This design comes from an exercise in tuning for small area, a short achievable clock period and few clock cycles per item on the open sky130 flow, not from production work. Where RTL was checked, it was by simulation tests only, not by an equivalence proof against the original. The series may have gaps, and a smaller design here may also do less where the tests do not look. For runs 4 to 10, only the layout was checked, not whether the RTL still works.

run_1/worst_path.png
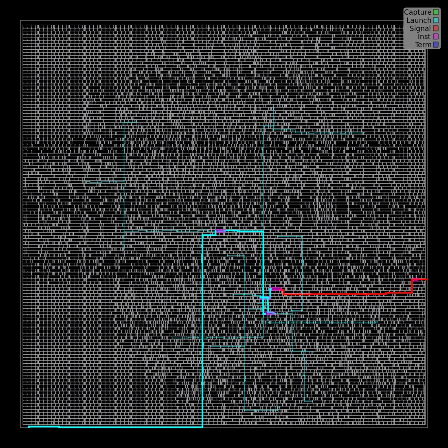
run_1/flops_by_reg.png
(1 px per um) Other sequential cells in the stronger grey, the rest of the logic in the fainter grey.
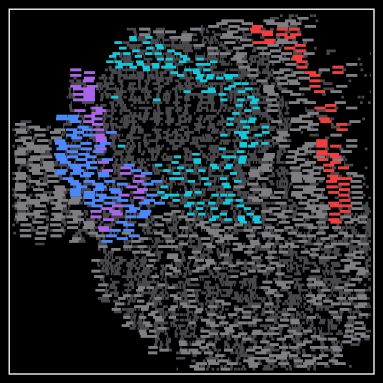
run_1/placement_by_type.png
(2 px per um)
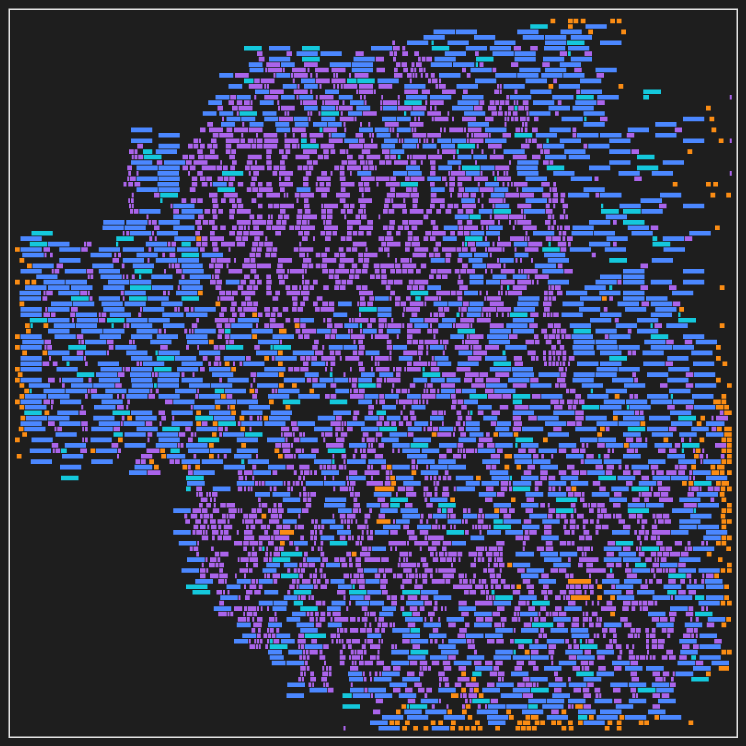
--- flow/design.v: outline only ---
// module DSP_CONV1D: 439 lines
// module conv_mul_s1: 528 lines
// module conv_mul_s2: 317 lines
// module conv_booth_enc: 50 lines
module DSP_CONV1D #(
    parameter AXI_DATA_WIDTH = 32,
    parameter AXI_ADDR_WIDTH = 5,  
    parameter DSP_DATA_WIDTH = 32,
    parameter MAX_CONV_LEN = 256,
    parameter MAX_KERNEL_LEN = 32
)(
    input  s_axi_clk,
    input  s_axi_resetn,  
    input  [AXI_ADDR_WIDTH-1:0] s_axi_awaddr,
    input  s_axi_awvalid,
    output reg s_axi_awready,
    input  [AXI_DATA_WIDTH-1:0] s_axi_wdata,
    input  [AXI_DATA_WIDTH/8-1:0] s_axi_wstrb,
    input  s_axi_wvalid,
    output reg s_axi_wready,
    output reg  s_axi_bvalid,
    input  s_axi_bready,
    output reg [1:0] s_axi_bresp,
    input  [AXI_ADDR_WIDTH-1:0] s_axi_araddr,
    input  s_axi_arvalid,
    output reg s_axi_arready,
    output reg [AXI_DATA_WIDTH-1:0] s_axi_rdata,
    output reg [1:0] s_axi_rresp,
    output reg s_axi_rvalid,
    input  s_axi_rready,
    output interrupt_o,
    output reg [DSP_DATA_WIDTH-1:0] dsp_mem_addr_o,
    input  [DSP_DATA_WIDTH-1:0] dsp_mem_rdata_i,
    output reg dsp_mem_req_o,
    input  dsp_mem_ack_i,
    output reg dsp_mem_we_o,
    output reg [DSP_DATA_WIDTH-1:0] dsp_mem_wdata_o
);
  // ...
==> flow/flow/run.sh <==
#!/bin/bash
set -euo pipefail
bash standard.sh SETUP_SLACK_MARGIN=5.8 "BUFFER_PORTS_ARGS=-buffer_cell sky130_fd_sc_hd__buf_4" finish > standard_finish.log 2>&1
==> flow/standard.sh <==
#!/bin/bash
# synth_recipe.tcl (not shown) runs the flow's synth.tcl, then flattens the netlist and writes it again
# the make line also repeats each setting of config.mk as NAME=value (left out here)
make -C /OpenROAD-flow-scripts/flow DESIGN_CONFIG=/design/flow/config.mk WORK_HOME=/design/flow/orfs CLKGATE_MAP_FILE= SYNTH_SCRIPT=/design/flow/synth_recipe.tcl "${@:-finish}"
==> flow/config.mk <==
export PLATFORM = sky130hd
export DESIGN_NAME = DSP_CONV1D
export DESIGN_NICKNAME = DSP_CONV1D
export VERILOG_FILES = /design/flow/design.v
export SDC_FILE = /design/flow/constraint.sdc
export NUM_CORES = 8
export LEC_CHECK = 0
export ABC_CLOCK_PERIOD_IN_PS = 3000
export CAP_MARGIN = 0
export CORE_MARGIN = 2
export CORE_UTILIZATION = 40
export SLEW_MARGIN = 0
==> flow/constraint.sdc <==
create_clock -name core_clock -period 9.0 [get_ports {s_axi_clk}]
set_input_delay 1.8000 -clock core_clock [delete_from_list [all_inputs] [get_ports {s_axi_clk}]]
set_output_delay 1.8000 -clock core_clock [all_outputs]
set_load 0.01 [all_outputs]
==> impl_results.md, run 1 <==
- Drc violations: 0
- Post-synth EDFFs: 530
- Wirelength per Cell: 20.58 um
- Commonest non-fill, non-tap cell in the layout: edfxtp_1
- # port buffers: 185
- Skew-Pair Late Insertion Delay: 0.76 ns
- Antenna fix cells: 0
- Worst path cell trace: buf_6
- Flop2flop setup slack: 5.92 ns
- Hold bufs inserted after CTS: 0
- Fin nets: 4761
- Total global-route track usage: 19.02%
- Initial DRC Count: 2849
- Relative slew slack: 24.69%
- Final worst setup slack: 5.812 ns
- Final WL: 124.9 mm
- Levels on crit path: 1
- Antenna violations before repair: 4
- CP Max Fanout: 2
- Root buf cell: clkbuf_16
- Worst Hold Depth: 0
- Worst-path clk slew: 0.06 ns
- Post-place setup slack: 4.792 ns
- Cell Area, Synth: 51610 um2
- Top cell type's share of synthesized area: 30.84%
- Critical path's largest stage delay: 0.48 ns
- Seq. cell area: 27110 um2
- Seq/Total Area, Yosys: 52.49%
- Max reg flops: 167
- ANT nets after route: 0
- Dominant cells by area after synthesis: edfxtp_1 (31%), dfrtp_1 (13%), dfxtp_1 (9.0%)
- Area grow syn2layout: 14.27%
- Status: no timing/DRC/antenna violations
- Die ar.: 131900 um2
- Area leader, netlist: edfxtp_1
- Clock buffer depth: 3
- First-pass DRT Iterations: 7
- Post-DP HPWL: 83.94 mm
- WP buf/inv: 1
- Post-DR vias/cell: 5.336
- Max-cap violations: 0
- # setup viols final: 0
- H-tree levels: 3
- CP arrival: 1.39 ns
- CTS tree: yes
- Post-Syn Instances: 4178
- Top cell family by delay on the critical path: flip-flops
- Largest net degree at the start of global routing: 96
- Slowest cell on the critical path: dfrtp_2
- Fillers: 11520
- Startpoint Class: register
- Synth warnings: 5
- Reg2Reg Depth: 6
- Yosys reg bits: 1023
- Yosys cell types: 87
- Unrepaired setup endpoints after global routing: yes
- Worst min path class: register to register
- Ports: 194
- Fin crit period: 3.188 ns
- Vias: 32390
- Clk_skew: 0.08820 ns
Testbench counts for the RTL of run 1, summed over its fixed seeds: cycles 141,951, macs 128,917.
## Picture notes: worst_path.png
post-route insts no fill: 6070
setup TNS: 0 ns

## Picture notes: flops_by_reg.png
`dl`: in blue, flops 96, where middle left. `rows_q`: in cyan, flops 167. `ksel_q`: in purple, flops 48. `wq`: in red, flops 64.

## Picture notes: placement_by_type.png
remaining buffers and delay cells: in orange, cells 264, share of their area 3.7%. combinational and other logic: in purple, cells 2916, share of their area 42%. clock drivers and dummy loads: in cyan, cells 205, share of their area 6.5%. sequential cells: in blue, cells 1023, share of their area 48%.

## run 1: layout make-up
class	count	share of cell area [%]
clock buffers	151	5.268
clock inverters	54	1.016
inverters	358	2.285
multi-input cells	2558	38.32
flip-flops and latches	1023	45.97
well taps	1662	3.526
repair buffers	264	3.615
## run 1: what timing repair did
action                                  CTS  global route
endpoints found under the setup margin   78            97
resized for setup                        29            24
gates cloned                              2             0
pin swaps                                 1             4
endpoints found under the hold margin     0             0
buffers inserted                         10             3
## run 1: routing by layer
metal	vias to the layer above	wire, um	GRT usage [%]
li1	14950	-	-
met1	16310	58090	27.56
met2	941	55720	29.02
met3	188	7803	3.460
met4	6	3262	5.638
met5	-	36	0
## run 1: cell usage after synthesis (15+ instances only)
cell,count
mux2_2,219
xor2_1,145
fa_1,225
buf_1,44
dfxtp_1,233
a222oi_1,21
a221oi_1,29
dfrtp_1,258
buf_2,17
nor2b_1,51
nand2_1,204
clkbuf_1,173
inv_1,358
o21ai_0,114
nor3_1,39
and2_1,15
xnor2_1,336
a21o_1,37
nand3_1,60
nor2_1,143
nand4_1,23
ha_1,136
nor4_1,21
edfxtp_1,530
o31ai_1,20
mux2i_1,80
and3_1,27
nand2b_1,22
a22oi_1,274
o21a_1,22
a21oi_1,135
## run 1: through the flow
step	hold WS (ns)	utilization, %	cell area, um2	cells
after floorplan	0.3312	-	51940	4181
after global placement	0.3369	42.94	54890	5850
after detailed placement	0.3355	42.94	54890	5850
after CTS	0.3491	46.03	58850	6067
after global routing	0.3681	46.13	58980	6070
final	0.3471	46.13	58980	6070
## run 1: cell families (layout without fill, tap and decap cells)
logic type | count (synthesis) | in the layout | share of synthesized area [%]
DFF | 1023 | 1023 | 52.49
muxes | 300 | 300 | 6.374
adders and majority gates | 361 | 361 | 12.02
buffers and inverters | 600 | 827 | 4.502
AOI/OAI and AO/OA | 743 | 743 | 9.918
and+or+nand+nor | 669 | 669 | 6.524
xor gates and xnor gates | 481 | 481 | 8.163
other | 1 | 4 | 0.007266
run_1/io_fan.png
(1 px per um)
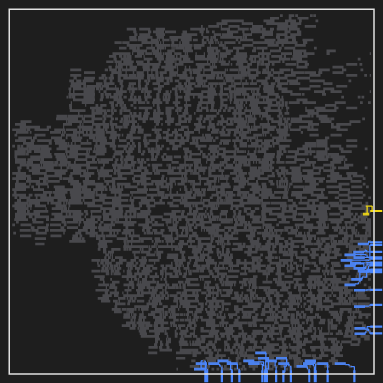

==> run 2: changes to the inputs <==
==> flow/config.mk (replaced) <==
export PLATFORM = sky130hd
export DESIGN_NAME = DSP_CONV1D
export DESIGN_NICKNAME = DSP_CONV1D
export VERILOG_FILES = /design/flow/design.v
export SDC_FILE = /design/flow/constraint.sdc
export NUM_CORES = 8
export LEC_CHECK = 0
export ABC_CLOCK_PERIOD_IN_PS = 2500
export CAP_MARGIN = 20
export CORE_MARGIN = 2
export CORE_UTILIZATION = 40
export SLEW_MARGIN = 20
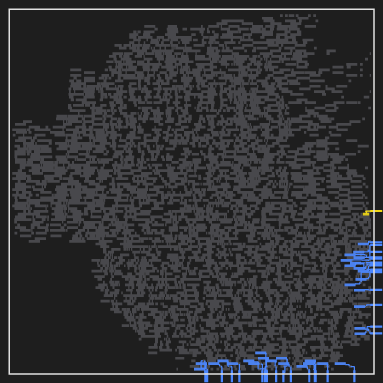
run_2/io_fan.png
(1 px per um)
`s_axi_awvalid`: in yellow, bits 1, direction input, edge right, end cells 1, buffers 1, wire 10.6 um. `dsp_mem_addr_o`: in blue, bits 32, direction output, edge 17 bottom, 15 right, end cells 32, buffers 32, wire 443 um.

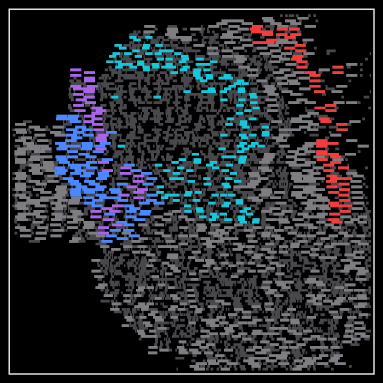
run_2/flops_by_reg.png
(1 px per um) Other sequential cells in the stronger grey, the rest of the logic in the fainter grey.
`dl`: in blue, flops 96, where middle left. `ksel_q`: in purple, flops 48. `rows_q`: in cyan, flops 167. `wq`: in red, flops 64.
Another 648 sequential cells are not coloured.

==> impl_results.md, run 2 <==
- Top cell family by delay on the critical path: flip-flops
- Setup TNS: 0 ns (unchanged)
- Mux contribution to synthesized area: 6.374% (unchanged)
- Dominant cells by area after synthesis: edfxtp_1 (31%), dfrtp_1 (13%), dfxtp_1 (9.0%)
- Ports: 194 (unchanged)
- Most numerous cell in the Yosys netlist: edfxtp_1
- Relative slew slack: 26.86% (+2.2 points)
- Startpoint Class: register
- Worst Hold Depth: 0 (unchanged)
- Adder-Cell Fraction of Synth Area: 12.02% (unchanged)
- Worst min path class: register to register
- Largest family of logic cells by synthesized area: adder cells
- Worst path cell trace: buf_6
- Post-synth EDFFs: 530 (unchanged)
- # port buffers: 185 (unchanged)
- Critical path's largest stage delay: 0.48 ns (about the same)
- Vias: 32390 (-0.012%)
- CP Max Fanout: 2 (unchanged)
- ANT nets after route: 0 (unchanged)
- Most instantiated cells after synthesis: edfxtp_1 (530), inv_1 (358), xnor2_1 (336), a22oi_1 (274), dfrtp_1 (258)
- Root buf cell: clkbuf_16
- Simple-gate share of the synthesized area: 6.524% (unchanged)
- Levels on crit path: 1 (unchanged)
- Seq/Total Area, Yosys: 52.49% (unchanged)
- Max reg flops: 167 (unchanged)
- Clock buffer depth: 3 (unchanged)
- Fin nets: 4762 (+0.021%)
- Die ar.: 131900 um2 (unchanged)
- Drc violations: 0 (unchanged)
- Worst-path clk slew: 0.06 ns (about the same)
- Flop2flop setup slack: 5.91 ns (about the same)
- Yosys reg bits: 1023 (unchanged)
- Hold bufs inserted after CTS: 0 (unchanged)
- Antenna violations before repair: 5 (+1)
- Clk_skew: 0.06893 ns (-0.01927 ns)
- Fillers: 11510 (-0.12%)
- Reg2Reg Depth: 10 (+4)
- Skew-Pair Late Insertion Delay: 0.75 ns (about the same)
- Synth warnings: 5 (unchanged)
- Post-DR vias/cell: 5.334 (about the same)
- Commonest non-fill, non-tap cell in the layout: edfxtp_1
- Antenna fix cells: 0 (unchanged)
- First-pass DRT Iterations: 8 (+1)
- Status: no timing/DRC/antenna violations
- CTS tree: yes
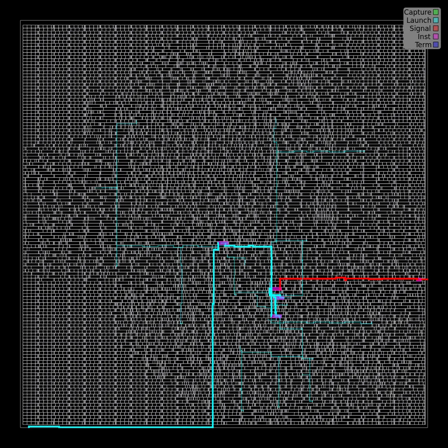
run_2/worst_path.png
post-route insts no fill: 6072
fin util: 46.06%
fin crit period: 3.183 ns
final worst setup slack: 5.817 ns

-- run 2: cell counts after synthesis --
Identical to the previous run, type by type.
-- run 2: layout make-up --
class                   instances  area, um2  share of cell area, %
well taps                    1662       2079                  3.531
inverters                     358       1348                  2.288
clock inverters                61      565.5                 0.9604
flip-flops and latches       1023      27110                  46.04
multi-input cells            2558      22640                  38.45
repair buffers                266       2145                  3.642
clock buffers                 144       2999                  5.093
-- run 2: cells by family after synthesis --
| kind of cell | Yosys count |
|---|---|
| AOI/OAI and AO/OA | 743 |
| adders and majority gates | 361 |
| DFF | 1023 |
| muxes | 300 |
| xor gates and xnor gates | 481 |
| other | 1 |
| buffers and inverters | 600 |
| and+or+nand+nor | 669 |
-- run 2: through the flow --
step / instance area (um2) / std cells / hold WS (ns) / setup WS, ns
6_report: 58890 / 6072 / 0.3639 / 5.817
3_5_place_dp: 54900 / 5850 / 0.3355 / 4.794
4_1_cts: 58700 / 6065 / 0.3651 / 5.776
5_1_grt: 58890 / 6072 / 0.3723 / 5.785
2_1_floorplan: 51940 / 4181 / 0.3312 / 5.545
3_3_place_gp: 54890 / 5850 / 0.3369 / 4.822
-- run 2: timing repair --
action,4_1_cts,5_1_grt
buffers inserted,8,6
resized for setup,27,23
pin swaps,1,5
gates cloned,2,0
endpoints found under the setup margin,70,90
-- run 2: routing by layer --
layer	GRT usage (%)	wire, um
met1	27.62	59030
met2	29.06	55930
met3	3.229	7368
met4	5.858	3365
met5	0	47
==> run 3: changes to the inputs <==
--- a/flow/config.mk
+++ b/flow/config.mk
@@ -5,7 +5,7 @@
 export SDC_FILE = /design/flow/constraint.sdc
 export NUM_CORES = 8
 export LEC_CHECK = 0
-export ABC_CLOCK_PERIOD_IN_PS = 2500
+export ABC_CLOCK_PERIOD_IN_PS = 4000
 export CAP_MARGIN = 20
 export CORE_MARGIN = 2
 export CORE_UTILIZATION = 40
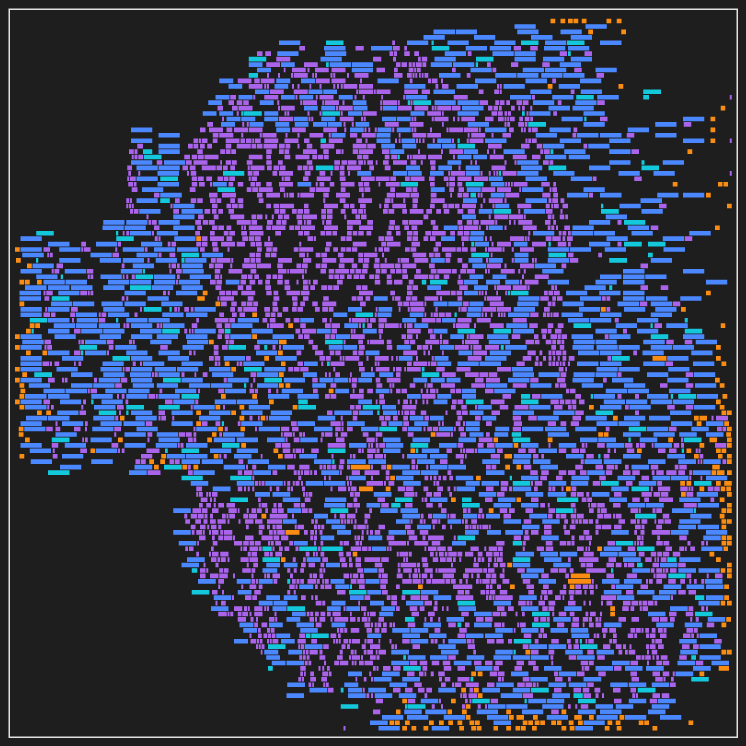
run_3/placement_by_type.png
(2 px per um)
fin area: 58890 um2
core area: 127800 um2
Rows: 131
sequential portion of the cell area: 46.04%

==> impl_results.md, run 3 <==
- Status: no timing/DRC/antenna violations
- DIE HEIGHT: 363.2 um
- Slowest cell on the critical path: dfrtp_2
- First-pass DRT Iterations: 8 (unchanged)
- Total global-route track usage: 19.03%
- Root buf cell: clkbuf_16
- Reg2Reg Depth: 10 (unchanged)
- Hold bufs inserted after CTS: 0 (unchanged)
- Worst Hold Depth: 0 (unchanged)
- CP required: 7.20 ns
- Synth warnings: 5 (unchanged)
- Most instantiated cells after synthesis: edfxtp_1 (530), inv_1 (358), xnor2_1 (336), a22oi_1 (274), dfrtp_1 (258)
- Yosys reg bits: 1023 (unchanged)
- Achievable Freq: 314.2 MHz
- Final WL: 125.7 mm
- Unrepaired setup endpoints after global routing: yes
- GR Overflow Total: 0
- Starting Density: 40.37%
- Seq/Total Area, Yosys: 52.49% (unchanged)
- Initial DRC Count: 2657
- TritonCTS buffer count: 108
- Setup TNS: 0 ns (unchanged)
- Flop2flop setup slack: 5.91 ns (about the same)
- H-tree levels: 3
- Post-synth EDFFs: 530 (unchanged)
- Fin crit period: 3.183 ns (unchanged)
- Clock buffer depth: 3 (unchanged)
- Max-slew violation count: 0
- Worst-path clk slew: 0.06 ns (about the same)
- Levels on crit path: 1 (unchanged)
- Dominant cells by area after synthesis: edfxtp_1 (31%), dfrtp_1 (13%), dfxtp_1 (9.0%)
- Avg Cell Area, Syn: 12.35 um2
- Most frequent cells in the layout: edfxtp_1 (530), inv_1 (355), xnor2_1 (335), a22oi_1 (274)
- Post-DP HPWL: 84.03 mm
- # port buffers: 185 (unchanged)
- Ys async rst share: 25.42%
- Post-Syn Instances: 4178
- Die width: 363.2 um
- Worst-Margin Slew: 1.097 ns
- Smallest hold slack: 0.3639 ns (unchanged)
- Commonest non-fill, non-tap cell in the layout: edfxtp_1
- Max-cap violations: 0
- ANT nets after route: 0 (unchanged)
- Wirelength per Cell: 20.71 um
- CP Max Fanout: 2 (unchanged)
- Critical path endpoint category: output pin
- Critical path's largest stage delay: 0.48 ns (about the same)
- WP buf/inv: 1
- Post-DR vias/cell: 5.334 (unchanged)
- Clk_skew: 0.06893 ns (unchanged)
- Skew-Pair Late Insertion Delay: 0.75 ns (about the same)
- Top cell family by delay on the critical path: flip-flops
- Share of cells above drive strength 1: 16.58%
- Antenna violations before repair: 5 (unchanged)
- CTS sink count: 1023
- Fin. Hold Viols: 0
- Startpoint Class: register
- Critical path class: register to output pin
- Fin nets: 4762 (unchanged)
- GP Congestion: 0.8520
- CP arrival: 1.38 ns
- Crit share post-route: 35.37%
- # setup viols final: 0
- CTS tree: yes
- Vias in the first global route: 32220
- Largest net degree at the start of global routing: 96
- Ys flop type: edfxtp_1
- Antenna fix cells: 0 (unchanged)
- Most numerous cell in the Yosys netlist: edfxtp_1
- Worst min path class: register to register
- Drc violations: 0 (unchanged)
- Ports: 194 (unchanged)
- First-pass GRT wire length: 195.2 mm
- Yosys cell types: 87
- Worst path cell trace: buf_6
- Max reg flops: 167 (unchanged)
- Die ar.: 131900 um2 (unchanged)
- Cell Area, Synth: 51610 um2
- Relative slew slack: 26.86% (unchanged)
- Area leader, netlist: edfxtp_1
- Vias: 32390 (unchanged)
- Top cell type's share of synthesized area: 30.84%
run 3: layout make-up:
type | count | area (um2)
clock buffers | 144 | 2999
clock inverters | 61 | 565.5
fillers | 11510 | 68960
inverters | 358 | 1348
multi-input cells | 2558 | 22640
flip-flops and latches | 1023 | 27110
well taps | 1662 | 2079
repair buffers | 266 | 2145
run 3: repair_timing:
action / CTS / global route
resized for setup: 27 / 23
buffers inserted: 8 / 6
endpoints found under the setup margin: 70 / 90
endpoints found under the hold margin: 0 / 0
cloned: 2 / 0
pin swaps: 1 / 5
run 3: cells by family after synthesis:
family / share of synthesized area, %
compound gates: 9.918
xor+xnor: 8.163
fa+ha+maj: 12.02
buf+inv: 4.502
flops: 52.49
mux: 6.374
other cells: 0.007266
simple gates: 6.524
run 3: layer usage:
metal / GRT usage, % / vias up / share of wire, %
li1: - / 14960 / -
met1: 27.62 / 16280 / 47
met2: 29.06 / 938 / 44
met3: 3.229 / 202 / 5.9
met4: 5.858 / 8 / 2.7
met5: 0 / - / 0.037
run 3: per-stage QoR:
stage	instances	utilization [%]	area [um2]	setup WS (ns)
2_1_floorplan	4181	-	51940	5.545
3_3_place_gp	5850	42.94	54890	4.822
3_5_place_dp	5850	42.94	54900	4.794
4_1_cts	6065	45.91	58700	5.776
5_1_grt	6072	46.06	58890	5.785
6_report	6072	46.06	58890	5.817
==> run 4: changes to the inputs <==
--- a/flow/design.v
+++ b/flow/design.v
@@ -312,9 +312,9 @@
     assign do_w = m_free && wsel;
     assign do_r = m_free && !wsel && want_r;
     reg [8:0]  w_idx;      
-    wire [31:0] rbase   = r_k ? kernel_addr_r : data_in_addr_r;
-    wire [8:0]  ridx    = r_k ? {3'b0, r_kidx} : rx_idx;
-    wire [31:0] raddr_w = rbase + {23'd0, ridx};
+    wire [31:0] kaddr_w = kernel_addr_r + {26'd0, r_kidx};
+    wire [31:0] xaddr_w = data_in_addr_r + {23'd0, rx_idx};
+    wire [31:0] raddr_w = r_k ? kaddr_w : xaddr_w;
     wire [31:0] waddr_w = data_out_addr_r + {23'd0, w_idx};
     wire [31:0] addr_nx = wsel ? waddr_w : raddr_w;
     always @(posedge s_axi_clk or negedge s_axi_resetn) begin
--- a/flow/config.mk
+++ b/flow/config.mk
@@ -5,7 +5,7 @@
 export SDC_FILE = /design/flow/constraint.sdc
 export NUM_CORES = 8
 export LEC_CHECK = 0
-export ABC_CLOCK_PERIOD_IN_PS = 4000
+export ABC_CLOCK_PERIOD_IN_PS = 3000
 export CAP_MARGIN = 20
 export CORE_MARGIN = 2
 export CORE_UTILIZATION = 40
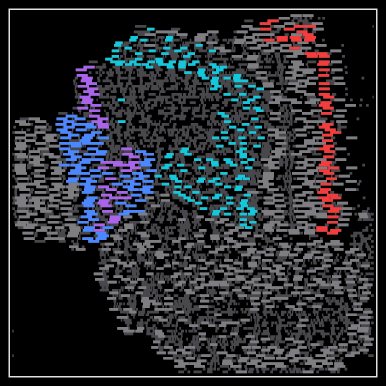
run_4/flops_by_reg.png
(1 px per um) Other sequential cells in the stronger grey, the rest of the logic in the fainter grey.
Seq. cell area: 27110 um2
sequential portion of the cell area: 45.41%

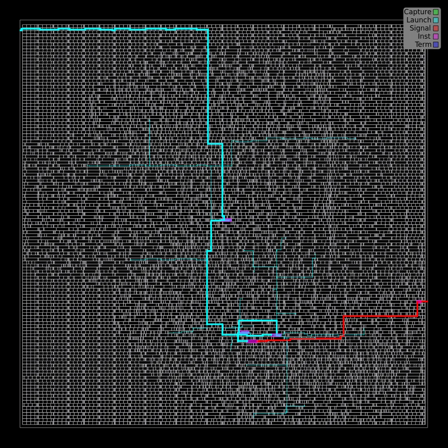
run_4/worst_path.png
final worst setup slack: 5.817 ns
fin crit period: 3.183 ns
fin util: 45.98%

==> impl_results.md, run 4 <==
- DIE HEIGHT: 365.9 um (+0.76%)
- Most frequent cells in the layout: edfxtp_1 (530), inv_1 (362), xnor2_1 (343), a22oi_1 (258), buf_4 (254)
- GR Overflow Total: 0 (unchanged)
- Startpoint Class: register
- Fillers: 11840 (+2.9%)
- CP required: 7.20 ns (about the same)
- Post-Syn Instances: 4364 (+4.5%)
- CTS tree: yes
- Dominant cells by area after synthesis: edfxtp_1 (30%), dfrtp_1 (12%), dfxtp_1 (8.9%)
- Multi-input logic area: 23220 um2 (+2.6%)
- Max-slew violation count: 0 (unchanged)
- Achievable Freq: 314.1 MHz (about the same)
- Root buf cell: clkbuf_16
- Top cell type's share of synthesized area: 30.37% (-0.47 points)
- Worst path cell trace: buf_6
- Worst-path clk slew: 0.06 ns (about the same)
- Worst Hold Depth: 0 (unchanged)
- Area leader, netlist: edfxtp_1
- Die width: 365.9 um (+0.76%)
- Smallest hold slack: 0.3540 ns (-0.009872 ns)
- Largest net degree at the start of global routing: 152 (+58%)
- Critical path class: register to output pin
- Top cell family by delay on the critical path: flip-flops
- Unrepaired setup endpoints after global routing: yes
- Drc violations: 0 (unchanged)
- Most instantiated cells after synthesis: edfxtp_1 (530), inv_1 (363), xnor2_1 (343), a22oi_1 (258), dfrtp_1 (258)
- Vias: 33840 (+4.5%)
- Post-DP HPWL: 89.50 mm (+6.5%)
- Max reg flops: 167 (unchanged)
- Worst min path class: register to register
- First-pass DRT Iterations: 5 (-3)
- Critical path's largest stage delay: 0.49 ns (about the same)
- Core area: 129800 um2 (+1.5%)
- Yosys cell types: 89 (+2.3%)
- Wirelength per Cell: 20.81 um (+0.47%)
- Vias in the first global route: 33640 (+4.4%)
- Final WL: 131.8 mm (+4.8%)
- Post-place setup slack: 4.757 ns (-0.03754 ns)
- Cell Area, Synth: 52400 um2 (+1.5%)
- Ports: 194 (unchanged)
- Commonest non-fill, non-tap cell in the layout: edfxtp_1
- Hold bufs inserted after CTS: 0 (unchanged)
- Yosys reg bits: 1023 (unchanged)
- Clock buffer depth: 3 (unchanged)
- Starting Density: 40.37% (about the same)
- Max-cap violations: 0 (unchanged)
- Relative slew slack: 29.50% (+2.6 points)
- Flop2flop setup slack: 5.86 ns (-0.05 ns)
- Post-DR vias/cell: 5.340 (+0.13%)
- Levels on crit path: 1 (unchanged)
- Setup TNS: 0 ns (unchanged)
- WP buf/inv: 1 (unchanged)
- Initial DRC Count: 2928 (+10%)
- CTS sink count: 1023 (unchanged)
- Rows: 132 (+0.76%)
- CP arrival: 1.38 ns (about the same)
- First-pass GRT wire length: 204.6 mm (+4.8%)
- Ys async rst share: 25.42% (unchanged)
- Ys flop type: edfxtp_1
- # setup viols final: 0 (unchanged)
- TritonCTS buffer count: 109 (+0.93%)
- Share of cells above drive strength 1: 15.14% (-1.4 points)
- Critical path endpoint category: output pin
- ANT nets after route: 0 (unchanged)
- # port buffers: 185 (unchanged)
- Synth warnings: 5 (unchanged)
- Worst-Margin Slew: 1.057 ns (-0.03969 ns)
- Post-synth EDFFs: 530 (unchanged)
- Die ar.: 133900 um2 (+1.5%)
- Most numerous cell in the Yosys netlist: edfxtp_1
- Fin. Hold Viols: 0 (unchanged)
- Total global-route track usage: 19.54% (+0.51 points)
- Fin nets: 4949 (+3.9%)
- Antenna violations before repair: 2 (-3)
- Clk_skew: 0.06398 ns (-0.004946 ns)
- Seq/Total Area, Yosys: 51.69% (-0.79 points)
- Skew-Pair Late Insertion Delay: 0.74 ns (about the same)
- CP Max Fanout: 2 (unchanged)
- Status: no timing/DRC/antenna violations
- H-tree levels: 3 (unchanged)
- GP Congestion: 0.8883 (+4.3%)
- Reg2Reg Depth: 6 (-4)
- Avg Cell Area, Syn: 12.01 um2 (-2.8%)
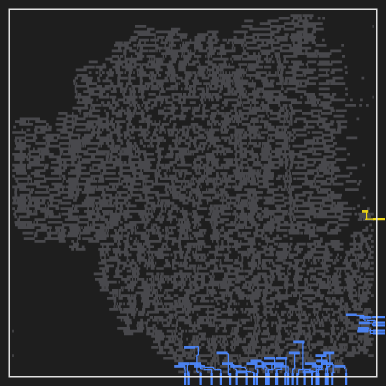
run_4/io_fan.png
(1 px per um)
`s_axi_awvalid`: in yellow, bits 1, direction input, edge right, end cells 1, buffers 1, wire 19.9 um. `dsp_mem_addr_o`: in blue, bits 32, direction output, edge 27 bottom, 5 right, end cells 32, buffers 32, wire 554 um.

-- run 4: cell types whose count changed after synthesis, sizes merged, moves of 20 or more --
cell,delta
nor2,+58
a211oi,+20
a222oi,-20
mux2,-22
o21ai,+29
a21oi,+20
-- run 4: what timing repair did --
| action | in CTS | in global routing |
|---|---|---|
| setup endpoints to repair | 68 | 44 |
| pin swaps | 1 | 2 |
| setup buffers | 8 | 11 |
| gates cloned | 1 | 0 |
| gates resized for setup | 24 | 11 |
-- run 4: metal layers --
metal,wire (um),global-route usage [%],vias up
met5,0,0,-
met4,3575,5.516,0
met3,7875,3.166,219
met2,58360,29.67,1064
met1,62020,28.80,16990
li1,-,-,15570
-- run 4: cell families after synthesis --
logic type	synth area share, %
DFF	51.69
AOI/OAI and AO/OA	10.22
and+or+nand+nor	7.182
buffers and inverters	4.515
xor gates and xnor gates	8.474
adders and majority gates	12.02
muxes	5.881
other	0.007156
-- run 4: final cells by class --
type	instances	share of cell area [%]
Sequential cell	1023	45.41
Inverter	363	2.289
Clock buffer	138	4.993
Tap cell	1742	3.652
Antenna cell	2	0.008385
Clock inverter	70	1.193
Timing Repair Buffer	270	3.532
Multi-Input combinational cell	2727	38.91
Timing Repair inverter	1	0.008385
-- run 4: stage by stage --
stage / instance area [um2] / util [%] / cells
detailed placement: 55720 / 42.93 / 6106
global route: 59680 / 45.98 / 6334
finish: 59690 / 45.98 / 6336
global placement: 55720 / 42.93 / 6106
CTS: 59560 / 45.88 / 6323
floorplan: 52610 / - / 4367
run_4/placement_by_type.png
(2 px per um)
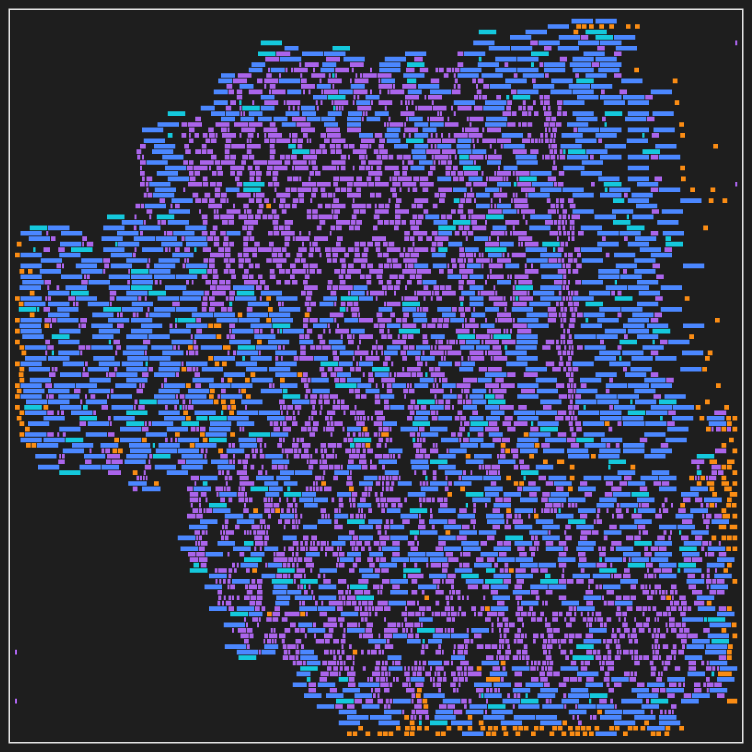

--- run 5: outline of the changes from run 4 ---
flow/design.v: 1334 -> 1300 lines; modules unchanged: 1
  DSP_CONV1D: edited, 439 -> 431 lines
  conv_mul_s1: edited, 528 -> 626 lines
  conv_mul_s2: edited, 317 -> 193 lines
==> module conv_mul_s2 as of run 5 <==
module conv_mul_s2 (input [127:0] rows, input [31:0] acc, output [31:0] q0, output [31:0] q1);
  wire u1 = rows[0] ^ rows[32];
  wire u2 = rows[0] & rows[32];
  wire u3 = rows[1] ^ rows[33] ^ rows[65];
  wire u4 = (rows[1] & rows[33]) | (rows[1] & rows[65]) | (rows[33] & rows[65]);
  wire u5 = rows[2] ^ rows[34] ^ rows[66];
  wire u6 = (rows[2] & rows[34]) | (rows[2] & rows[66]) | (rows[34] & rows[66]);
  wire u7 = rows[3] ^ rows[35] ^ rows[67];
  wire u8 = (rows[3] & rows[35]) | (rows[3] & rows[67]) | (rows[35] & rows[67]);
  wire u9 = rows[4] ^ rows[36] ^ rows[68];
  wire u10 = (rows[4] & rows[36]) | (rows[4] & rows[68]) | (rows[36] & rows[68]);
  wire u11 = rows[5] ^ rows[37] ^ rows[69];
  wire u12 = (rows[5] & rows[37]) | (rows[5] & rows[69]) | (rows[37] & rows[69]);
  wire u13 = rows[6] ^ rows[38] ^ rows[70];
  wire u14 = (rows[6] & rows[38]) | (rows[6] & rows[70]) | (rows[38] & rows[70]);
  wire u15 = rows[7] ^ rows[39] ^ rows[71];
  wire u16 = (rows[7] & rows[39]) | (rows[7] & rows[71]) | (rows[39] & rows[71]);
  wire u17 = rows[8] ^ rows[40] ^ rows[72];
  wire u18 = (rows[8] & rows[40]) | (rows[8] & rows[72]) | (rows[40] & rows[72]);
  wire u19 = rows[9] ^ rows[41] ^ rows[73];
  wire u20 = (rows[9] & rows[41]) | (rows[9] & rows[73]) | (rows[41] & rows[73]);
  wire u21 = rows[10] ^ rows[42] ^ rows[74];
  wire u22 = (rows[10] & rows[42]) | (rows[10] & rows[74]) | (rows[42] & rows[74]);
  wire u23 = rows[11] ^ rows[43] ^ rows[75];
  wire u24 = (rows[11] & rows[43]) | (rows[11] & rows[75]) | (rows[43] & rows[75]);
  wire u25 = rows[12] ^ rows[44] ^ rows[76];
  wire u26 = (rows[12] & rows[44]) | (rows[12] & rows[76]) | (rows[44] & rows[76]);
  wire u27 = rows[13] ^ rows[45] ^ rows[77];
  wire u28 = (rows[13] & rows[45]) | (rows[13] & rows[77]) | (rows[45] & rows[77]);
  wire u29 = rows[14] ^ rows[46] ^ rows[78];
  wire u30 = (rows[14] & rows[46]) | (rows[14] & rows[78]) | (rows[46] & rows[78]);
  wire u31 = rows[15] ^ rows[47] ^ rows[79];
  wire u32 = (rows[15] & rows[47]) | (rows[15] & rows[79]) | (rows[47] & rows[79]);
  wire u33 = rows[16] ^ rows[48] ^ rows[80];
  wire u34 = (rows[16] & rows[48]) | (rows[16] & rows[80]) | (rows[48] & rows[80]);
  wire u35 = rows[17] ^ rows[49] ^ rows[81];
  wire u36 = (rows[17] & rows[49]) | (rows[17] & rows[81]) | (rows[49] & rows[81]);
  wire u37 = rows[18] ^ rows[50] ^ rows[82];
  wire u38 = (rows[18] & rows[50]) | (rows[18] & rows[82]) | (rows[50] & rows[82]);
  wire u39 = rows[19] ^ rows[51] ^ rows[83];
  wire u40 = (rows[19] & rows[51]) | (rows[19] & rows[83]) | (rows[51] & rows[83]);
  wire u41 = rows[20] ^ rows[52] ^ rows[84];
  wire u42 = (rows[20] & rows[52]) | (rows[20] & rows[84]) | (rows[52] & rows[84]);
  wire u43 = rows[21] ^ rows[53] ^ rows[85];
  wire u44 = (rows[21] & rows[53]) | (rows[21] & rows[85]) | (rows[53] & rows[85]);
  wire u45 = rows[22] ^ rows[54] ^ rows[86];
  wire u46 = (rows[22] & rows[54]) | (rows[22] & rows[86]) | (rows[54] & rows[86]);
  wire u47 = rows[23] ^ rows[55] ^ rows[87];
  wire u48 = (rows[23] & rows[55]) | (rows[23] & rows[87]) | (rows[55] & rows[87]);
  wire u49 = rows[24] ^ rows[56] ^ rows[88];
  wire u50 = (rows[24] & rows[56]) | (rows[24] & rows[88]) | (rows[56] & rows[88]);
  wire u51 = rows[25] ^ rows[57] ^ rows[89];
  wire u52 = (rows[25] & rows[57]) | (rows[25] & rows[89]) | (rows[57] & rows[89]);
  wire u53 = rows[26] ^ rows[58] ^ rows[90];
  wire u54 = (rows[26] & rows[58]) | (rows[26] & rows[90]) | (rows[58] & rows[90]);
  wire u55 = rows[27] ^ rows[59] ^ rows[91];
  wire u56 = (rows[27] & rows[59]) | (rows[27] & rows[91]) | (rows[59] & rows[91]);
  wire u57 = rows[28] ^ rows[60] ^ rows[92];
  wire u58 = (rows[28] & rows[60]) | (rows[28] & rows[92]) | (rows[60] & rows[92]);
  wire u59 = rows[29] ^ rows[61] ^ rows[93];
  wire u60 = (rows[29] & rows[61]) | (rows[29] & rows[93]) | (rows[61] & rows[93]);
  wire u61 = rows[30] ^ rows[62] ^ rows[94];
  wire u62 = (rows[30] & rows[62]) | (rows[30] & rows[94]) | (rows[62] & rows[94]);
  wire u63 = rows[31] ^ rows[63] ^ rows[95];
  wire u64 = u1 ^ rows[64];
  wire u65 = u1 & rows[64];
  wire u66 = u2 ^ u3 ^ rows[97];
  wire u67 = (u2 & u3) | (u2 & rows[97]) | (u3 & rows[97]);
  wire u68 = u4 ^ u5 ^ rows[98];
  wire u69 = (u4 & u5) | (u4 & rows[98]) | (u5 & rows[98]);
  wire u70 = u6 ^ u7 ^ rows[99];
  wire u71 = (u6 & u7) | (u6 & rows[99]) | (u7 & rows[99]);
  wire u72 = u8 ^ u9 ^ rows[100];
  wire u73 = (u8 & u9) | (u8 & rows[100]) | (u9 & rows[100]);
  wire u74 = u10 ^ u11 ^ rows[101];
  wire u75 = (u10 & u11) | (u10 & rows[101]) | (u11 & rows[101]);
  wire u76 = u12 ^ u13 ^ rows[102];
  wire u77 = (u12 & u13) | (u12 & rows[102]) | (u13 & rows[102]);
  wire u78 = u14 ^ u15 ^ rows[103];
  wire u79 = (u14 & u15) | (u14 & rows[103]) | (u15 & rows[103]);
  wire u80 = u16 ^ u17 ^ rows[104];
  wire u81 = (u16 & u17) | (u16 & rows[104]) | (u17 & rows[104]);
  wire u82 = u18 ^ u19 ^ rows[105];
  wire u83 = (u18 & u19) | (u18 & rows[105]) | (u19 & rows[105]);
  wire u84 = u20 ^ u21 ^ rows[106];
  wire u85 = (u20 & u21) | (u20 & rows[106]) | (u21 & rows[106]);
  wire u86 = u22 ^ u23 ^ rows[107];
  wire u87 = (u22 & u23) | (u22 & rows[107]) | (u23 & rows[107]);
  wire u88 = u24 ^ u25 ^ rows[108];
  wire u89 = (u24 & u25) | (u24 & rows[108]) | (u25 & rows[108]);
  wire u90 = u26 ^ u27 ^ rows[109];
  wire u91 = (u26 & u27) | (u26 & rows[109]) | (u27 & rows[109]);
  wire u92 = u28 ^ u29 ^ rows[110];
  wire u93 = (u28 & u29) | (u28 & rows[110]) | (u29 & rows[110]);
  wire u94 = u30 ^ u31 ^ rows[111];
  wire u95 = (u30 & u31) | (u30 & rows[111]) | (u31 & rows[111]);
  wire u96 = u32 ^ u33 ^ rows[112];
  wire u97 = (u32 & u33) | (u32 & rows[112]) | (u33 & rows[112]);
  wire u98 = u34 ^ u35 ^ rows[113];
  wire u99 = (u34 & u35) | (u34 & rows[113]) | (u35 & rows[113]);
  wire u100 = u36 ^ u37 ^ rows[114];
  wire u101 = (u36 & u37) | (u36 & rows[114]) | (u37 & rows[114]);
  wire u102 = u38 ^ u39 ^ rows[115];
  wire u103 = (u38 & u39) | (u38 & rows[115]) | (u39 & rows[115]);
  wire u104 = u40 ^ u41 ^ rows[116];
  wire u105 = (u40 & u41) | (u40 & rows[116]) | (u41 & rows[116]);
  wire u106 = u42 ^ u43 ^ rows[117];
  wire u107 = (u42 & u43) | (u42 & rows[117]) | (u43 & rows[117]);
  wire u108 = u44 ^ u45 ^ rows[118];
  wire u109 = (u44 & u45) | (u44 & rows[118]) | (u45 & rows[118]);
  wire u110 = u46 ^ u47 ^ rows[119];
  wire u111 = (u46 & u47) | (u46 & rows[119]) | (u47 & rows[119]);
  wire u112 = u48 ^ u49 ^ rows[120];
  wire u113 = (u48 & u49) | (u48 & rows[120]) | (u49 & rows[120]);
  wire u114 = u50 ^ u51 ^ rows[121];
  wire u115 = (u50 & u51) | (u50 & rows[121]) | (u51 & rows[121]);
  wire u116 = u52 ^ u53 ^ rows[122];
  wire u117 = (u52 & u53) | (u52 & rows[122]) | (u53 & rows[122]);
  wire u118 = u54 ^ u55 ^ rows[123];
  wire u119 = (u54 & u55) | (u54 & rows[123]) | (u55 & rows[123]);
  wire u120 = u56 ^ u57 ^ rows[124];
  wire u121 = (u56 & u57) | (u56 & rows[124]) | (u57 & rows[124]);
  wire u122 = u58 ^ u59 ^ rows[125];
  wire u123 = (u58 & u59) | (u58 & rows[125]) | (u59 & rows[125]);
  wire u124 = u60 ^ u61 ^ rows[126];
  wire u125 = (u60 & u61) | (u60 & rows[126]) | (u61 & rows[126]);
  wire u126 = u62 ^ u63 ^ rows[127];
  wire u127 = u64 ^ rows[96];
  wire u128 = u64 & rows[96];
  wire u129 = u65 ^ u66 ^ acc[1];
  wire u130 = (u65 & u66) | (u65 & acc[1]) | (u66 & acc[1]);
  wire u131 = u67 ^ u68 ^ acc[2];
  wire u132 = (u67 & u68) | (u67 & acc[2]) | (u68 & acc[2]);
  wire u133 = u69 ^ u70 ^ acc[3];
  wire u134 = (u69 & u70) | (u69 & acc[3]) | (u70 & acc[3]);
  wire u135 = u71 ^ u72 ^ acc[4];
  wire u136 = (u71 & u72) | (u71 & acc[4]) | (u72 & acc[4]);
  wire u137 = u73 ^ u74 ^ acc[5];
  wire u138 = (u73 & u74) | (u73 & acc[5]) | (u74 & acc[5]);
  wire u139 = u75 ^ u76 ^ acc[6];
  wire u140 = (u75 & u76) | (u75 & acc[6]) | (u76 & acc[6]);
  wire u141 = u77 ^ u78 ^ acc[7];
  wire u142 = (u77 & u78) | (u77 & acc[7]) | (u78 & acc[7]);
  wire u143 = u79 ^ u80 ^ acc[8];
  wire u144 = (u79 & u80) | (u79 & acc[8]) | (u80 & acc[8]);
  wire u145 = u81 ^ u82 ^ acc[9];
  wire u146 = (u81 & u82) | (u81 & acc[9]) | (u82 & acc[9]);
  wire u147 = u83 ^ u84 ^ acc[10];
  wire u148 = (u83 & u84) | (u83 & acc[10]) | (u84 & acc[10]);
  wire u149 = u85 ^ u86 ^ acc[11];
  wire u150 = (u85 & u86) | (u85 & acc[11]) | (u86 & acc[11]);
  wire u151 = u87 ^ u88 ^ acc[12];
  wire u152 = (u87 & u88) | (u87 & acc[12]) | (u88 & acc[12]);
  wire u153 = u89 ^ u90 ^ acc[13];
  wire u154 = (u89 & u90) | (u89 & acc[13]) | (u90 & acc[13]);
  wire u155 = u91 ^ u92 ^ acc[14];
  wire u156 = (u91 & u92) | (u91 & acc[14]) | (u92 & acc[14]);
  wire u157 = u93 ^ u94 ^ acc[15];
  wire u158 = (u93 & u94) | (u93 & acc[15]) | (u94 & acc[15]);
  wire u159 = u95 ^ u96 ^ acc[16];
  wire u160 = (u95 & u96) | (u95 & acc[16]) | (u96 & acc[16]);
  wire u161 = u97 ^ u98 ^ acc[17];
  wire u162 = (u97 & u98) | (u97 & acc[17]) | (u98 & acc[17]);
  wire u163 = u99 ^ u100 ^ acc[18];
  wire u164 = (u99 & u100) | (u99 & acc[18]) | (u100 & acc[18]);
  wire u165 = u101 ^ u102 ^ acc[19];
  wire u166 = (u101 & u102) | (u101 & acc[19]) | (u102 & acc[19]);
  wire u167 = u103 ^ u104 ^ acc[20];
  wire u168 = (u103 & u104) | (u103 & acc[20]) | (u104 & acc[20]);
  wire u169 = u105 ^ u106 ^ acc[21];
  wire u170 = (u105 & u106) | (u105 & acc[21]) | (u106 & acc[21]);
  wire u171 = u107 ^ u108 ^ acc[22];
  wire u172 = (u107 & u108) | (u107 & acc[22]) | (u108 & acc[22]);
  wire u173 = u109 ^ u110 ^ acc[23];
  wire u174 = (u109 & u110) | (u109 & acc[23]) | (u110 & acc[23]);
  wire u175 = u111 ^ u112 ^ acc[24];
  wire u176 = (u111 & u112) | (u111 & acc[24]) | (u112 & acc[24]);
  wire u177 = u113 ^ u114 ^ acc[25];
  wire u178 = (u113 & u114) | (u113 & acc[25]) | (u114 & acc[25]);
  wire u179 = u115 ^ u116 ^ acc[26];
  wire u180 = (u115 & u116) | (u115 & acc[26]) | (u116 & acc[26]);
  wire u181 = u117 ^ u118 ^ acc[27];
  wire u182 = (u117 & u118) | (u117 & acc[27]) | (u118 & acc[27]);
  wire u183 = u119 ^ u120 ^ acc[28];
  wire u184 = (u119 & u120) | (u119 & acc[28]) | (u120 & acc[28]);
  wire u185 = u121 ^ u122 ^ acc[29];
  wire u186 = (u121 & u122) | (u121 & acc[29]) | (u122 & acc[29]);
  wire u187 = u123 ^ u124 ^ acc[30];
  wire u188 = (u123 & u124) | (u123 & acc[30]) | (u124 & acc[30]);
  wire u189 = u125 ^ u126 ^ acc[31];
  assign q0 = {u188, u186, u184, u182, u180, u178, u176, u174, u172, u170, u168, u166, u164, u162, u160, u158, u156, u154, u152, u150, u148, u146, u144, u142, u140, u138, u136, u134, u132, u130, u128, u127};
  assign q1 = {u189, u187, u185, u183, u181, u179, u177, u175, u173, u171, u169, u167, u165, u163, u161, u159, u157, u155, u153, u151, u149, u147, u145, u143, u141, u139, u137, u135, u133, u131, u129, acc[0]};
endmodule
==> flow/run.sh (new file) <==
#!/bin/bash
# synth_recipe.tcl (not shown) runs the flow's synth.tcl, then flattens the netlist and writes it again
# the make line also repeats each setting of config.mk as NAME=value (left out here)
make -C /OpenROAD-flow-scripts/flow DESIGN_CONFIG=/design/flow/config.mk WORK_HOME=/design/flow/orfs CLKGATE_MAP_FILE= SYNTH_SCRIPT=/design/flow/synth_recipe.tcl finish
--- a/flow/config.mk
+++ b/flow/config.mk
@@ -10,3 +10,4 @@
 export CORE_MARGIN = 2
 export CORE_UTILIZATION = 40
+export SETUP_SLACK_MARGIN = 5
 export SLEW_MARGIN = 20
removed: flow/flow/run.sh
removed: flow/standard.sh
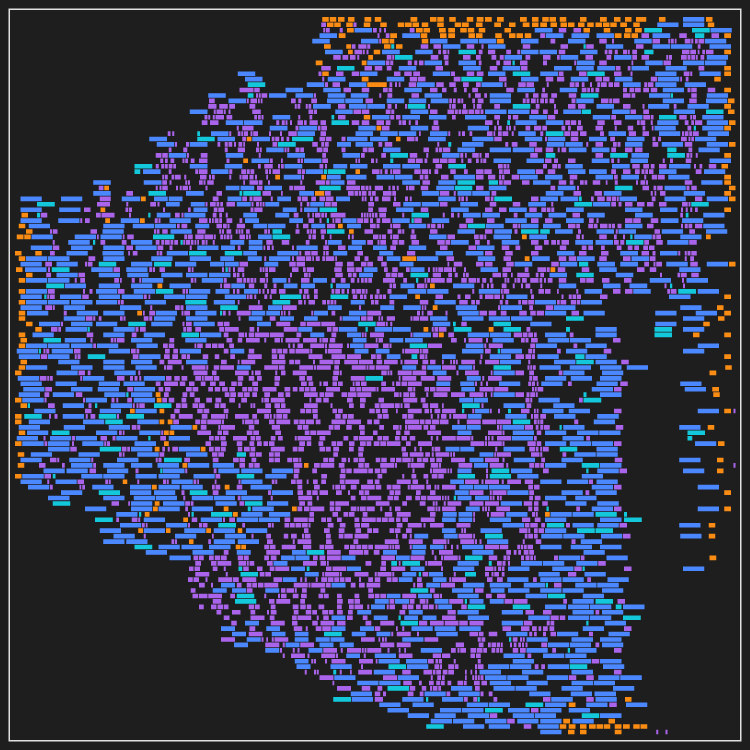
run_5/placement_by_type.png
(2 px per um)
sequential cells: in blue, cells 1047, share of their area 49%. combinational and other logic: in purple, cells 2875, share of their area 40%. remaining buffers and delay cells: in orange, cells 251, share of their area 4.2%. clock drivers and dummy loads: in cyan, cells 209, share of their area 6.5%.

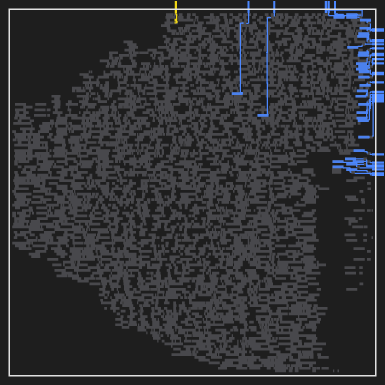
run_5/io_fan.png
(1 px per um)
# port buffers: 185
Ports: 194

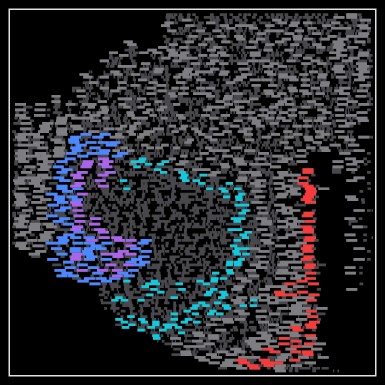
run_5/flops_by_reg.png
(1 px per um) Other sequential cells in the stronger grey, the rest of the logic in the fainter grey.
fin util: 46.12%
Seq. cell area: 28310 um2
sequential portion of the cell area: 47.40%

==> impl_results.md, run 5 <==
- Flop2flop setup slack: 5.13 ns (-0.73 ns)
- Antenna violations before repair: 1 (-1)
- Final WL: 130.1 mm (-1.3%)
- Status: no timing/DRC/antenna violations
- Die ar.: 133300 um2 (-0.48%)
- Hold bufs inserted after CTS: 0 (unchanged)
- Most numerous cell in the Yosys netlist: edfxtp_1
- Critical path class: register to register
- Reg2Reg Depth: 7 (+1)
- Rows: 132 (unchanged)
- Max-slew violation count: 0 (unchanged)
- Post-Syn Instances: 4160 (-4.7%)
- CTS tree: yes
- ANT nets after route: 0 (unchanged)
- Worst Hold Depth: 0 (unchanged)
- Area leader, netlist: edfxtp_1
- Drc violations: 0 (unchanged)
- CTS sink count: 1047 (+2.3%)
- Simple-gate share of the synthesized area: 5.893% (-1.3 points)
- Adder-Cell Fraction of Synth Area: 11.24% (-0.79 points)
- Fraction of the mapped netlist area in compound gates: 9.919% (-0.30 points)
- Starting Density: 40.27% (-0.094 points)
- First-pass DRT Iterations: 6 (+1)
- CP required: 9.58 ns (+2.38 ns)
- Most instantiated cells after synthesis: edfxtp_1 (603), inv_1 (330), a22oi_1 (306), xnor2_1 (276), dfrtp_1 (257)
- Dominant cells by area after synthesis: edfxtp_1 (35%), dfrtp_1 (12%), fa_1 (8.6%)
- Avg Cell Area, Syn: 12.54 um2 (+4.4%)
- Largest net degree at the start of global routing: 126 (-17%)
- Seq/Total Area, Yosys: 54.26% (+2.6 points)
- Fillers: 11720 (-1.1%)
- Post-synth EDFFs: 603 (+14%)
- Synth warnings: 3 (-2)
- Mux contribution to synthesized area: 6.596% (+0.72 points)
- Fin crit period: 3.870 ns (+0.6870 ns)
- Vias in the first global route: 32610 (-3.1%)
- Post-place setup slack: 4.049 ns (-0.7079 ns)
- Ys async rst share: 24.74% (-0.68 points)
- Yosys reg bits: 1047 (+2.3%)
- Max reg flops: 119 (-29%)
[run 5: layer usage]
layer  GRT usage (%)  share of wire (%)  up-vias
met5               0                  0        -
met4           5.285                2.4        0
met3           3.278                6.3      185
met2           29.12                 44     1060
met1           29.03                 47    16350
li1                -                  -    14930
[run 5: what timing repair did]
action	4_1_cts	5_1_grt
setup buffers	0	2
endpoints found under the hold margin	0	0
gates cloned	0	1
gates resized for setup	4	10
endpoints found under the setup margin	24	31
[run 5: layout make-up]
type | instances | area share (%)
clock inverter | 53 | 1.022
tap | 1742 | 3.649
multi-input combinational | 2545 | 36.62
inverter | 330 | 2.080
sequential | 1047 | 47.40
timing repair buffer | 251 | 4.004
clock buffer | 156 | 5.227
[run 5: logic make-up after synthesis]
family	after synthesis
fa+ha+maj	334
compound gates	778
xor+xnor	471
mux	313
flops	1047
buf+inv	572
other cells	1
simple gates	644
[run 5: metrics by stage]
stage	hold slack, ns	instances	util, %
after floorplan	0.3312	4163	-
after global placement	0.3379	5911	43.16
after detailed placement	0.3403	5911	43.16
after CTS	0.3202	6120	46.05
after global routing	0.3233	6124	46.12
final	0.3158	6124	46.12
[run 5: critical path, stage by stage, from the launching register on]
cell      delay (ns)
edfxtp_1        1.11
a22oi_1         0.24
xor2_1          0.22
fa_1            0.53
fa_1            0.58
inv_1           0.06
fa_1            0.46
fa_1            0.52
run_5/worst_path.png
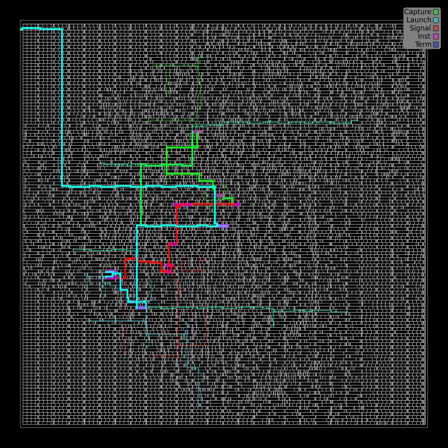

==> run 6: changes to the inputs <==
==> flow/flow/run.sh (new file) <==
#!/bin/bash
set -euo pipefail
bash standard.sh SETUP_SLACK_MARGIN=5.7 finish > standard_finish.log 2>&1
==> flow/standard.sh (new file) <==
#!/bin/bash
# synth_recipe.tcl (not shown) runs the flow's synth.tcl, then flattens the netlist and writes it again
# the make line also repeats each setting of config.mk as NAME=value (left out here)
make -C /OpenROAD-flow-scripts/flow DESIGN_CONFIG=/design/flow/config.mk WORK_HOME=/design/flow/orfs CLKGATE_MAP_FILE= SYNTH_SCRIPT=/design/flow/synth_recipe.tcl "${@:-finish}"
--- a/flow/config.mk
+++ b/flow/config.mk
@@ -9,5 +9,4 @@
 export CAP_MARGIN = 20
 export CORE_MARGIN = 2
 export CORE_UTILIZATION = 40
-export SETUP_SLACK_MARGIN = 5
 export SLEW_MARGIN = 20
removed: flow/run.sh
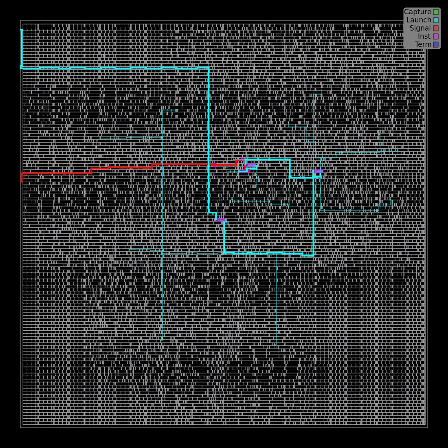
run_6/worst_path.png
fin crit period: 3.302 ns
fin util: 47.47%
final worst setup slack: 5.698 ns
post-route insts no fill: 6241

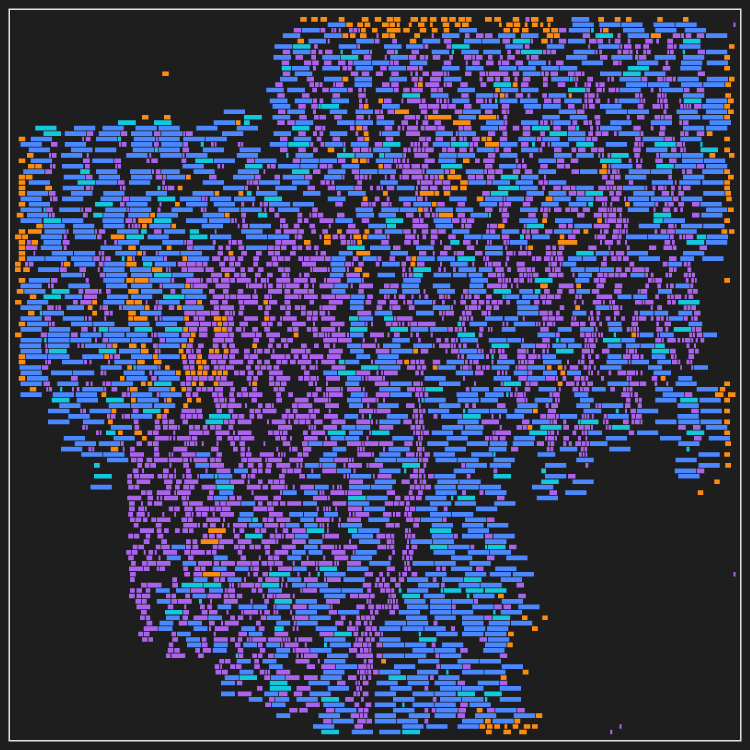
run_6/placement_by_type.png
(2 px per um)
sequential portion of the cell area: 46.07%
Rows: 132
fin area: 61460 um2
core area: 129500 um2

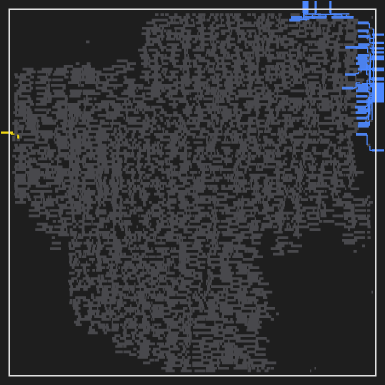
run_6/io_fan.png
(1 px per um)

==> impl_results.md, run 6 <==
- Worst-Margin Slew: 1.014 ns
- Area grow syn2layout: 17.86%
- Worst min path class: register to register
- Crit share post-route: 36.69%
- Top cell type's share of synthesized area: 34.72%
- Max-cap violations: 0
- Most frequent cells in the layout: edfxtp_1 (603), inv_1 (325), a22oi_1 (292), xnor2_1 (267), dfrtp_1 (250)
- Share of cells above drive strength 1: 16.46%
- Total global-route track usage: 20.06%
- Setup TNS: 0 ns
- Initial DRC Count: 3033
- Most instantiated cells after synthesis: edfxtp_1 (603), inv_1 (330), a22oi_1 (306), xnor2_1 (276), dfrtp_1 (257)
- Avg Cell Area, Syn: 12.54 um2 (unchanged)
- Starting Density: 40.27% (unchanged)
- Worst-path clk slew: 0.06 ns
- Post-DP HPWL: 87.25 mm
- Most numerous cell in the Yosys netlist: edfxtp_1
- # port buffers: 185 (unchanged)
- Post-DR vias/cell: 5.301
- Dominant cells by area after synthesis: edfxtp_1 (35%), dfrtp_1 (12%), fa_1 (8.6%)
- Startpoint Class: register
- Reg2Reg Depth: 8 (+1)
- Fillers: 11600 (-1.0%)
- Area leader, netlist: edfxtp_1
- Die ar.: 133300 um2 (unchanged)
- Status: no timing/DRC/antenna violations
- Vias: 33080
- Yosys reg bits: 1047 (unchanged)
- Final WL: 136.2 mm (+4.7%)
- Post-Syn Instances: 4160 (unchanged)
- Fin nets: 4812
- GR Overflow Total: 0
- Root buf cell: clkbuf_16
- Critical path endpoint category: output pin
- Cell Area, Synth: 52150 um2
- TritonCTS buffer count: 111
- Commonest non-fill, non-tap cell in the layout: edfxtp_1
- First-pass GRT wire length: 203.3 mm
- Seq/Total Area, Yosys: 54.26% (unchanged)
- Ys flop type: edfxtp_1
- Clock buffer depth: 3
- H-tree levels: 3
- Post-place setup slack: 4.057 ns (+0.008480 ns)
- Skew-Pair Late Insertion Delay: 0.76 ns
- Antenna violations before repair: 15 (+14)
- CP required: 7.20 ns (-2.38 ns)
- Die width: 365.1 um
- First-pass DRT Iterations: 5 (-1)
- Critical path class: register to output pin
- ANT nets after route: 0 (unchanged)
- Max-slew violation count: 0 (unchanged)
- Smallest hold slack: 0.3447 ns (+0.02894 ns)
- CTS sink count: 1047 (unchanged)
- Flop2flop setup slack: 5.74 ns (+0.61 ns)
- Post-synth EDFFs: 603 (unchanged)
- DIE HEIGHT: 365.1 um
- Unrepaired setup endpoints after global routing: yes
- Placed inst area: 56090 um2
- Synth warnings: 3 (unchanged)
- Largest net degree at the start of global routing: 115 (-8.7%)
- CP Max Fanout: 2
- Fin. Hold Viols: 0
- GP Congestion: 0.8700
- Relative slew slack: 32.25%
- Ports: 194 (unchanged)
- Achievable Freq: 302.8 MHz
- CP arrival: 1.50 ns
- Wirelength per Cell: 21.82 um
- CTS tree: yes
- Ys async rst share: 24.74% (unchanged)
- Clk_skew: 0.08458 ns
- Cells after DPL: 5910 (-0.017%)
- Max reg flops: 119 (unchanged)
- Vias in the first global route: 32970 (+1.1%)
- Worst Hold Depth: 1 (+1)
- Yosys cell types: 70
- Drc violations: 0 (unchanged)
- # setup viols final: 0
## run 6: cell counts after synthesis
No cell type changed its count.
## run 6: kinds of logic after synthesis
family | share of synthesized area (%)
XOR/XNOR | 7.911
adder cells (fa/ha/maj) | 11.24
buffers and inverters | 4.175
AND/OR/NAND/NOR | 5.893
other | 0.007191
multiplexers | 6.596
flip-flops | 54.26
AO/OA/AOI/OAI | 9.919
## run 6: timing repair
action / in CTS / in global routing
gates resized for setup: 211 / 68
endpoints found under the hold margin: 0 / 0
endpoints found under the setup margin: 381 / 156
gates cloned: 6 / 7
buffers inserted: 66 / 32
hold buffers: 0 / 0
pin swaps: 7 / 24
## run 6: cell type report
class                           count  area (um2)  share of cell area (%)
Clock inverter                     52       709.4                   1.154
Timing Repair Buffer              352        3351                   5.452
Tap cell                         1742        2180                   3.546
Clock buffer                      160        3189                   5.189
Sequential cell                  1047       28310                   46.07
Antenna cell                        8       20.02                 0.03257
Multi-Input combinational cell   2549       22450                   36.52
Timing Repair inverter              1       7.507                 0.01221
Inverter                          330        1246                   2.028
## run 6: worst max-delay path: stages (launching register included)
cell and delay (ns):
dfrtp_1 0.38, o21a_1 0.21, buf_6 0.15
## run 6: per-layer routing
| metal | wire length, um | track usage, % | part of all wire, % |
|---|---|---|---|
| met5 | 36 | 0 | 0.026 |
| met4 | 4258 | 6.835 | 3.1 |
| met3 | 9630 | 3.503 | 7.1 |
| met2 | 60130 | 30.48 | 44 |
| met1 | 62120 | 28.99 | 46 |
run_6/flops_by_reg.png
(1 px per um) Other sequential cells in the stronger grey, the rest of the logic in the fainter grey.
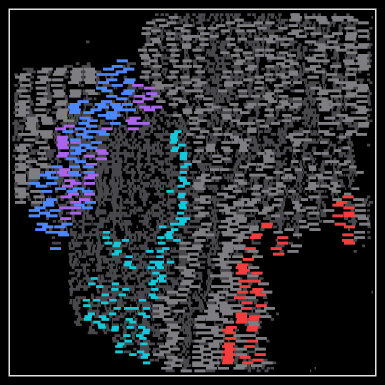

==> run 7: changes to the inputs <==
--- a/flow/design.v
+++ b/flow/design.v
@@ -261,26 +261,19 @@
     reg [8:0]  r_nblk;     
     reg [7:0]  r_i;        
     reg [8:0]  rx_idx;     
-    reg [31:0] raddr_q;    
-    reg        rv_q;       
     wire [7:0] r_inext = (r_nblk == 9'd2) ? lasti_q : r_i + P;
     wire r_grpend = (r_fill == 1);
     wire r_blkend = r_grpend && (r_kidx == kl_q);
-    wire r_gen = r_act && (!rv_q || do_r);
-    wire [31:0] r_addr = (r_k ? kernel_addr_r : data_in_addr_r) + (r_k ? {26'd0, r_kidx} : {23'd0, rx_idx});
+    wire r_gen = do_r;
     always @(posedge s_axi_clk or negedge s_axi_resetn) begin
         if (!s_axi_resetn) begin
             r_act <= 1'b0;
-            rv_q  <= 1'b0;
         end else begin
             if (start_q) r_act <= 1'b1;
             else if (r_gen && !r_k && r_blkend && r_nblk == 9'd1) r_act <= 1'b0;
-            if (r_gen) rv_q <= 1'b1;
-            else if (do_r) rv_q <= 1'b0;
         end
     end
     always @(posedge s_axi_clk) begin
-        if (r_gen) raddr_q <= r_addr;
         if (start_q) begin
             r_k     <= 1'b1;
             r_kidx  <= 6'd0;
@@ -306,10 +299,12 @@
         end
     end
     wire m_free = !dsp_mem_req_o || dsp_mem_ack_i;
-    wire want_r = rv_q && (f_roomy_q || f_pop);
+    wire want_r = r_act && (f_roomy_q || f_pop);
     assign do_w = m_free && wq_ne_q;
     assign do_r = m_free && !wq_ne_q && want_r;
-    reg [31:0] waddr_q;    
+    reg [8:0]  w_idx;      
+    wire [31:0] base_sel = wq_ne_q ? data_out_addr_r : (r_k ? kernel_addr_r : data_in_addr_r);
+    wire [8:0]  idx_sel  = wq_ne_q ? w_idx : (r_k ? {3'b0, r_kidx} : rx_idx);
     always @(posedge s_axi_clk or negedge s_axi_resetn) begin
         if (!s_axi_resetn) begin
             dsp_mem_req_o <= 1'b0;
@@ -321,11 +316,11 @@
     end
     always @(posedge s_axi_clk) begin
         if (m_free) begin
-            dsp_mem_addr_o  <= wq_ne_q ? waddr_q : raddr_q;
+            dsp_mem_addr_o  <= base_sel + {23'd0, idx_sel};
             dsp_mem_wdata_o <= wq[wq_rp];
         end
-        if (start_q) waddr_q <= data_out_addr_r;
-        else if (do_w) waddr_q <= waddr_q + 32'd1;
+        if (start_q) w_idx <= 9'd0;
+        else if (do_w) w_idx <= w_idx + 9'd1;
     end
     reg st_kload, st_run, st_flush, st_drain;
     reg [5:0]    c_tap;
==> flow/run.sh (new file) <==
#!/bin/bash
# synth_recipe.tcl (not shown) runs the flow's synth.tcl, then flattens the netlist and writes it again
# the make line also repeats each setting of config.mk as NAME=value (left out here)
make -C /OpenROAD-flow-scripts/flow DESIGN_CONFIG=/design/flow/config.mk WORK_HOME=/design/flow/orfs CLKGATE_MAP_FILE= SYNTH_SCRIPT=/design/flow/synth_recipe.tcl finish
--- a/flow/config.mk
+++ b/flow/config.mk
@@ -9,4 +9,5 @@
 export CAP_MARGIN = 20
 export CORE_MARGIN = 2
 export CORE_UTILIZATION = 40
+export SETUP_SLACK_MARGIN = 5
 export SLEW_MARGIN = 20
removed: flow/flow/run.sh
removed: flow/standard.sh
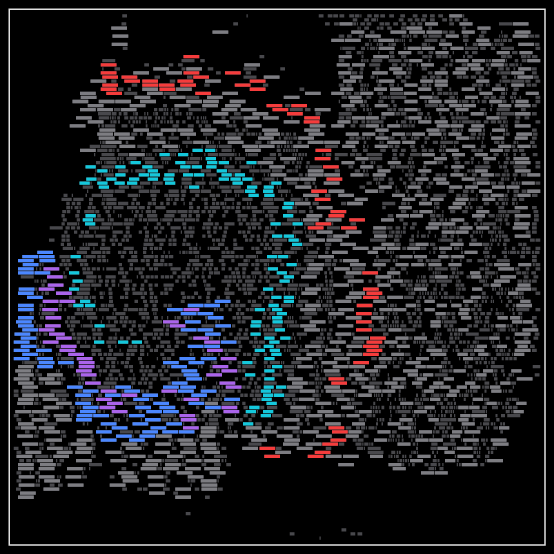
run_7/flops_by_reg.png
(1.5 px per um) Other sequential cells in the stronger grey, the rest of the logic in the fainter grey.
`wq`: in red, flops 64. `ksel_q`: in purple, flops 48. `dl`: in blue, flops 96. `rows_q`: in cyan, flops 119.
Another 664 sequential cells are not coloured.

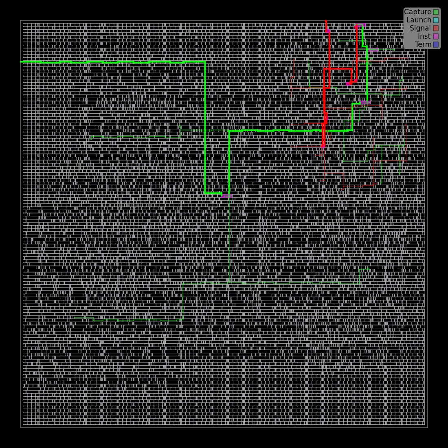
run_7/worst_path.png
final worst setup slack: 5.031 ns
fin crit period: 3.969 ns

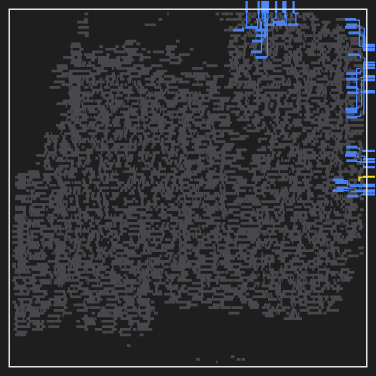
run_7/io_fan.png
(1 px per um)
`s_axi_awvalid`: in yellow, bits 1, direction input, edge right, end cells 1, buffers 1, wire 11.3 um. `dsp_mem_addr_o`: in blue, bits 32, direction output, edge 21 right, 11 top, end cells 32, buffers 32, wire 710 um.

==> impl_results.md, run 7 <==
- Startpoint Class: input pin
- Status: no timing/DRC/antenna violations
- Relative slew slack: 30.48% (-1.8 points)
- Hold bufs inserted after CTS: 0 (unchanged)
- Achievable Freq: 252.0 MHz (-17%)
- Unrepaired setup endpoints after global routing: yes
- Cells after DPL: 5639 (-4.6%)
- Wirelength per Cell: 20.51 um (-6.0%)
- Post-route insts no fill: 5844 (-6.4%)
- Rows: 129 (-2.3%)
- Flop2flop setup slack: 5.19 ns (-0.55 ns)
- Worst-Margin Slew: 1.033 ns (+0.01944 ns)
- Synth warnings: 3 (unchanged)
- Share of cells above drive strength 1: 11.75% (-4.7 points)
- Dominant cells by area after synthesis: edfxtp_1 (33%), dfrtp_1 (13%), fa_1 (9.0%)
- Max-slew violation count: 0 (unchanged)
- Initial DRC Count: 2372 (-22%)
- Seq. cell area: 26540 um2 (-6.3%)
- Area leader, netlist: edfxtp_1
- Post-DR vias/cell: 5.297 (about the same)
- Multi-input logic area: 21150 um2 (-5.8%)
- Met3 Wirelength: 5.776 mm (-40%)
- Max-cap violations: 0 (unchanged)
- Clk_skew: 0.04444 ns (-0.04014 ns)
- Most frequent cells in the layout: edfxtp_1 (539), a22oi_1 (309), inv_1 (296), xnor2_1 (269), dfrtp_1 (252)
- First-pass GRT wire length: 187.8 mm (-7.6%)
- Post-Syn Instances: 3985 (-4.2%)
- Metal-1 WL: 50.48 mm (-19%)
- Fin util: 46.21% (-1.3 points)
- Worst-path clk slew: 0.06 ns (about the same)
- Die width: 356.1 um (-2.4%)
- Worst Hold Depth: 0 (-1)
- Core area: 123300 um2 (-4.8%)
- Critical path endpoint category: register
- Total global-route track usage: 19.06% (-1.0 points)
- Starting Density: 40.22% (-0.054 points)
- DIE HEIGHT: 356.1 um (-2.4%)
- GP Congestion: 0.8670 (-0.34%)
- DR top layer: met5
- CP Max Fanout: 29 (+27)
- Critical path class: input pin to register
- Final WL: 119.8 mm (-12%)
- Max reg flops: 119 (unchanged)
- Most instantiated cells after synthesis: edfxtp_1 (539), a22oi_1 (309), inv_1 (298), xnor2_1 (269), dfrtp_1 (256)
- Post-DP HPWL: 79.70 mm (-8.7%)
- Drc violations: 0 (unchanged)
- Clock buffer depth: 3 (unchanged)
- Setup TNS: 0 ns (unchanged)
- CP arrival: 4.63 ns (+3.13 ns)
- Die ar.: 126800 um2 (-4.8%)
- Vias: 30960 (-6.4%)
- Most numerous cell in the Yosys netlist: edfxtp_1
- GR Overflow Total: 0 (unchanged)
[run 7: changes by cell type after synthesis, sizes merged, moves of 14 or more]
cell	previous run	this run
nand3	67	46
buf	69	51
mux2	245	213
clkbuf	173	187
edfxtp	603	539
inv	330	299
mux2i	68	84
nor2	157	184
[run 7: cells by family after synthesis]
family | after synthesis | share of synthesized area, %
compound gates | 731 | 9.834
mux | 297 | 6.532
simple gates | 641 | 6.181
xor+xnor | 451 | 7.965
buf+inv | 538 | 4.165
other cells | 1 | 0.007561
fa+ha+maj | 335 | 11.83
flops | 991 | 53.49
[run 7: metal layers]
metal | global-route usage, % | vias to the layer above
met3 | 3.099 | 235
met1 | 24.19 | 15650
met4 | 6.819 | 4
met5 | 0 | -
li1 | - | 14250
met2 | 32.85 | 822
[run 7: layout make-up]
type | count | share of cell area [%]
multi-input combinational | 2459 | 37.12
timing repair buffer | 253 | 4.242
inverter | 300 | 1.985
antenna | 4 | 0.01757
tap | 1637 | 3.594
sequential | 991 | 46.58
clock inverter | 58 | 1.227
clock buffer | 142 | 5.237
[run 7: timing repair]
action	4_1_cts	5_1_grt
gates resized for setup	10	3
setup endpoints to repair	19	13
pin swaps	1	1
buffers inserted	0	1
[run 7: worst max-delay path, stage by stage]
cell,delay (ns)
clkdlybuf4s50_1,0.56
nor3_1,0.73
and2_2,0.87
a222oi_1,0.26
a21oi_1,0.28
a21o_1,0.11
[run 7: metrics by stage]
stage          hold slack [ns]  instance area, um2
2_1_floorplan           0.3312               49650
3_3_place_gp            0.3339               53190
3_5_place_dp            0.3412               53210
4_1_cts                 0.3554               56940
5_1_grt                 0.3648               56980
6_report                0.3525               56990
run_7/placement_by_type.png
(2 px per um)
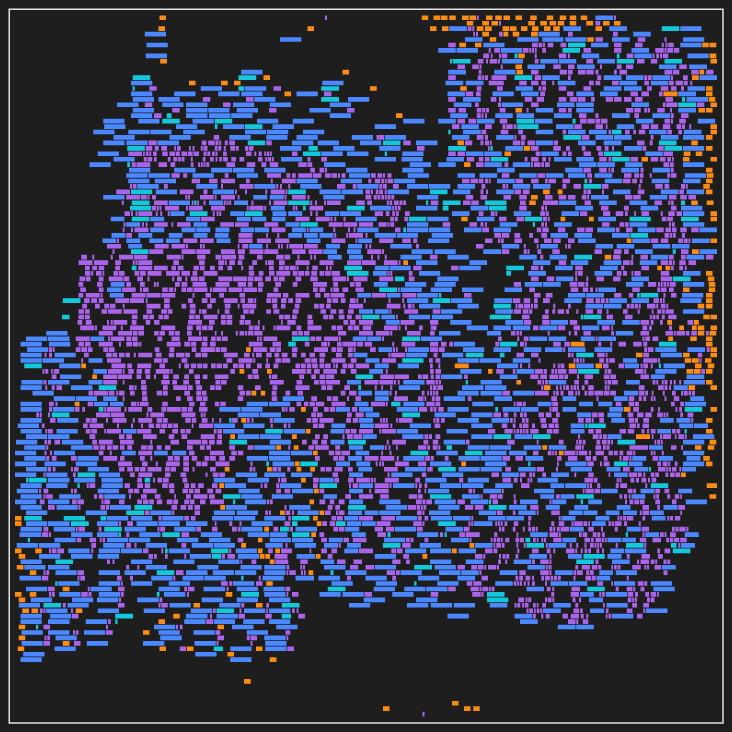

==> run 8: changes to the inputs <==
==> flow/flow/run.sh (new file) <==
#!/bin/bash
set -euo pipefail
bash standard.sh SETUP_SLACK_MARGIN=6 "BUFFER_PORTS_ARGS=-buffer_cell sky130_fd_sc_hd__buf_4" finish > standard_finish.log 2>&1
==> flow/standard.sh (new file) <==
#!/bin/bash
# synth_recipe.tcl (not shown) runs the flow's synth.tcl, then flattens the netlist and writes it again
# the make line also repeats each setting of config.mk as NAME=value (left out here)
make -C /OpenROAD-flow-scripts/flow DESIGN_CONFIG=/design/flow/config.mk WORK_HOME=/design/flow/orfs CLKGATE_MAP_FILE= SYNTH_SCRIPT=/design/flow/synth_recipe.tcl "${@:-finish}"
--- a/flow/config.mk
+++ b/flow/config.mk
@@ -9,5 +9,4 @@
 export CAP_MARGIN = 20
 export CORE_MARGIN = 2
 export CORE_UTILIZATION = 40
-export SETUP_SLACK_MARGIN = 5
 export SLEW_MARGIN = 20
removed: flow/run.sh
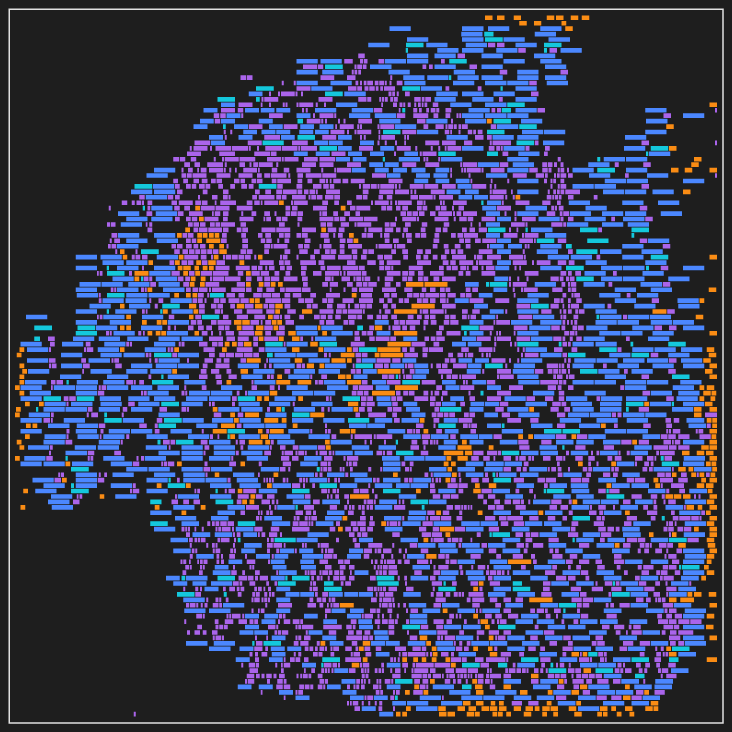
run_8/placement_by_type.png
(2 px per um)
fin area: 60180 um2
core area: 123300 um2
Rows: 129

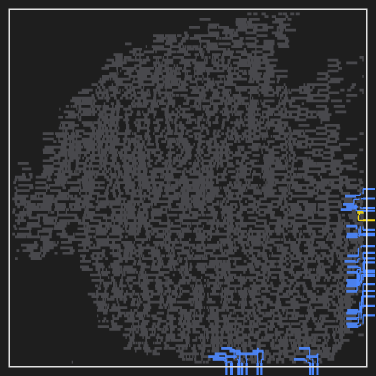
run_8/io_fan.png
(1 px per um)

==> impl_results.md, run 8 <==
- Most instantiated cells after synthesis: edfxtp_1 (539), a22oi_1 (309), inv_1 (298), xnor2_1 (269), dfrtp_1 (256)
- Mux contribution to synthesized area: 6.532% (unchanged)
- Flop2flop setup slack: 5.68 ns (+0.49 ns)
- First-pass DRT Iterations: 6
- Placed inst area: 53260 um2 (about the same)
- Largest family of logic cells by synthesized area: adder cells
- Worst min path class: register to register
- Post-DP HPWL: 78.37 mm (-1.7%)
- Fin nets: 4712
- Antenna violations before repair: 5
- Top cell type's share of synthesized area: 32.64%
- Post-synth EDFFs: 539
- Ys async rst share: 26.03%
- Fin. Hold Viols: 0
- Ys flop type: edfxtp_1
- TritonCTS buffer count: 105
- Die ar.: 126800 um2 (unchanged)
- Fillers: 10760
- Yosys reg bits: 991
- Most frequent cells in the layout: edfxtp_1 (539), inv_1 (282), a22oi_1 (267), xnor2_1 (257), buf_4 (256)
- Commonest non-fill, non-tap cell in the layout: edfxtp_1
- Dominant cells by area after synthesis: edfxtp_1 (33%), dfrtp_1 (13%), fa_1 (9.0%)
- Max-cap violations: 0 (unchanged)
- Skew-Pair Late Insertion Delay: 0.74 ns
- Worst Hold Depth: 0 (unchanged)
- Startpoint Class: register
- DIE HEIGHT: 356.1 um (unchanged)
- Synth warnings: 3 (unchanged)
- Root buf cell: clkbuf_16
- Achievable Freq: 300.8 MHz (+19%)
- CP required: 9.53 ns
- Hold bufs inserted after CTS: 0 (unchanged)
- CTS tree: yes
- Largest net degree at the start of global routing: 114
- Relative slew slack: 29.70% (-0.77 points)
- GR Overflow Total: 0 (unchanged)
- Max reg flops: 119 (unchanged)
- Starting Density: 40.22% (unchanged)
- Area leader, netlist: edfxtp_1
- Cells after DPL: 5627 (-0.21%)
- Post-DR vias/cell: 5.274 (-0.44%)
- GP Congestion: 0.8378 (-3.4%)
- Reg2Reg Depth: 8
- CP arrival: 3.85 ns (-0.78 ns)
- Unrepaired setup endpoints after global routing: yes
- Avg Cell Area, Syn: 12.45 um2
- CTS sink count: 991
- Post-Synth XOR/XNOR Area: 7.965% (unchanged)
- Share of cells above drive strength 1: 23.71% (+12 points)
- Max-slew violation count: 0 (unchanged)
- Die width: 356.1 um (unchanged)
- Total global-route track usage: 19.43% (+0.37 points)
- # setup viols final: 0
- First-pass GRT wire length: 191.2 mm (+1.8%)
- Simple-gate share of the synthesized area: 6.181% (unchanged)
- Vias: 31760 (+2.6%)
- Critical path endpoint category: register
- Drc violations: 0 (unchanged)
- CP Max Fanout: 12 (-59%)
- Seq/Total Area, Yosys: 53.49%
- Clk_skew: 0.08376 ns (+0.03932 ns)
- Most numerous cell in the Yosys netlist: edfxtp_1
- Area grow syn2layout: 21.35%
- Worst-Margin Slew: 1.053 ns (+0.01998 ns)
- Fraction of the mapped netlist area in compound gates: 9.834% (unchanged)
- # port buffers: 185
- Clock buffer depth: 3 (unchanged)
- H-tree levels: 3
- Setup TNS: 0 ns (unchanged)
- Vias in the first global route: 32140
- Ports: 194
- Initial DRC Count: 2523 (+6.4%)
- Adder-Cell Fraction of Synth Area: 11.83% (unchanged)
- Final WL: 124.2 mm (+3.6%)
- Critical path class: register to register
- Post-Syn Instances: 3985 (unchanged)
- Status: no timing/DRC/antenna violations
- Crit share post-route: 36.94%
- Cell Area, Synth: 49600 um2
- Worst-path clk slew: 0.06 ns (about the same)
- Wirelength per Cell: 20.62 um (+0.54%)
- Yosys cell types: 75
- ANT nets after route: 0
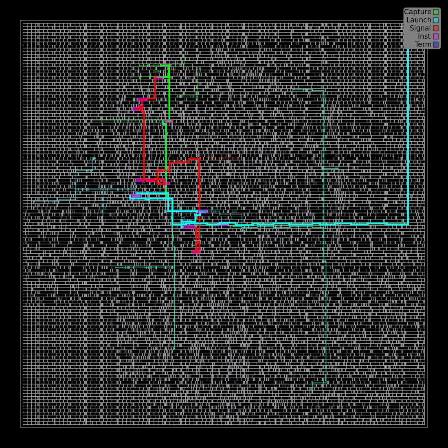
run_8/worst_path.png
fin util: 48.81%
final worst setup slack: 5.676 ns
fin crit period: 3.324 ns
post-route insts no fill: 6022

==> run 8: metrics by stage <==
stage          hold WS (ns)  setup slack (ns)  utilization, %
5_1_grt              0.3341             5.628           48.80
6_report             0.3233             5.676           48.81
2_1_floorplan        0.3312             4.694               -
3_5_place_dp         0.3401             4.971           43.19
4_1_cts              0.3329             5.642           47.97
3_3_place_gp         0.3357             4.998           43.19
==> run 8: cells by family after synthesis <==
family,count (synthesis)
compound gates,731
xor+xnor,451
fa+ha+maj,335
buf+inv,538
flops,991
mux,297
other cells,1
simple gates,641
==> run 8: per-layer routing <==
metal  vias up  global-route usage [%]  wire, um
met2       925                   30.22     56680
met1     15990                   27.62     56400
met5         -                       0        41
met4         6                   6.785      3724
met3       219                   3.078      7313
li1      14620                       -         -
==> run 8: cell type report <==
type	count	area, um2	area share, %
timing repair buffer	433	4408	7.324
sequential	991	26550	44.12
tap	1637	2048	3.403
inverter	300	1139	1.892
antenna	2	5.005	0.008316
clock inverter	60	593.1	0.9854
multi-input combinational	2460	22530	37.44
clock buffer	139	2909	4.834
==> run 8: worst max-delay path, cell delays in order (launching register included) <==
cell	delay (ns)
edfxtp_1	0.44
buf_12	0.19
a22oi_2	0.16
xor2_1	0.24
fa_1	0.47
fa_1	0.59
inv_2	0.05
fa_2	0.54
fa_2	0.44
==> run 8: what timing repair did <==
action	4_1_cts	5_1_grt
endpoints found under the setup margin	237	252
buffers inserted	141	38
pin swaps	56	83
gates cloned	12	2
gates resized for setup	210	163
run_8/flops_by_reg.png
(1.5 px per um) Other sequential cells in the stronger grey, the rest of the logic in the fainter grey.
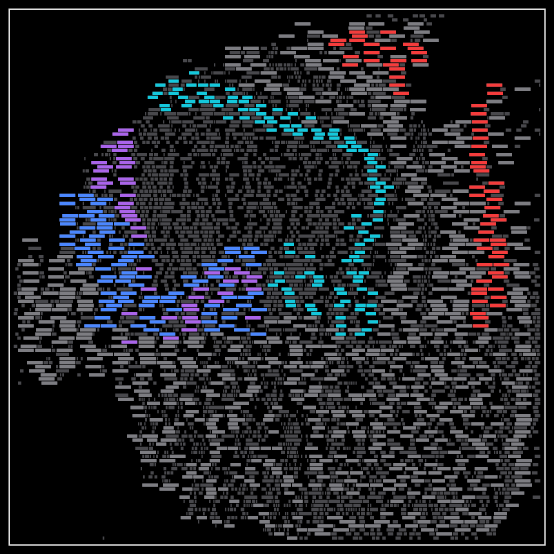

==> run 9: too many edits to list; what changed since run 8 <==
flow/design.v: 1295 -> 1619 lines; modules unchanged: 2
  DSP_CONV1D: edited, 426 -> 498 lines
  conv_mul_s2: edited, 193 -> 377 lines
  conv_cpa: new, 68 lines
==> module conv_cpa as of run 9 <==
module conv_cpa (input [95:0] q, output [31:0] sum);
  wire v1 = q[0] ^ q[32];
  wire v2 = q[0] & q[32];
  wire v3 = q[1] ^ q[33] ^ q[65];
  wire v4 = (q[1] & q[33]) | (q[1] & q[65]) | (q[33] & q[65]);
  wire v5 = q[2] ^ q[34] ^ q[66];
  wire v6 = (q[2] & q[34]) | (q[2] & q[66]) | (q[34] & q[66]);
  wire v7 = q[3] ^ q[35] ^ q[67];
  wire v8 = (q[3] & q[35]) | (q[3] & q[67]) | (q[35] & q[67]);
  wire v9 = q[4] ^ q[36] ^ q[68];
  wire v10 = (q[4] & q[36]) | (q[4] & q[68]) | (q[36] & q[68]);
  wire v11 = q[5] ^ q[37] ^ q[69];
  wire v12 = (q[5] & q[37]) | (q[5] & q[69]) | (q[37] & q[69]);
  wire v13 = q[6] ^ q[38] ^ q[70];
  wire v14 = (q[6] & q[38]) | (q[6] & q[70]) | (q[38] & q[70]);
  wire v15 = q[7] ^ q[39] ^ q[71];
  wire v16 = (q[7] & q[39]) | (q[7] & q[71]) | (q[39] & q[71]);
  wire v17 = q[8] ^ q[40] ^ q[72];
  wire v18 = (q[8] & q[40]) | (q[8] & q[72]) | (q[40] & q[72]);
  wire v19 = q[9] ^ q[41] ^ q[73];
  wire v20 = (q[9] & q[41]) | (q[9] & q[73]) | (q[41] & q[73]);
  wire v21 = q[10] ^ q[42] ^ q[74];
  wire v22 = (q[10] & q[42]) | (q[10] & q[74]) | (q[42] & q[74]);
  wire v23 = q[11] ^ q[43] ^ q[75];
  wire v24 = (q[11] & q[43]) | (q[11] & q[75]) | (q[43] & q[75]);
  wire v25 = q[12] ^ q[44] ^ q[76];
  wire v26 = (q[12] & q[44]) | (q[12] & q[76]) | (q[44] & q[76]);
  wire v27 = q[13] ^ q[45] ^ q[77];
  wire v28 = (q[13] & q[45]) | (q[13] & q[77]) | (q[45] & q[77]);
  wire v29 = q[14] ^ q[46] ^ q[78];
  wire v30 = (q[14] & q[46]) | (q[14] & q[78]) | (q[46] & q[78]);
  wire v31 = q[15] ^ q[47] ^ q[79];
  wire v32 = (q[15] & q[47]) | (q[15] & q[79]) | (q[47] & q[79]);
  wire v33 = q[16] ^ q[48] ^ q[80];
  wire v34 = (q[16] & q[48]) | (q[16] & q[80]) | (q[48] & q[80]);
  wire v35 = q[17] ^ q[49] ^ q[81];
  wire v36 = (q[17] & q[49]) | (q[17] & q[81]) | (q[49] & q[81]);
  wire v37 = q[18] ^ q[50] ^ q[82];
  wire v38 = (q[18] & q[50]) | (q[18] & q[82]) | (q[50] & q[82]);
  wire v39 = q[19] ^ q[51] ^ q[83];
  wire v40 = (q[19] & q[51]) | (q[19] & q[83]) | (q[51] & q[83]);
  wire v41 = q[20] ^ q[52] ^ q[84];
  wire v42 = (q[20] & q[52]) | (q[20] & q[84]) | (q[52] & q[84]);
  wire v43 = q[21] ^ q[53] ^ q[85];
  wire v44 = (q[21] & q[53]) | (q[21] & q[85]) | (q[53] & q[85]);
  wire v45 = q[22] ^ q[54] ^ q[86];
  wire v46 = (q[22] & q[54]) | (q[22] & q[86]) | (q[54] & q[86]);
  wire v47 = q[23] ^ q[55] ^ q[87];
  wire v48 = (q[23] & q[55]) | (q[23] & q[87]) | (q[55] & q[87]);
  wire v49 = q[24] ^ q[56] ^ q[88];
  wire v50 = (q[24] & q[56]) | (q[24] & q[88]) | (q[56] & q[88]);
  wire v51 = q[25] ^ q[57] ^ q[89];
  wire v52 = (q[25] & q[57]) | (q[25] & q[89]) | (q[57] & q[89]);
  wire v53 = q[26] ^ q[58] ^ q[90];
  wire v54 = (q[26] & q[58]) | (q[26] & q[90]) | (q[58] & q[90]);
  wire v55 = q[27] ^ q[59] ^ q[91];
  wire v56 = (q[27] & q[59]) | (q[27] & q[91]) | (q[59] & q[91]);
  wire v57 = q[28] ^ q[60] ^ q[92];
  wire v58 = (q[28] & q[60]) | (q[28] & q[92]) | (q[60] & q[92]);
  wire v59 = q[29] ^ q[61] ^ q[93];
  wire v60 = (q[29] & q[61]) | (q[29] & q[93]) | (q[61] & q[93]);
  wire v61 = q[30] ^ q[62] ^ q[94];
  wire v62 = (q[30] & q[62]) | (q[30] & q[94]) | (q[62] & q[94]);
  wire v63 = q[31] ^ q[63] ^ q[95];
  wire [31:0] c0 = {v62, v60, v58, v56, v54, v52, v50, v48, v46, v44, v42, v40, v38, v36, v34, v32, v30, v28, v26, v24, v22, v20, v18, v16, v14, v12, v10, v8, v6, v4, v2, v1};
  wire [31:0] c1 = {v63, v61, v59, v57, v55, v53, v51, v49, v47, v45, v43, v41, v39, v37, v35, v33, v31, v29, v27, v25, v23, v21, v19, v17, v15, v13, v11, v9, v7, v5, v3, q[64]};
  assign sum = c0 + c1;
endmodule
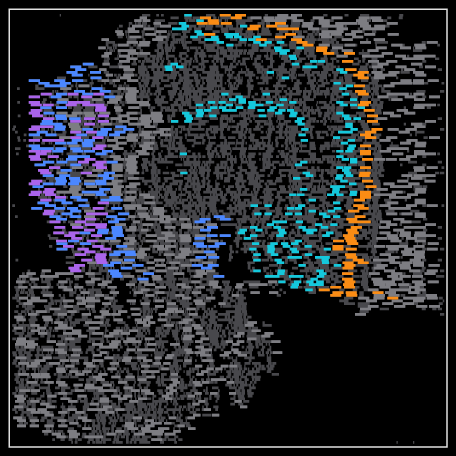
run_9/flops_by_reg.png
(1 px per um) Other sequential cells in the stronger grey, the rest of the logic in the fainter grey.
sequential portion of the cell area: 42.81%

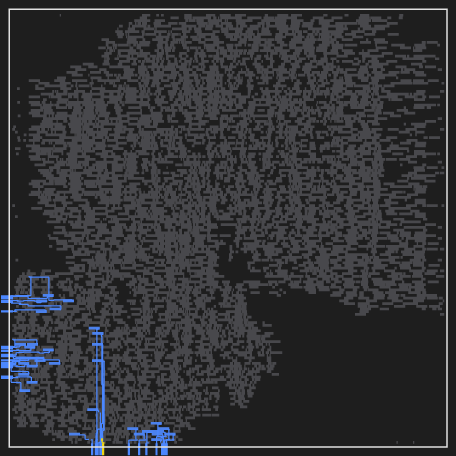
run_9/io_fan.png
(1 px per um)
`s_axi_awvalid`: in yellow, bits 1, direction input, edge bottom, end cells 1, buffers 1, wire 9.30 um. `dsp_mem_addr_o`: in blue, bits 32, direction output, edge 17 left, 15 bottom, end cells 32, buffers 32, wire 1410 um.

==> impl_results.md, run 9 <==
- Status: no timing/DRC/antenna violations
- Commonest non-fill, non-tap cell in the layout: edfxtp_1
- ANT nets after route: 0 (unchanged)
- Root buf cell: clkbuf_16
- Slowest cell on the critical path: a221o_1
- Most instantiated cells after synthesis: edfxtp_1 (835), a22oi_1 (520), fa_1 (473), xnor2_1 (439), xor2_1 (362)
- Fillers: 16110 (+50%)
- Post-DR vias/cell: 5.454 (+3.4%)
- Die width: 436.4 um (+23%)
- Cell repeated most along the worst path: buf_6
- Met3 Track Usage GR: 4.238% (+1.2 points)
- Area leader, netlist: edfxtp_1
- Startpoint Class: register
- GR Overflow Total: 0 (unchanged)
- Largest family of logic cells by synthesized area: adder cells
- Initial DRC Count: 4408 (+75%)
- First-pass DRT Iterations: 8 (+2)
- Wirelength per Cell: 23.93 um (+16%)
- Worst Hold Depth: 0 (unchanged)
- Most numerous cell in the Yosys netlist: edfxtp_1
- Share of cells above drive strength 1: 24.14% (+0.43 points)
- Met2 Track Usage GR: 33.69% (+3.5 points)
- Top cell type's share of synthesized area: 33.53% (+0.90 points)
- Area grow syn2layout: 20.74%
- Yosys reg bits: 1444 (+46%)
- First-pass GRT wire length: 314.8 mm (+65%)
- Ys flop type: edfxtp_1
- Core area: 185600 um2 (+51%)
- Max-cap violations: 0 (unchanged)
- Worst min path class: register to register
- Fraction of the mapped netlist area in compound gates: 9.298% (-0.54 points)
- Critical path's largest stage delay: 0.38 ns (-0.21 ns)
- Post-place setup slack: 3.991 ns (-0.9803 ns)
- DIE HEIGHT: 436.4 um (+23%)
- Fin nets: 6903 (+46%)
- Largest net degree at the start of global routing: 157 (+38%)
- Final WL: 210.4 mm (+69%)
- TritonCTS buffer count: 157 (+50%)
- Achievable Freq: 274.9 MHz (-8.6%)
- Drc violations: 0 (unchanged)
- GP Congestion: 0.9104 (+8.7%)
- Yosys cell types: 85 (+13%)
- Vias: 47940 (+51%)
- Critical path class: register to register
- Adder-Cell Fraction of Synth Area: 15.46% (+3.6 points)
- CP arrival: 4.37 ns (+0.52 ns)
- Mux contribution to synthesized area: 5.604% (-0.93 points)
- Vias in the first global route: 49610 (+54%)
- Busiest grt layer: met2
- Cell Area, Synth: 74780 um2 (+51%)
- Hold bufs inserted after CTS: 0 (unchanged)
- # port buffers: 185 (unchanged)
- Avg Cell Area, Syn: 12.91 um2 (+3.7%)
- Rows: 158 (+22%)
- Die ar.: 190400 um2 (+50%)
- Fin. Hold Viols: 0 (unchanged)
- Flop2flop setup slack: 5.36 ns (-0.31 ns)
- Total global-route track usage: 21.85% (+2.4 points)
- Post-DP HPWL: 132.9 mm (+70%)
- Antenna violations before repair: 10 (+5)
- Post-Synth XOR/XNOR Area: 9.382% (+1.4 points)
- # setup viols final: 0 (unchanged)
- Clock buffer depth: 3 (unchanged)
- Worst-Margin Slew: 1.050 ns (-0.002934 ns)
- Smallest hold slack: 0.3476 ns (+0.02433 ns)
- Grt met1 use: 30.50% (+2.9 points)
- Starting Density: 40.28% (+0.063 points)
- CTS sink count: 1444 (+46%)
- Max reg flops: 238 (+100%)
- Critical path endpoint category: register
- Seq/Total Area, Yosys: 51.61% (-1.9 points)
- Clk_skew: 0.04949 ns (-0.03427 ns)
- Reg2Reg Depth: 20 (+12)
- Post-synth EDFFs: 835 (+55%)
- CTS tree: yes
- Simple-gate share of the synthesized area: 5.191% (-0.99 points)
- Unrepaired setup endpoints after global routing: yes
- Setup TNS: 0 ns (unchanged)
- Ports: 194 (unchanged)
- Most frequent cells in the layout: edfxtp_1 (835), a22oi_1 (429), fa_1 (422), xnor2_1 (419), buf_4 (370)
- H-tree levels: 4 (+1)
- Worst-path clk slew: 0.06 ns (about the same)
- Worst path cell trace: nand3_4 -> nor2_4 -> and3_4 -> xor2_2 -> ha_1 -> nand3b_1 -> o211ai_1 -> a211o_1 -> a221o_1 -> nor3b_2 -> buf_4 -> buf_6 -> buf_6 -> buf_6 -> buf_6 -> buf_6 -> o21ai_4 -> a211o_1 -> a31o_1 -> nor2_1
- Max-slew violation count: 0 (unchanged)
- Synth warnings: 3 (unchanged)
- Skew-Pair Late Insertion Delay: 0.80 ns (+0.06 ns)
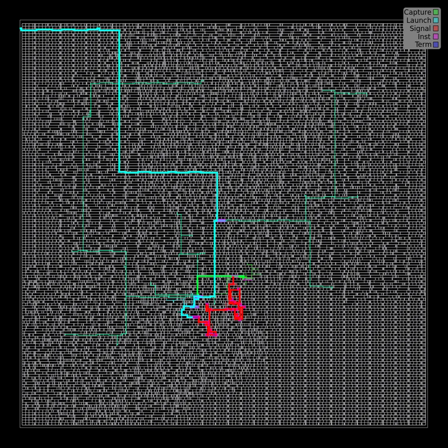
run_9/worst_path.png
final worst setup slack: 5.363 ns
post-route insts no fill: 8790
fin util: 48.64%
fin crit period: 3.637 ns

run 9: changes by cell type after synthesis, moves of 151 or more:
cell,change
xnor2_1,+170
fa_1,+250
xor2_1,+180
edfxtp_1,+296
dfxtp_1,+151
a22oi_1,+211
run 9: logic make-up (layout without fill, tap and decap cells):
logic type      count (synthesis)  count (layout)
compound gates               1037            1038
xor+xnor                      801             801
fa+ha+maj                     640             640
buf+inv                       674            1181
flops                        1444            1444
mux                           387             387
other cells                     1               5
simple gates                  810             814
run 9: layer usage:
layer  vias to the layer above  wire, um
met5                         -        54
met3                       395     15820
met1                     24510     91070
met2                      1872     95580
met4                         8      7854
li1                      21160         -
run 9: what timing repair did:
item	4_1_cts	5_1_grt
cloned	22	4
setup endpoints to repair	635	325
pin swaps	191	172
setup buffers	227	81
resized for setup	406	270
run 9: final cells by class:
class	instances	area [um2]	area share, %
timing repair buffer	609	6233	6.904
clock buffer	204	4387	4.859
tap	2480	3103	3.437
timing repair inverter	1	7.507	0.008315
antenna	1	2.502	0.002772
multi-input combinational	3684	35790	39.64
inverter	280	1062	1.177
clock inverter	87	1049	1.161
sequential	1444	38650	42.81
run 9: critical path, delay by kind of cell, from the launching register on:
kind / cells / cell delay, ns
AO/OA/AOI/OAI: 6 / 1.41
adder cells (fa/ha/maj): 1 / 0.28
XOR/XNOR: 1 / 0.07
AND/OR/NAND/NOR: 6 / 0.87
flip-flops: 1 / 0.36
buffers and inverters: 6 / 0.58
run 9: metrics by stage:
step                      cell area, um2  cells
after floorplan                    75250   5797
after global placement             78880   8162
after detailed placement           78900   8164
after CTS                          88450   8704
after global routing               90280   8790
final                              90280   8790
run_9/placement_by_type.png
(1.5 px per um)
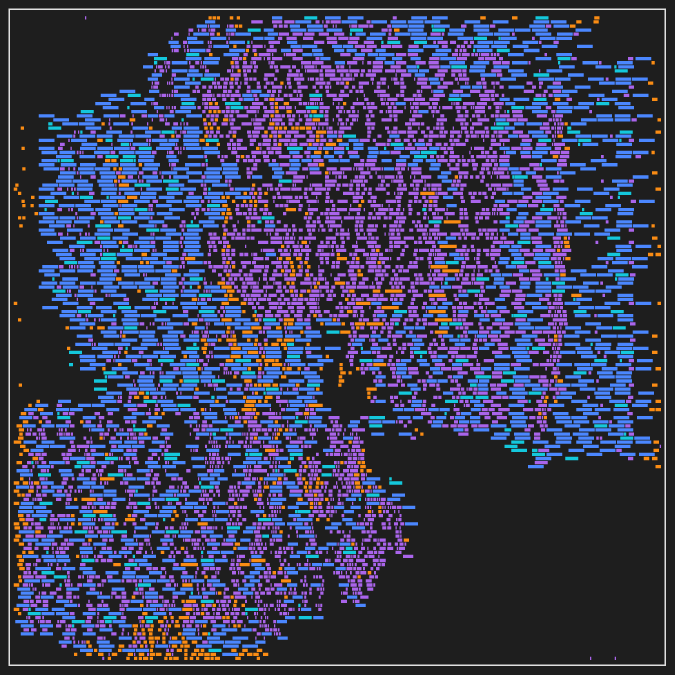

==> run 10: changes to the inputs <==
--- a/flow/design.v
+++ b/flow/design.v
@@ -32,7 +32,7 @@
     output reg dsp_mem_we_o,
     output reg [DSP_DATA_WIDTH-1:0] dsp_mem_wdata_o
 );
-    localparam P   = 6;    
+    localparam P   = 8;    
     localparam R   = 4;    
     localparam CSR = 3;    
     localparam FD  = 3;    
@@ -149,8 +149,6 @@
     reg [8:0]  dlm1_q;       
     reg [7:0]  lasti_q;      
     reg        small_q;      
-    reg        one_q;        
-    reg [2:0]  skip_q;       
     reg [4:0]  nsm1_q;       
     always @(posedge s_axi_clk) begin
         inv_q   <= kz_w || kbig_w || nlt_w || nbig_w;
@@ -159,9 +157,7 @@
         dlm1_q  <= data_len_r[8:0] - 9'd1;
         nsm1_q  <= (kl6_w - 6'd1) >> 1;
         small_q <= (nm1_q < P - 1);
-        one_q   <= (nm1_q < 2 * P - 1);
         lasti_q <= (nm1_q < P - 1) ? 8'd0 : (nm1_q + 8'd1 - P);
-        skip_q  <= (nm1_q < P - 1) ? 3'd0 : (P - 1) - ((nm1_q + 8'd1) % P == 0 ? P - 1 : ((nm1_q + 8'd1) % P) - 1);
     end
     reg errp_q;      
     reg start_q;     
@@ -249,7 +245,6 @@
     reg           v0, f0, w0;    
     reg           v1, f1, w1;
     reg  [WPW+1:0] w_pend;
-    wire [WPW+1:0] w_pend_n = w_pend + w0_n - do_w;
     always @(posedge s_axi_clk) begin
         if (wq_push) wq[wq_wp] <= wq_din;
     end
@@ -265,8 +260,11 @@
                 2'b01: begin wq_cnt <= wq_cnt - 1'b1; wq_ne_q <= (wq_cnt != 1); end
                 default: ;
             endcase
-            w_pend <= w_pend_n;
-            wcredit_q <= (w_pend_n < WQD);
+            case ({w0_n, do_w})
+                2'b10: begin w_pend <= w_pend + 1'b1; wcredit_q <= (w_pend < WQD - 1); end
+                2'b01: begin w_pend <= w_pend - 1'b1; wcredit_q <= 1'b1; end
+                default: ;
+            endcase
         end
     end
     reg [31:0] kq0, kq1;
@@ -329,28 +327,29 @@
     wire m_free = !dsp_mem_req_o || dsp_mem_ack_i;
     reg  kq_room_q;        
     assign want_r = r_act && ((r_ph == 2'd2) ? (f_roomy_q || f_pop) : (kq_room_q && !r_kfake));
-    assign do_w = m_free && wq_ne_q;
-    assign do_r = m_free && !wq_ne_q && want_r;
+    wire wsel = wq_ne_q && !(r_act && r_ph == 2'd2 && f_roomy_q && f_cnt < 2);
+    assign do_w = m_free && wsel;
+    assign do_r = m_free && !wsel && want_r;
     reg [8:0]  w_idx;      
-    wire [31:0] base_sel = wq_ne_q ? data_out_addr_r : ((r_ph != 2'd2) ? kernel_addr_r : data_in_addr_r);
-    wire [8:0]  idx_sel  = wq_ne_q ? w_idx : ((r_ph != 2'd2) ? {3'b0, r_kidx} : rx_idx);
-    wire [9:0]  addr_lo  = {1'b0, base_sel[8:0]} + {1'b0, idx_sel};
-    wire [22:0] base_inc = base_sel[31:9] + 23'd1;
-    wire [31:0] addr_nx  = {addr_lo[9] ? base_inc : base_sel[31:9], addr_lo[8:0]};
+    wire [31:0] rbase   = (r_ph != 2'd2) ? kernel_addr_r : data_in_addr_r;
+    wire [8:0]  ridx    = (r_ph != 2'd2) ? {3'b0, r_kidx} : rx_idx;
+    wire [31:0] raddr_w = rbase + {23'd0, ridx};
+    wire [31:0] waddr_w = data_out_addr_r + {23'd0, w_idx};
+    wire [31:0] addr_nx = wsel ? waddr_w : raddr_w;
     always @(posedge s_axi_clk or negedge s_axi_resetn) begin
         if (!s_axi_resetn) begin
             dsp_mem_req_o <= 1'b0;
             dsp_mem_we_o  <= 1'b0;
         end else if (m_free) begin
             dsp_mem_req_o <= wq_ne_q || want_r;
-            dsp_mem_we_o  <= wq_ne_q;
+            dsp_mem_we_o  <= wsel;
         end
     end
     always @(posedge s_axi_clk) begin
         if (m_free) begin
             dsp_mem_addr_o  <= addr_nx;
             dsp_mem_wdata_o <= wq[wq_rp];
-            cur_dst <= (r_ph == 2'd2) ? 2'd0 : {r_ph[0], !r_ph[0]};
+            cur_dst <= (wsel || r_ph == 2'd2) ? 2'd0 : {r_ph[0], !r_ph[0]};
         end
         if (start_q) w_idx <= 9'd0;
         else if (do_w) w_idx <= w_idx + 9'd1;
@@ -386,7 +385,8 @@
     reg [7:0]  c_i;
     reg        c_first;    
     reg        t0, tl, s0, sl, sl2;    
-    reg [31:0] a_q, b_q;           
+    reg [31:0] a_q;                
+    reg [2:0]  skip_q;             
     reg [47:0] ksa_q, ksb_q;       
     reg [31:0] dl [0:P-2];         
     wire [47:0] ksa_w, ksb_w;
@@ -415,7 +415,6 @@
         end
         if (iss_run) begin
             a_q <= a_in;
-            b_q <= b_in;
         end
         if (iss_run || iss_prime) begin
             for (di = P-2; di > 0; di = di - 1) dl[di] <= dl[di-1];
@@ -425,7 +424,7 @@
     always @(posedge s_axi_clk or negedge s_axi_resetn) begin
         if (!s_axi_resetn) begin
             st_prime <= 1'b0; st_run <= 1'b0; st_flush <= 1'b0; st_drain <= 1'b0;
-            c_step <= 5'd0; c_slot <= 3'd0; c_i <= 8'd0; c_first <= 1'b0;
+            c_step <= 5'd0; c_slot <= 3'd0; c_i <= 8'd0; skip_q <= 3'd0; c_first <= 1'b0;
             t0 <= 1'b0; tl <= 1'b0; s0 <= 1'b0; sl <= 1'b0; sl2 <= 1'b0;
             v0 <= 1'b0; f0 <= 1'b0; w0 <= 1'b0;
             v1 <= 1'b0; f1 <= 1'b0; w1 <= 1'b0;
@@ -437,6 +436,7 @@
             if (start_q) begin
                 st_prime <= 1'b1;
                 c_i <= 8'd0;
+                skip_q <= 3'd0;
                 c_first <= 1'b1;
                 c_step <= 5'd0; c_slot <= 3'd0;
                 t0 <= 1'b1; tl <= (nsm1_q == 5'd0); s0 <= 1'b1; sl <= 1'b0; sl2 <= 1'b0;
@@ -461,6 +461,7 @@
                     tl <= (nsm1_q == 5'd0);
                     c_first <= 1'b0;
                     c_i <= (c_i + P >= lasti_q) ? lasti_q : c_i + P;
+                    if (c_i != lasti_q) skip_q <= c_i + P - lasti_q;
                     st_run <= 1'b0;
                     if (c_i == lasti_q) st_flush <= 1'b1;
                     else st_prime <= 1'b1;
@@ -476,7 +477,7 @@
     wire [R*32-1:0] rows_a, rows_b;
     reg  [2*R*32-1:0] rows_q;
     conv_mul_s1 u_s1a (.x(a_q), .sel(ksa_q), .rows(rows_a));
-    conv_mul_s1 u_s1b (.x(b_q), .sel(ksb_q), .rows(rows_b));
+    conv_mul_s1 u_s1b (.x(dl[0]), .sel(ksb_q), .rows(rows_b));
     always @(posedge s_axi_clk) rows_q <= {rows_b, rows_a};
     reg  [31:0] ring [0:P-2];
     reg  [CSR*32-1:0] rcs;
==> flow/flow/run.sh (replaced) <==
#!/bin/bash
set -euo pipefail
bash standard.sh SETUP_SLACK_MARGIN=5.8 "BUFFER_PORTS_ARGS=-buffer_cell sky130_fd_sc_hd__buf_4" finish > standard_finish.log 2>&1
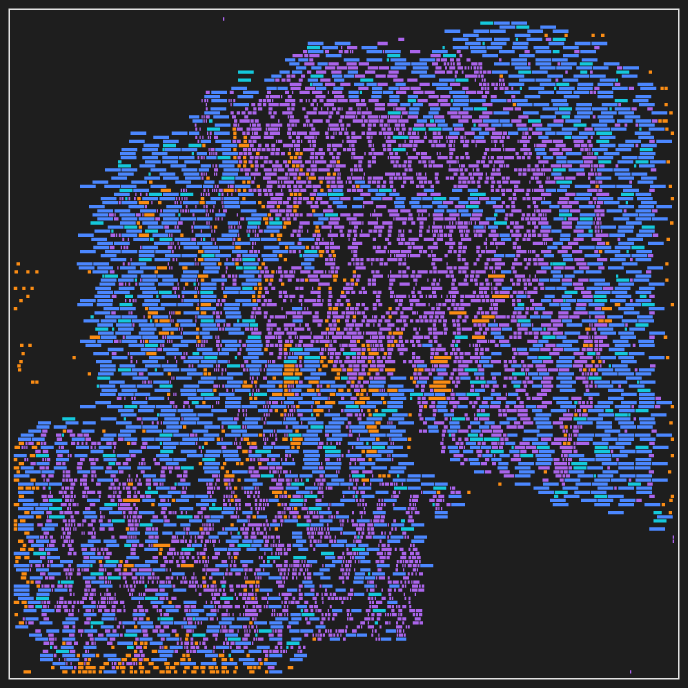
run_10/placement_by_type.png
(1.5 px per um)
combinational and other logic: in purple, cells 4120, share of their area 41%. clock drivers and dummy loads: in cyan, cells 305, share of their area 6.3%. sequential cells: in blue, cells 1540, share of their area 47%. remaining buffers and delay cells: in orange, cells 543, share of their area 6.1%.

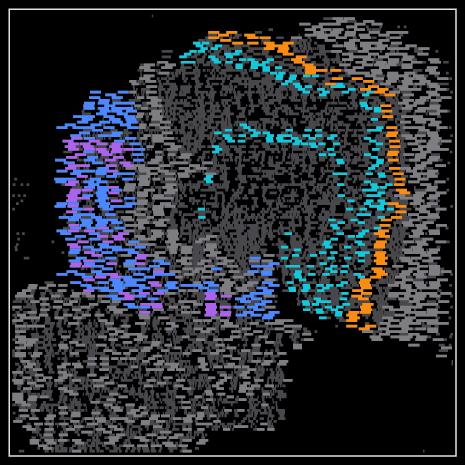
run_10/flops_by_reg.png
(1 px per um) Other sequential cells in the stronger grey, the rest of the logic in the fainter grey.
`rcs`: in orange, flops 93. `dl`: in blue, flops 224. `fifo`: in purple, flops 96, where middle left. `rows_q`: in cyan, flops 238.
Another 889 sequential cells are not coloured.

==> impl_results.md, run 10 <==
- Initial DRC Count: 4528 (+2.7%)
- First-pass GRT wire length: 319.3 mm (+1.4%)
- Fin. Hold Viols: 0 (unchanged)
- First-pass DRT Iterations: 6 (-2)
- Post-DP HPWL: 138.3 mm (+4.0%)
- Most instantiated cells after synthesis: edfxtp_1 (931), a22oi_1 (544), fa_1 (473), nand2_1 (448), xnor2_1 (444)
- Wirelength per Cell: 23.69 um (-1.0%)
- Core area: 193000 um2 (+4.0%)
- Die width: 445.3 um (+2.0%)
- Fin util: 47.62% (-1.0 points)
- Ports: 194 (unchanged)
- Area grow syn2layout: 17.99%
- Levels on crit path: 8 (-60%)
- Yosys cell types: 88 (+3.5%)
- Worst path cell trace: buf_6 -> a22oi_2 -> xor2_1 -> fa_1 -> fa_2 -> fa_1 -> inv_2 -> fa_2
- Final WL: 214.4 mm (+1.9%)
- ANT nets after route: 0 (unchanged)
- Vias: 49520 (+3.3%)
- Vias in the first global route: 50810 (+2.4%)
- Clock buffer depth: 3 (unchanged)
- Achievable Freq: 298.8 MHz (+8.7%)
- Share of cells above drive strength 1: 19.38% (-4.8 points)
- Largest net degree at the start of global routing: 145 (-7.6%)
- CTS sink count: 1540 (+6.6%)
- Max-cap violations: 0 (unchanged)
- Critical path endpoint category: register
- Area leader, netlist: edfxtp_1
- Avg Cell Area, Syn: 12.88 um2 (-0.21%)
- Drc violations: 0 (unchanged)
- Most frequent cells in the layout: edfxtp_1 (931), a22oi_1 (492), fa_1 (449), nand2_1 (443), xnor2_1 (429)
- Skew-Pair Late Insertion Delay: 0.82 ns (+0.02 ns)
- TritonCTS buffer count: 164 (+4.5%)
- Post-DR vias/cell: 5.472 (+0.32%)
- Top cell family by delay on the critical path: adder cells
- Yosys reg bits: 1540 (+6.6%)
- Starting Density: 40.36% (+0.081 points)
- Max reg flops: 238 (unchanged)
- Status: no timing/DRC/antenna violations
- Cell Area, Synth: 77890 um2 (+4.2%)
- CTS tree: yes
- Critical path's largest stage delay: 0.64 ns (+0.26 ns)
- Die ar.: 198300 um2 (+4.1%)
- Slowest cell on the critical path: fa_2
- Hold bufs inserted after CTS: 0 (unchanged)
- Worst-path clk slew: 0.06 ns (about the same)
- Worst min path class: register to register
- Post-synth EDFFs: 931 (+11%)
- Max-slew violation count: 0 (unchanged)
- Smallest hold slack: 0.3506 ns (+0.002983 ns)
- Critical path class: register to register
- Commonest non-fill, non-tap cell in the layout: edfxtp_1
- Setup TNS: 0 ns (unchanged)
- Fin nets: 7098 (+2.8%)
- Worst Hold Depth: 0 (unchanged)
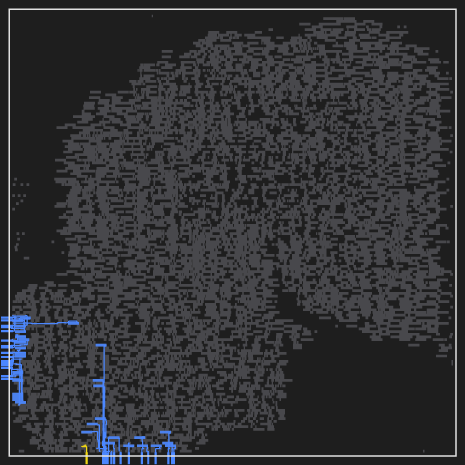
run_10/io_fan.png
(1 px per um)
`s_axi_awvalid`: in yellow, bits 1, direction input, edge bottom, end cells 1, buffers 1, wire 15.9 um. `dsp_mem_addr_o`: in blue, bits 32, direction output, edge 17 left, 15 bottom, end cells 32, buffers 32, wire 1100 um.

## run 10: changes by cell type after synthesis, moves of 17 or more
cell / before / now
nand2_1: 239 / 448
edfxtp_1: 835 / 931
mux2i_1: 146 / 87
nor2_1: 246 / 190
mux2_2: 239 / 202
nand3_1: 41 / 66
a22oi_1: 520 / 544
clkbuf_1: 294 / 311
## run 10: routing by layer
metal | wire [um] | track usage (%) | vias up
li1 | - | - | 21960
met1 | 92510 | 29.48 | 25100
met2 | 95530 | 32.45 | 1976
met3 | 16060 | 4.232 | 477
met4 | 10240 | 9.868 | 4
met5 | 22 | 0 | -
## run 10: repair_timing
action | in CTS | in global routing
cloned | 15 | 5
setup endpoints to repair | 478 | 401
resized for setup | 237 | 161
setup buffers | 191 | 50
pin swaps | 87 | 117
## run 10: logic make-up after synthesis
group	Yosys count	share of synthesized area (%)
mux	290	4.058
other cells	1	0.004814
fa+ha+maj	643	14.89
buf+inv	686	3.357
simple gates	1012	6.032
compound gates	1077	9.415
xor+xnor	799	8.984
flops	1540	53.26
## run 10: worst reg2reg max path, cell delays in order, from the launching register on
cell and delay [ns]:
edfxtp_1 0.49, buf_6 0.17, a22oi_2 0.17, xor2_1 0.12
fa_1 0.61, fa_2 0.50, fa_1 0.52, inv_2 0.04
fa_2 0.64
## run 10: area by class of cell
type,count,area (um2)
clock inverter,83,991.0
fill,16890,101100
antenna,16,40.04
inverter,290,1092
timing repair inverter,1,7.507
multi-input combinational,3829,35120
tap,2526,3161
timing repair buffer,543,5404
sequential,1540,41510
clock buffer,222,4568
## run 10: metrics by stage
step	setup WS (ns)	instances	cell area, um2
5_1_grt	5.623	9048	91900
3_3_place_gp	4.327	8468	81960
3_5_place_dp	4.284	8468	81960
6_report	5.653	9050	91900
2_1_floorplan	4.773	6051	78130
4_1_cts	5.672	8979	90650

==> afterwards: timing with drivers on the ports <==
How much do the figures lean on ideal ports? The routed layouts below were timed once more, with nothing changed but the port constraints. Step 1 assumes that a clkbuf_16 drives the clock port and a buf_2 every other input. Step 2 moves the port delays by t, midway between the first and last clock arrival at a register: inputs arrive t later, outputs are due t later. That takes back most of the time a late clock gives input paths. Three values: ideal, step 1, step 2; two values: the first two.
run	shift t [ns]	slack for setup (ns)	clock arrival spread, ns
run 1	0.785	5.812 / 5.745 / 5.241	0.091 / 0.090
run 2	0.784	5.817 / 5.750 / 5.214	0.078 / 0.078
run 3	0.784	5.817 / 5.750 / 5.214	0.078 / 0.078
run 4	0.789	5.817 / 5.739 / 5.156	0.066 / 0.065
run 5	0.800	5.130 / 5.067 / 4.395	0.067 / 0.067
run 6	0.790	5.698 / 5.628 / 4.963	0.096 / 0.096
run 7	0.757	5.031 / 5.065 / 4.308	0.058 / 0.058
run 8	0.772	5.676 / 5.611 / 5.188	0.088 / 0.088
run 9	0.876	5.363 / 5.363 / 5.213	0.069 / 0.070
run 10	0.895	5.653 / 5.637 / 5.074	0.042 / 0.043
After both steps setup and hold are still met in every run listed.
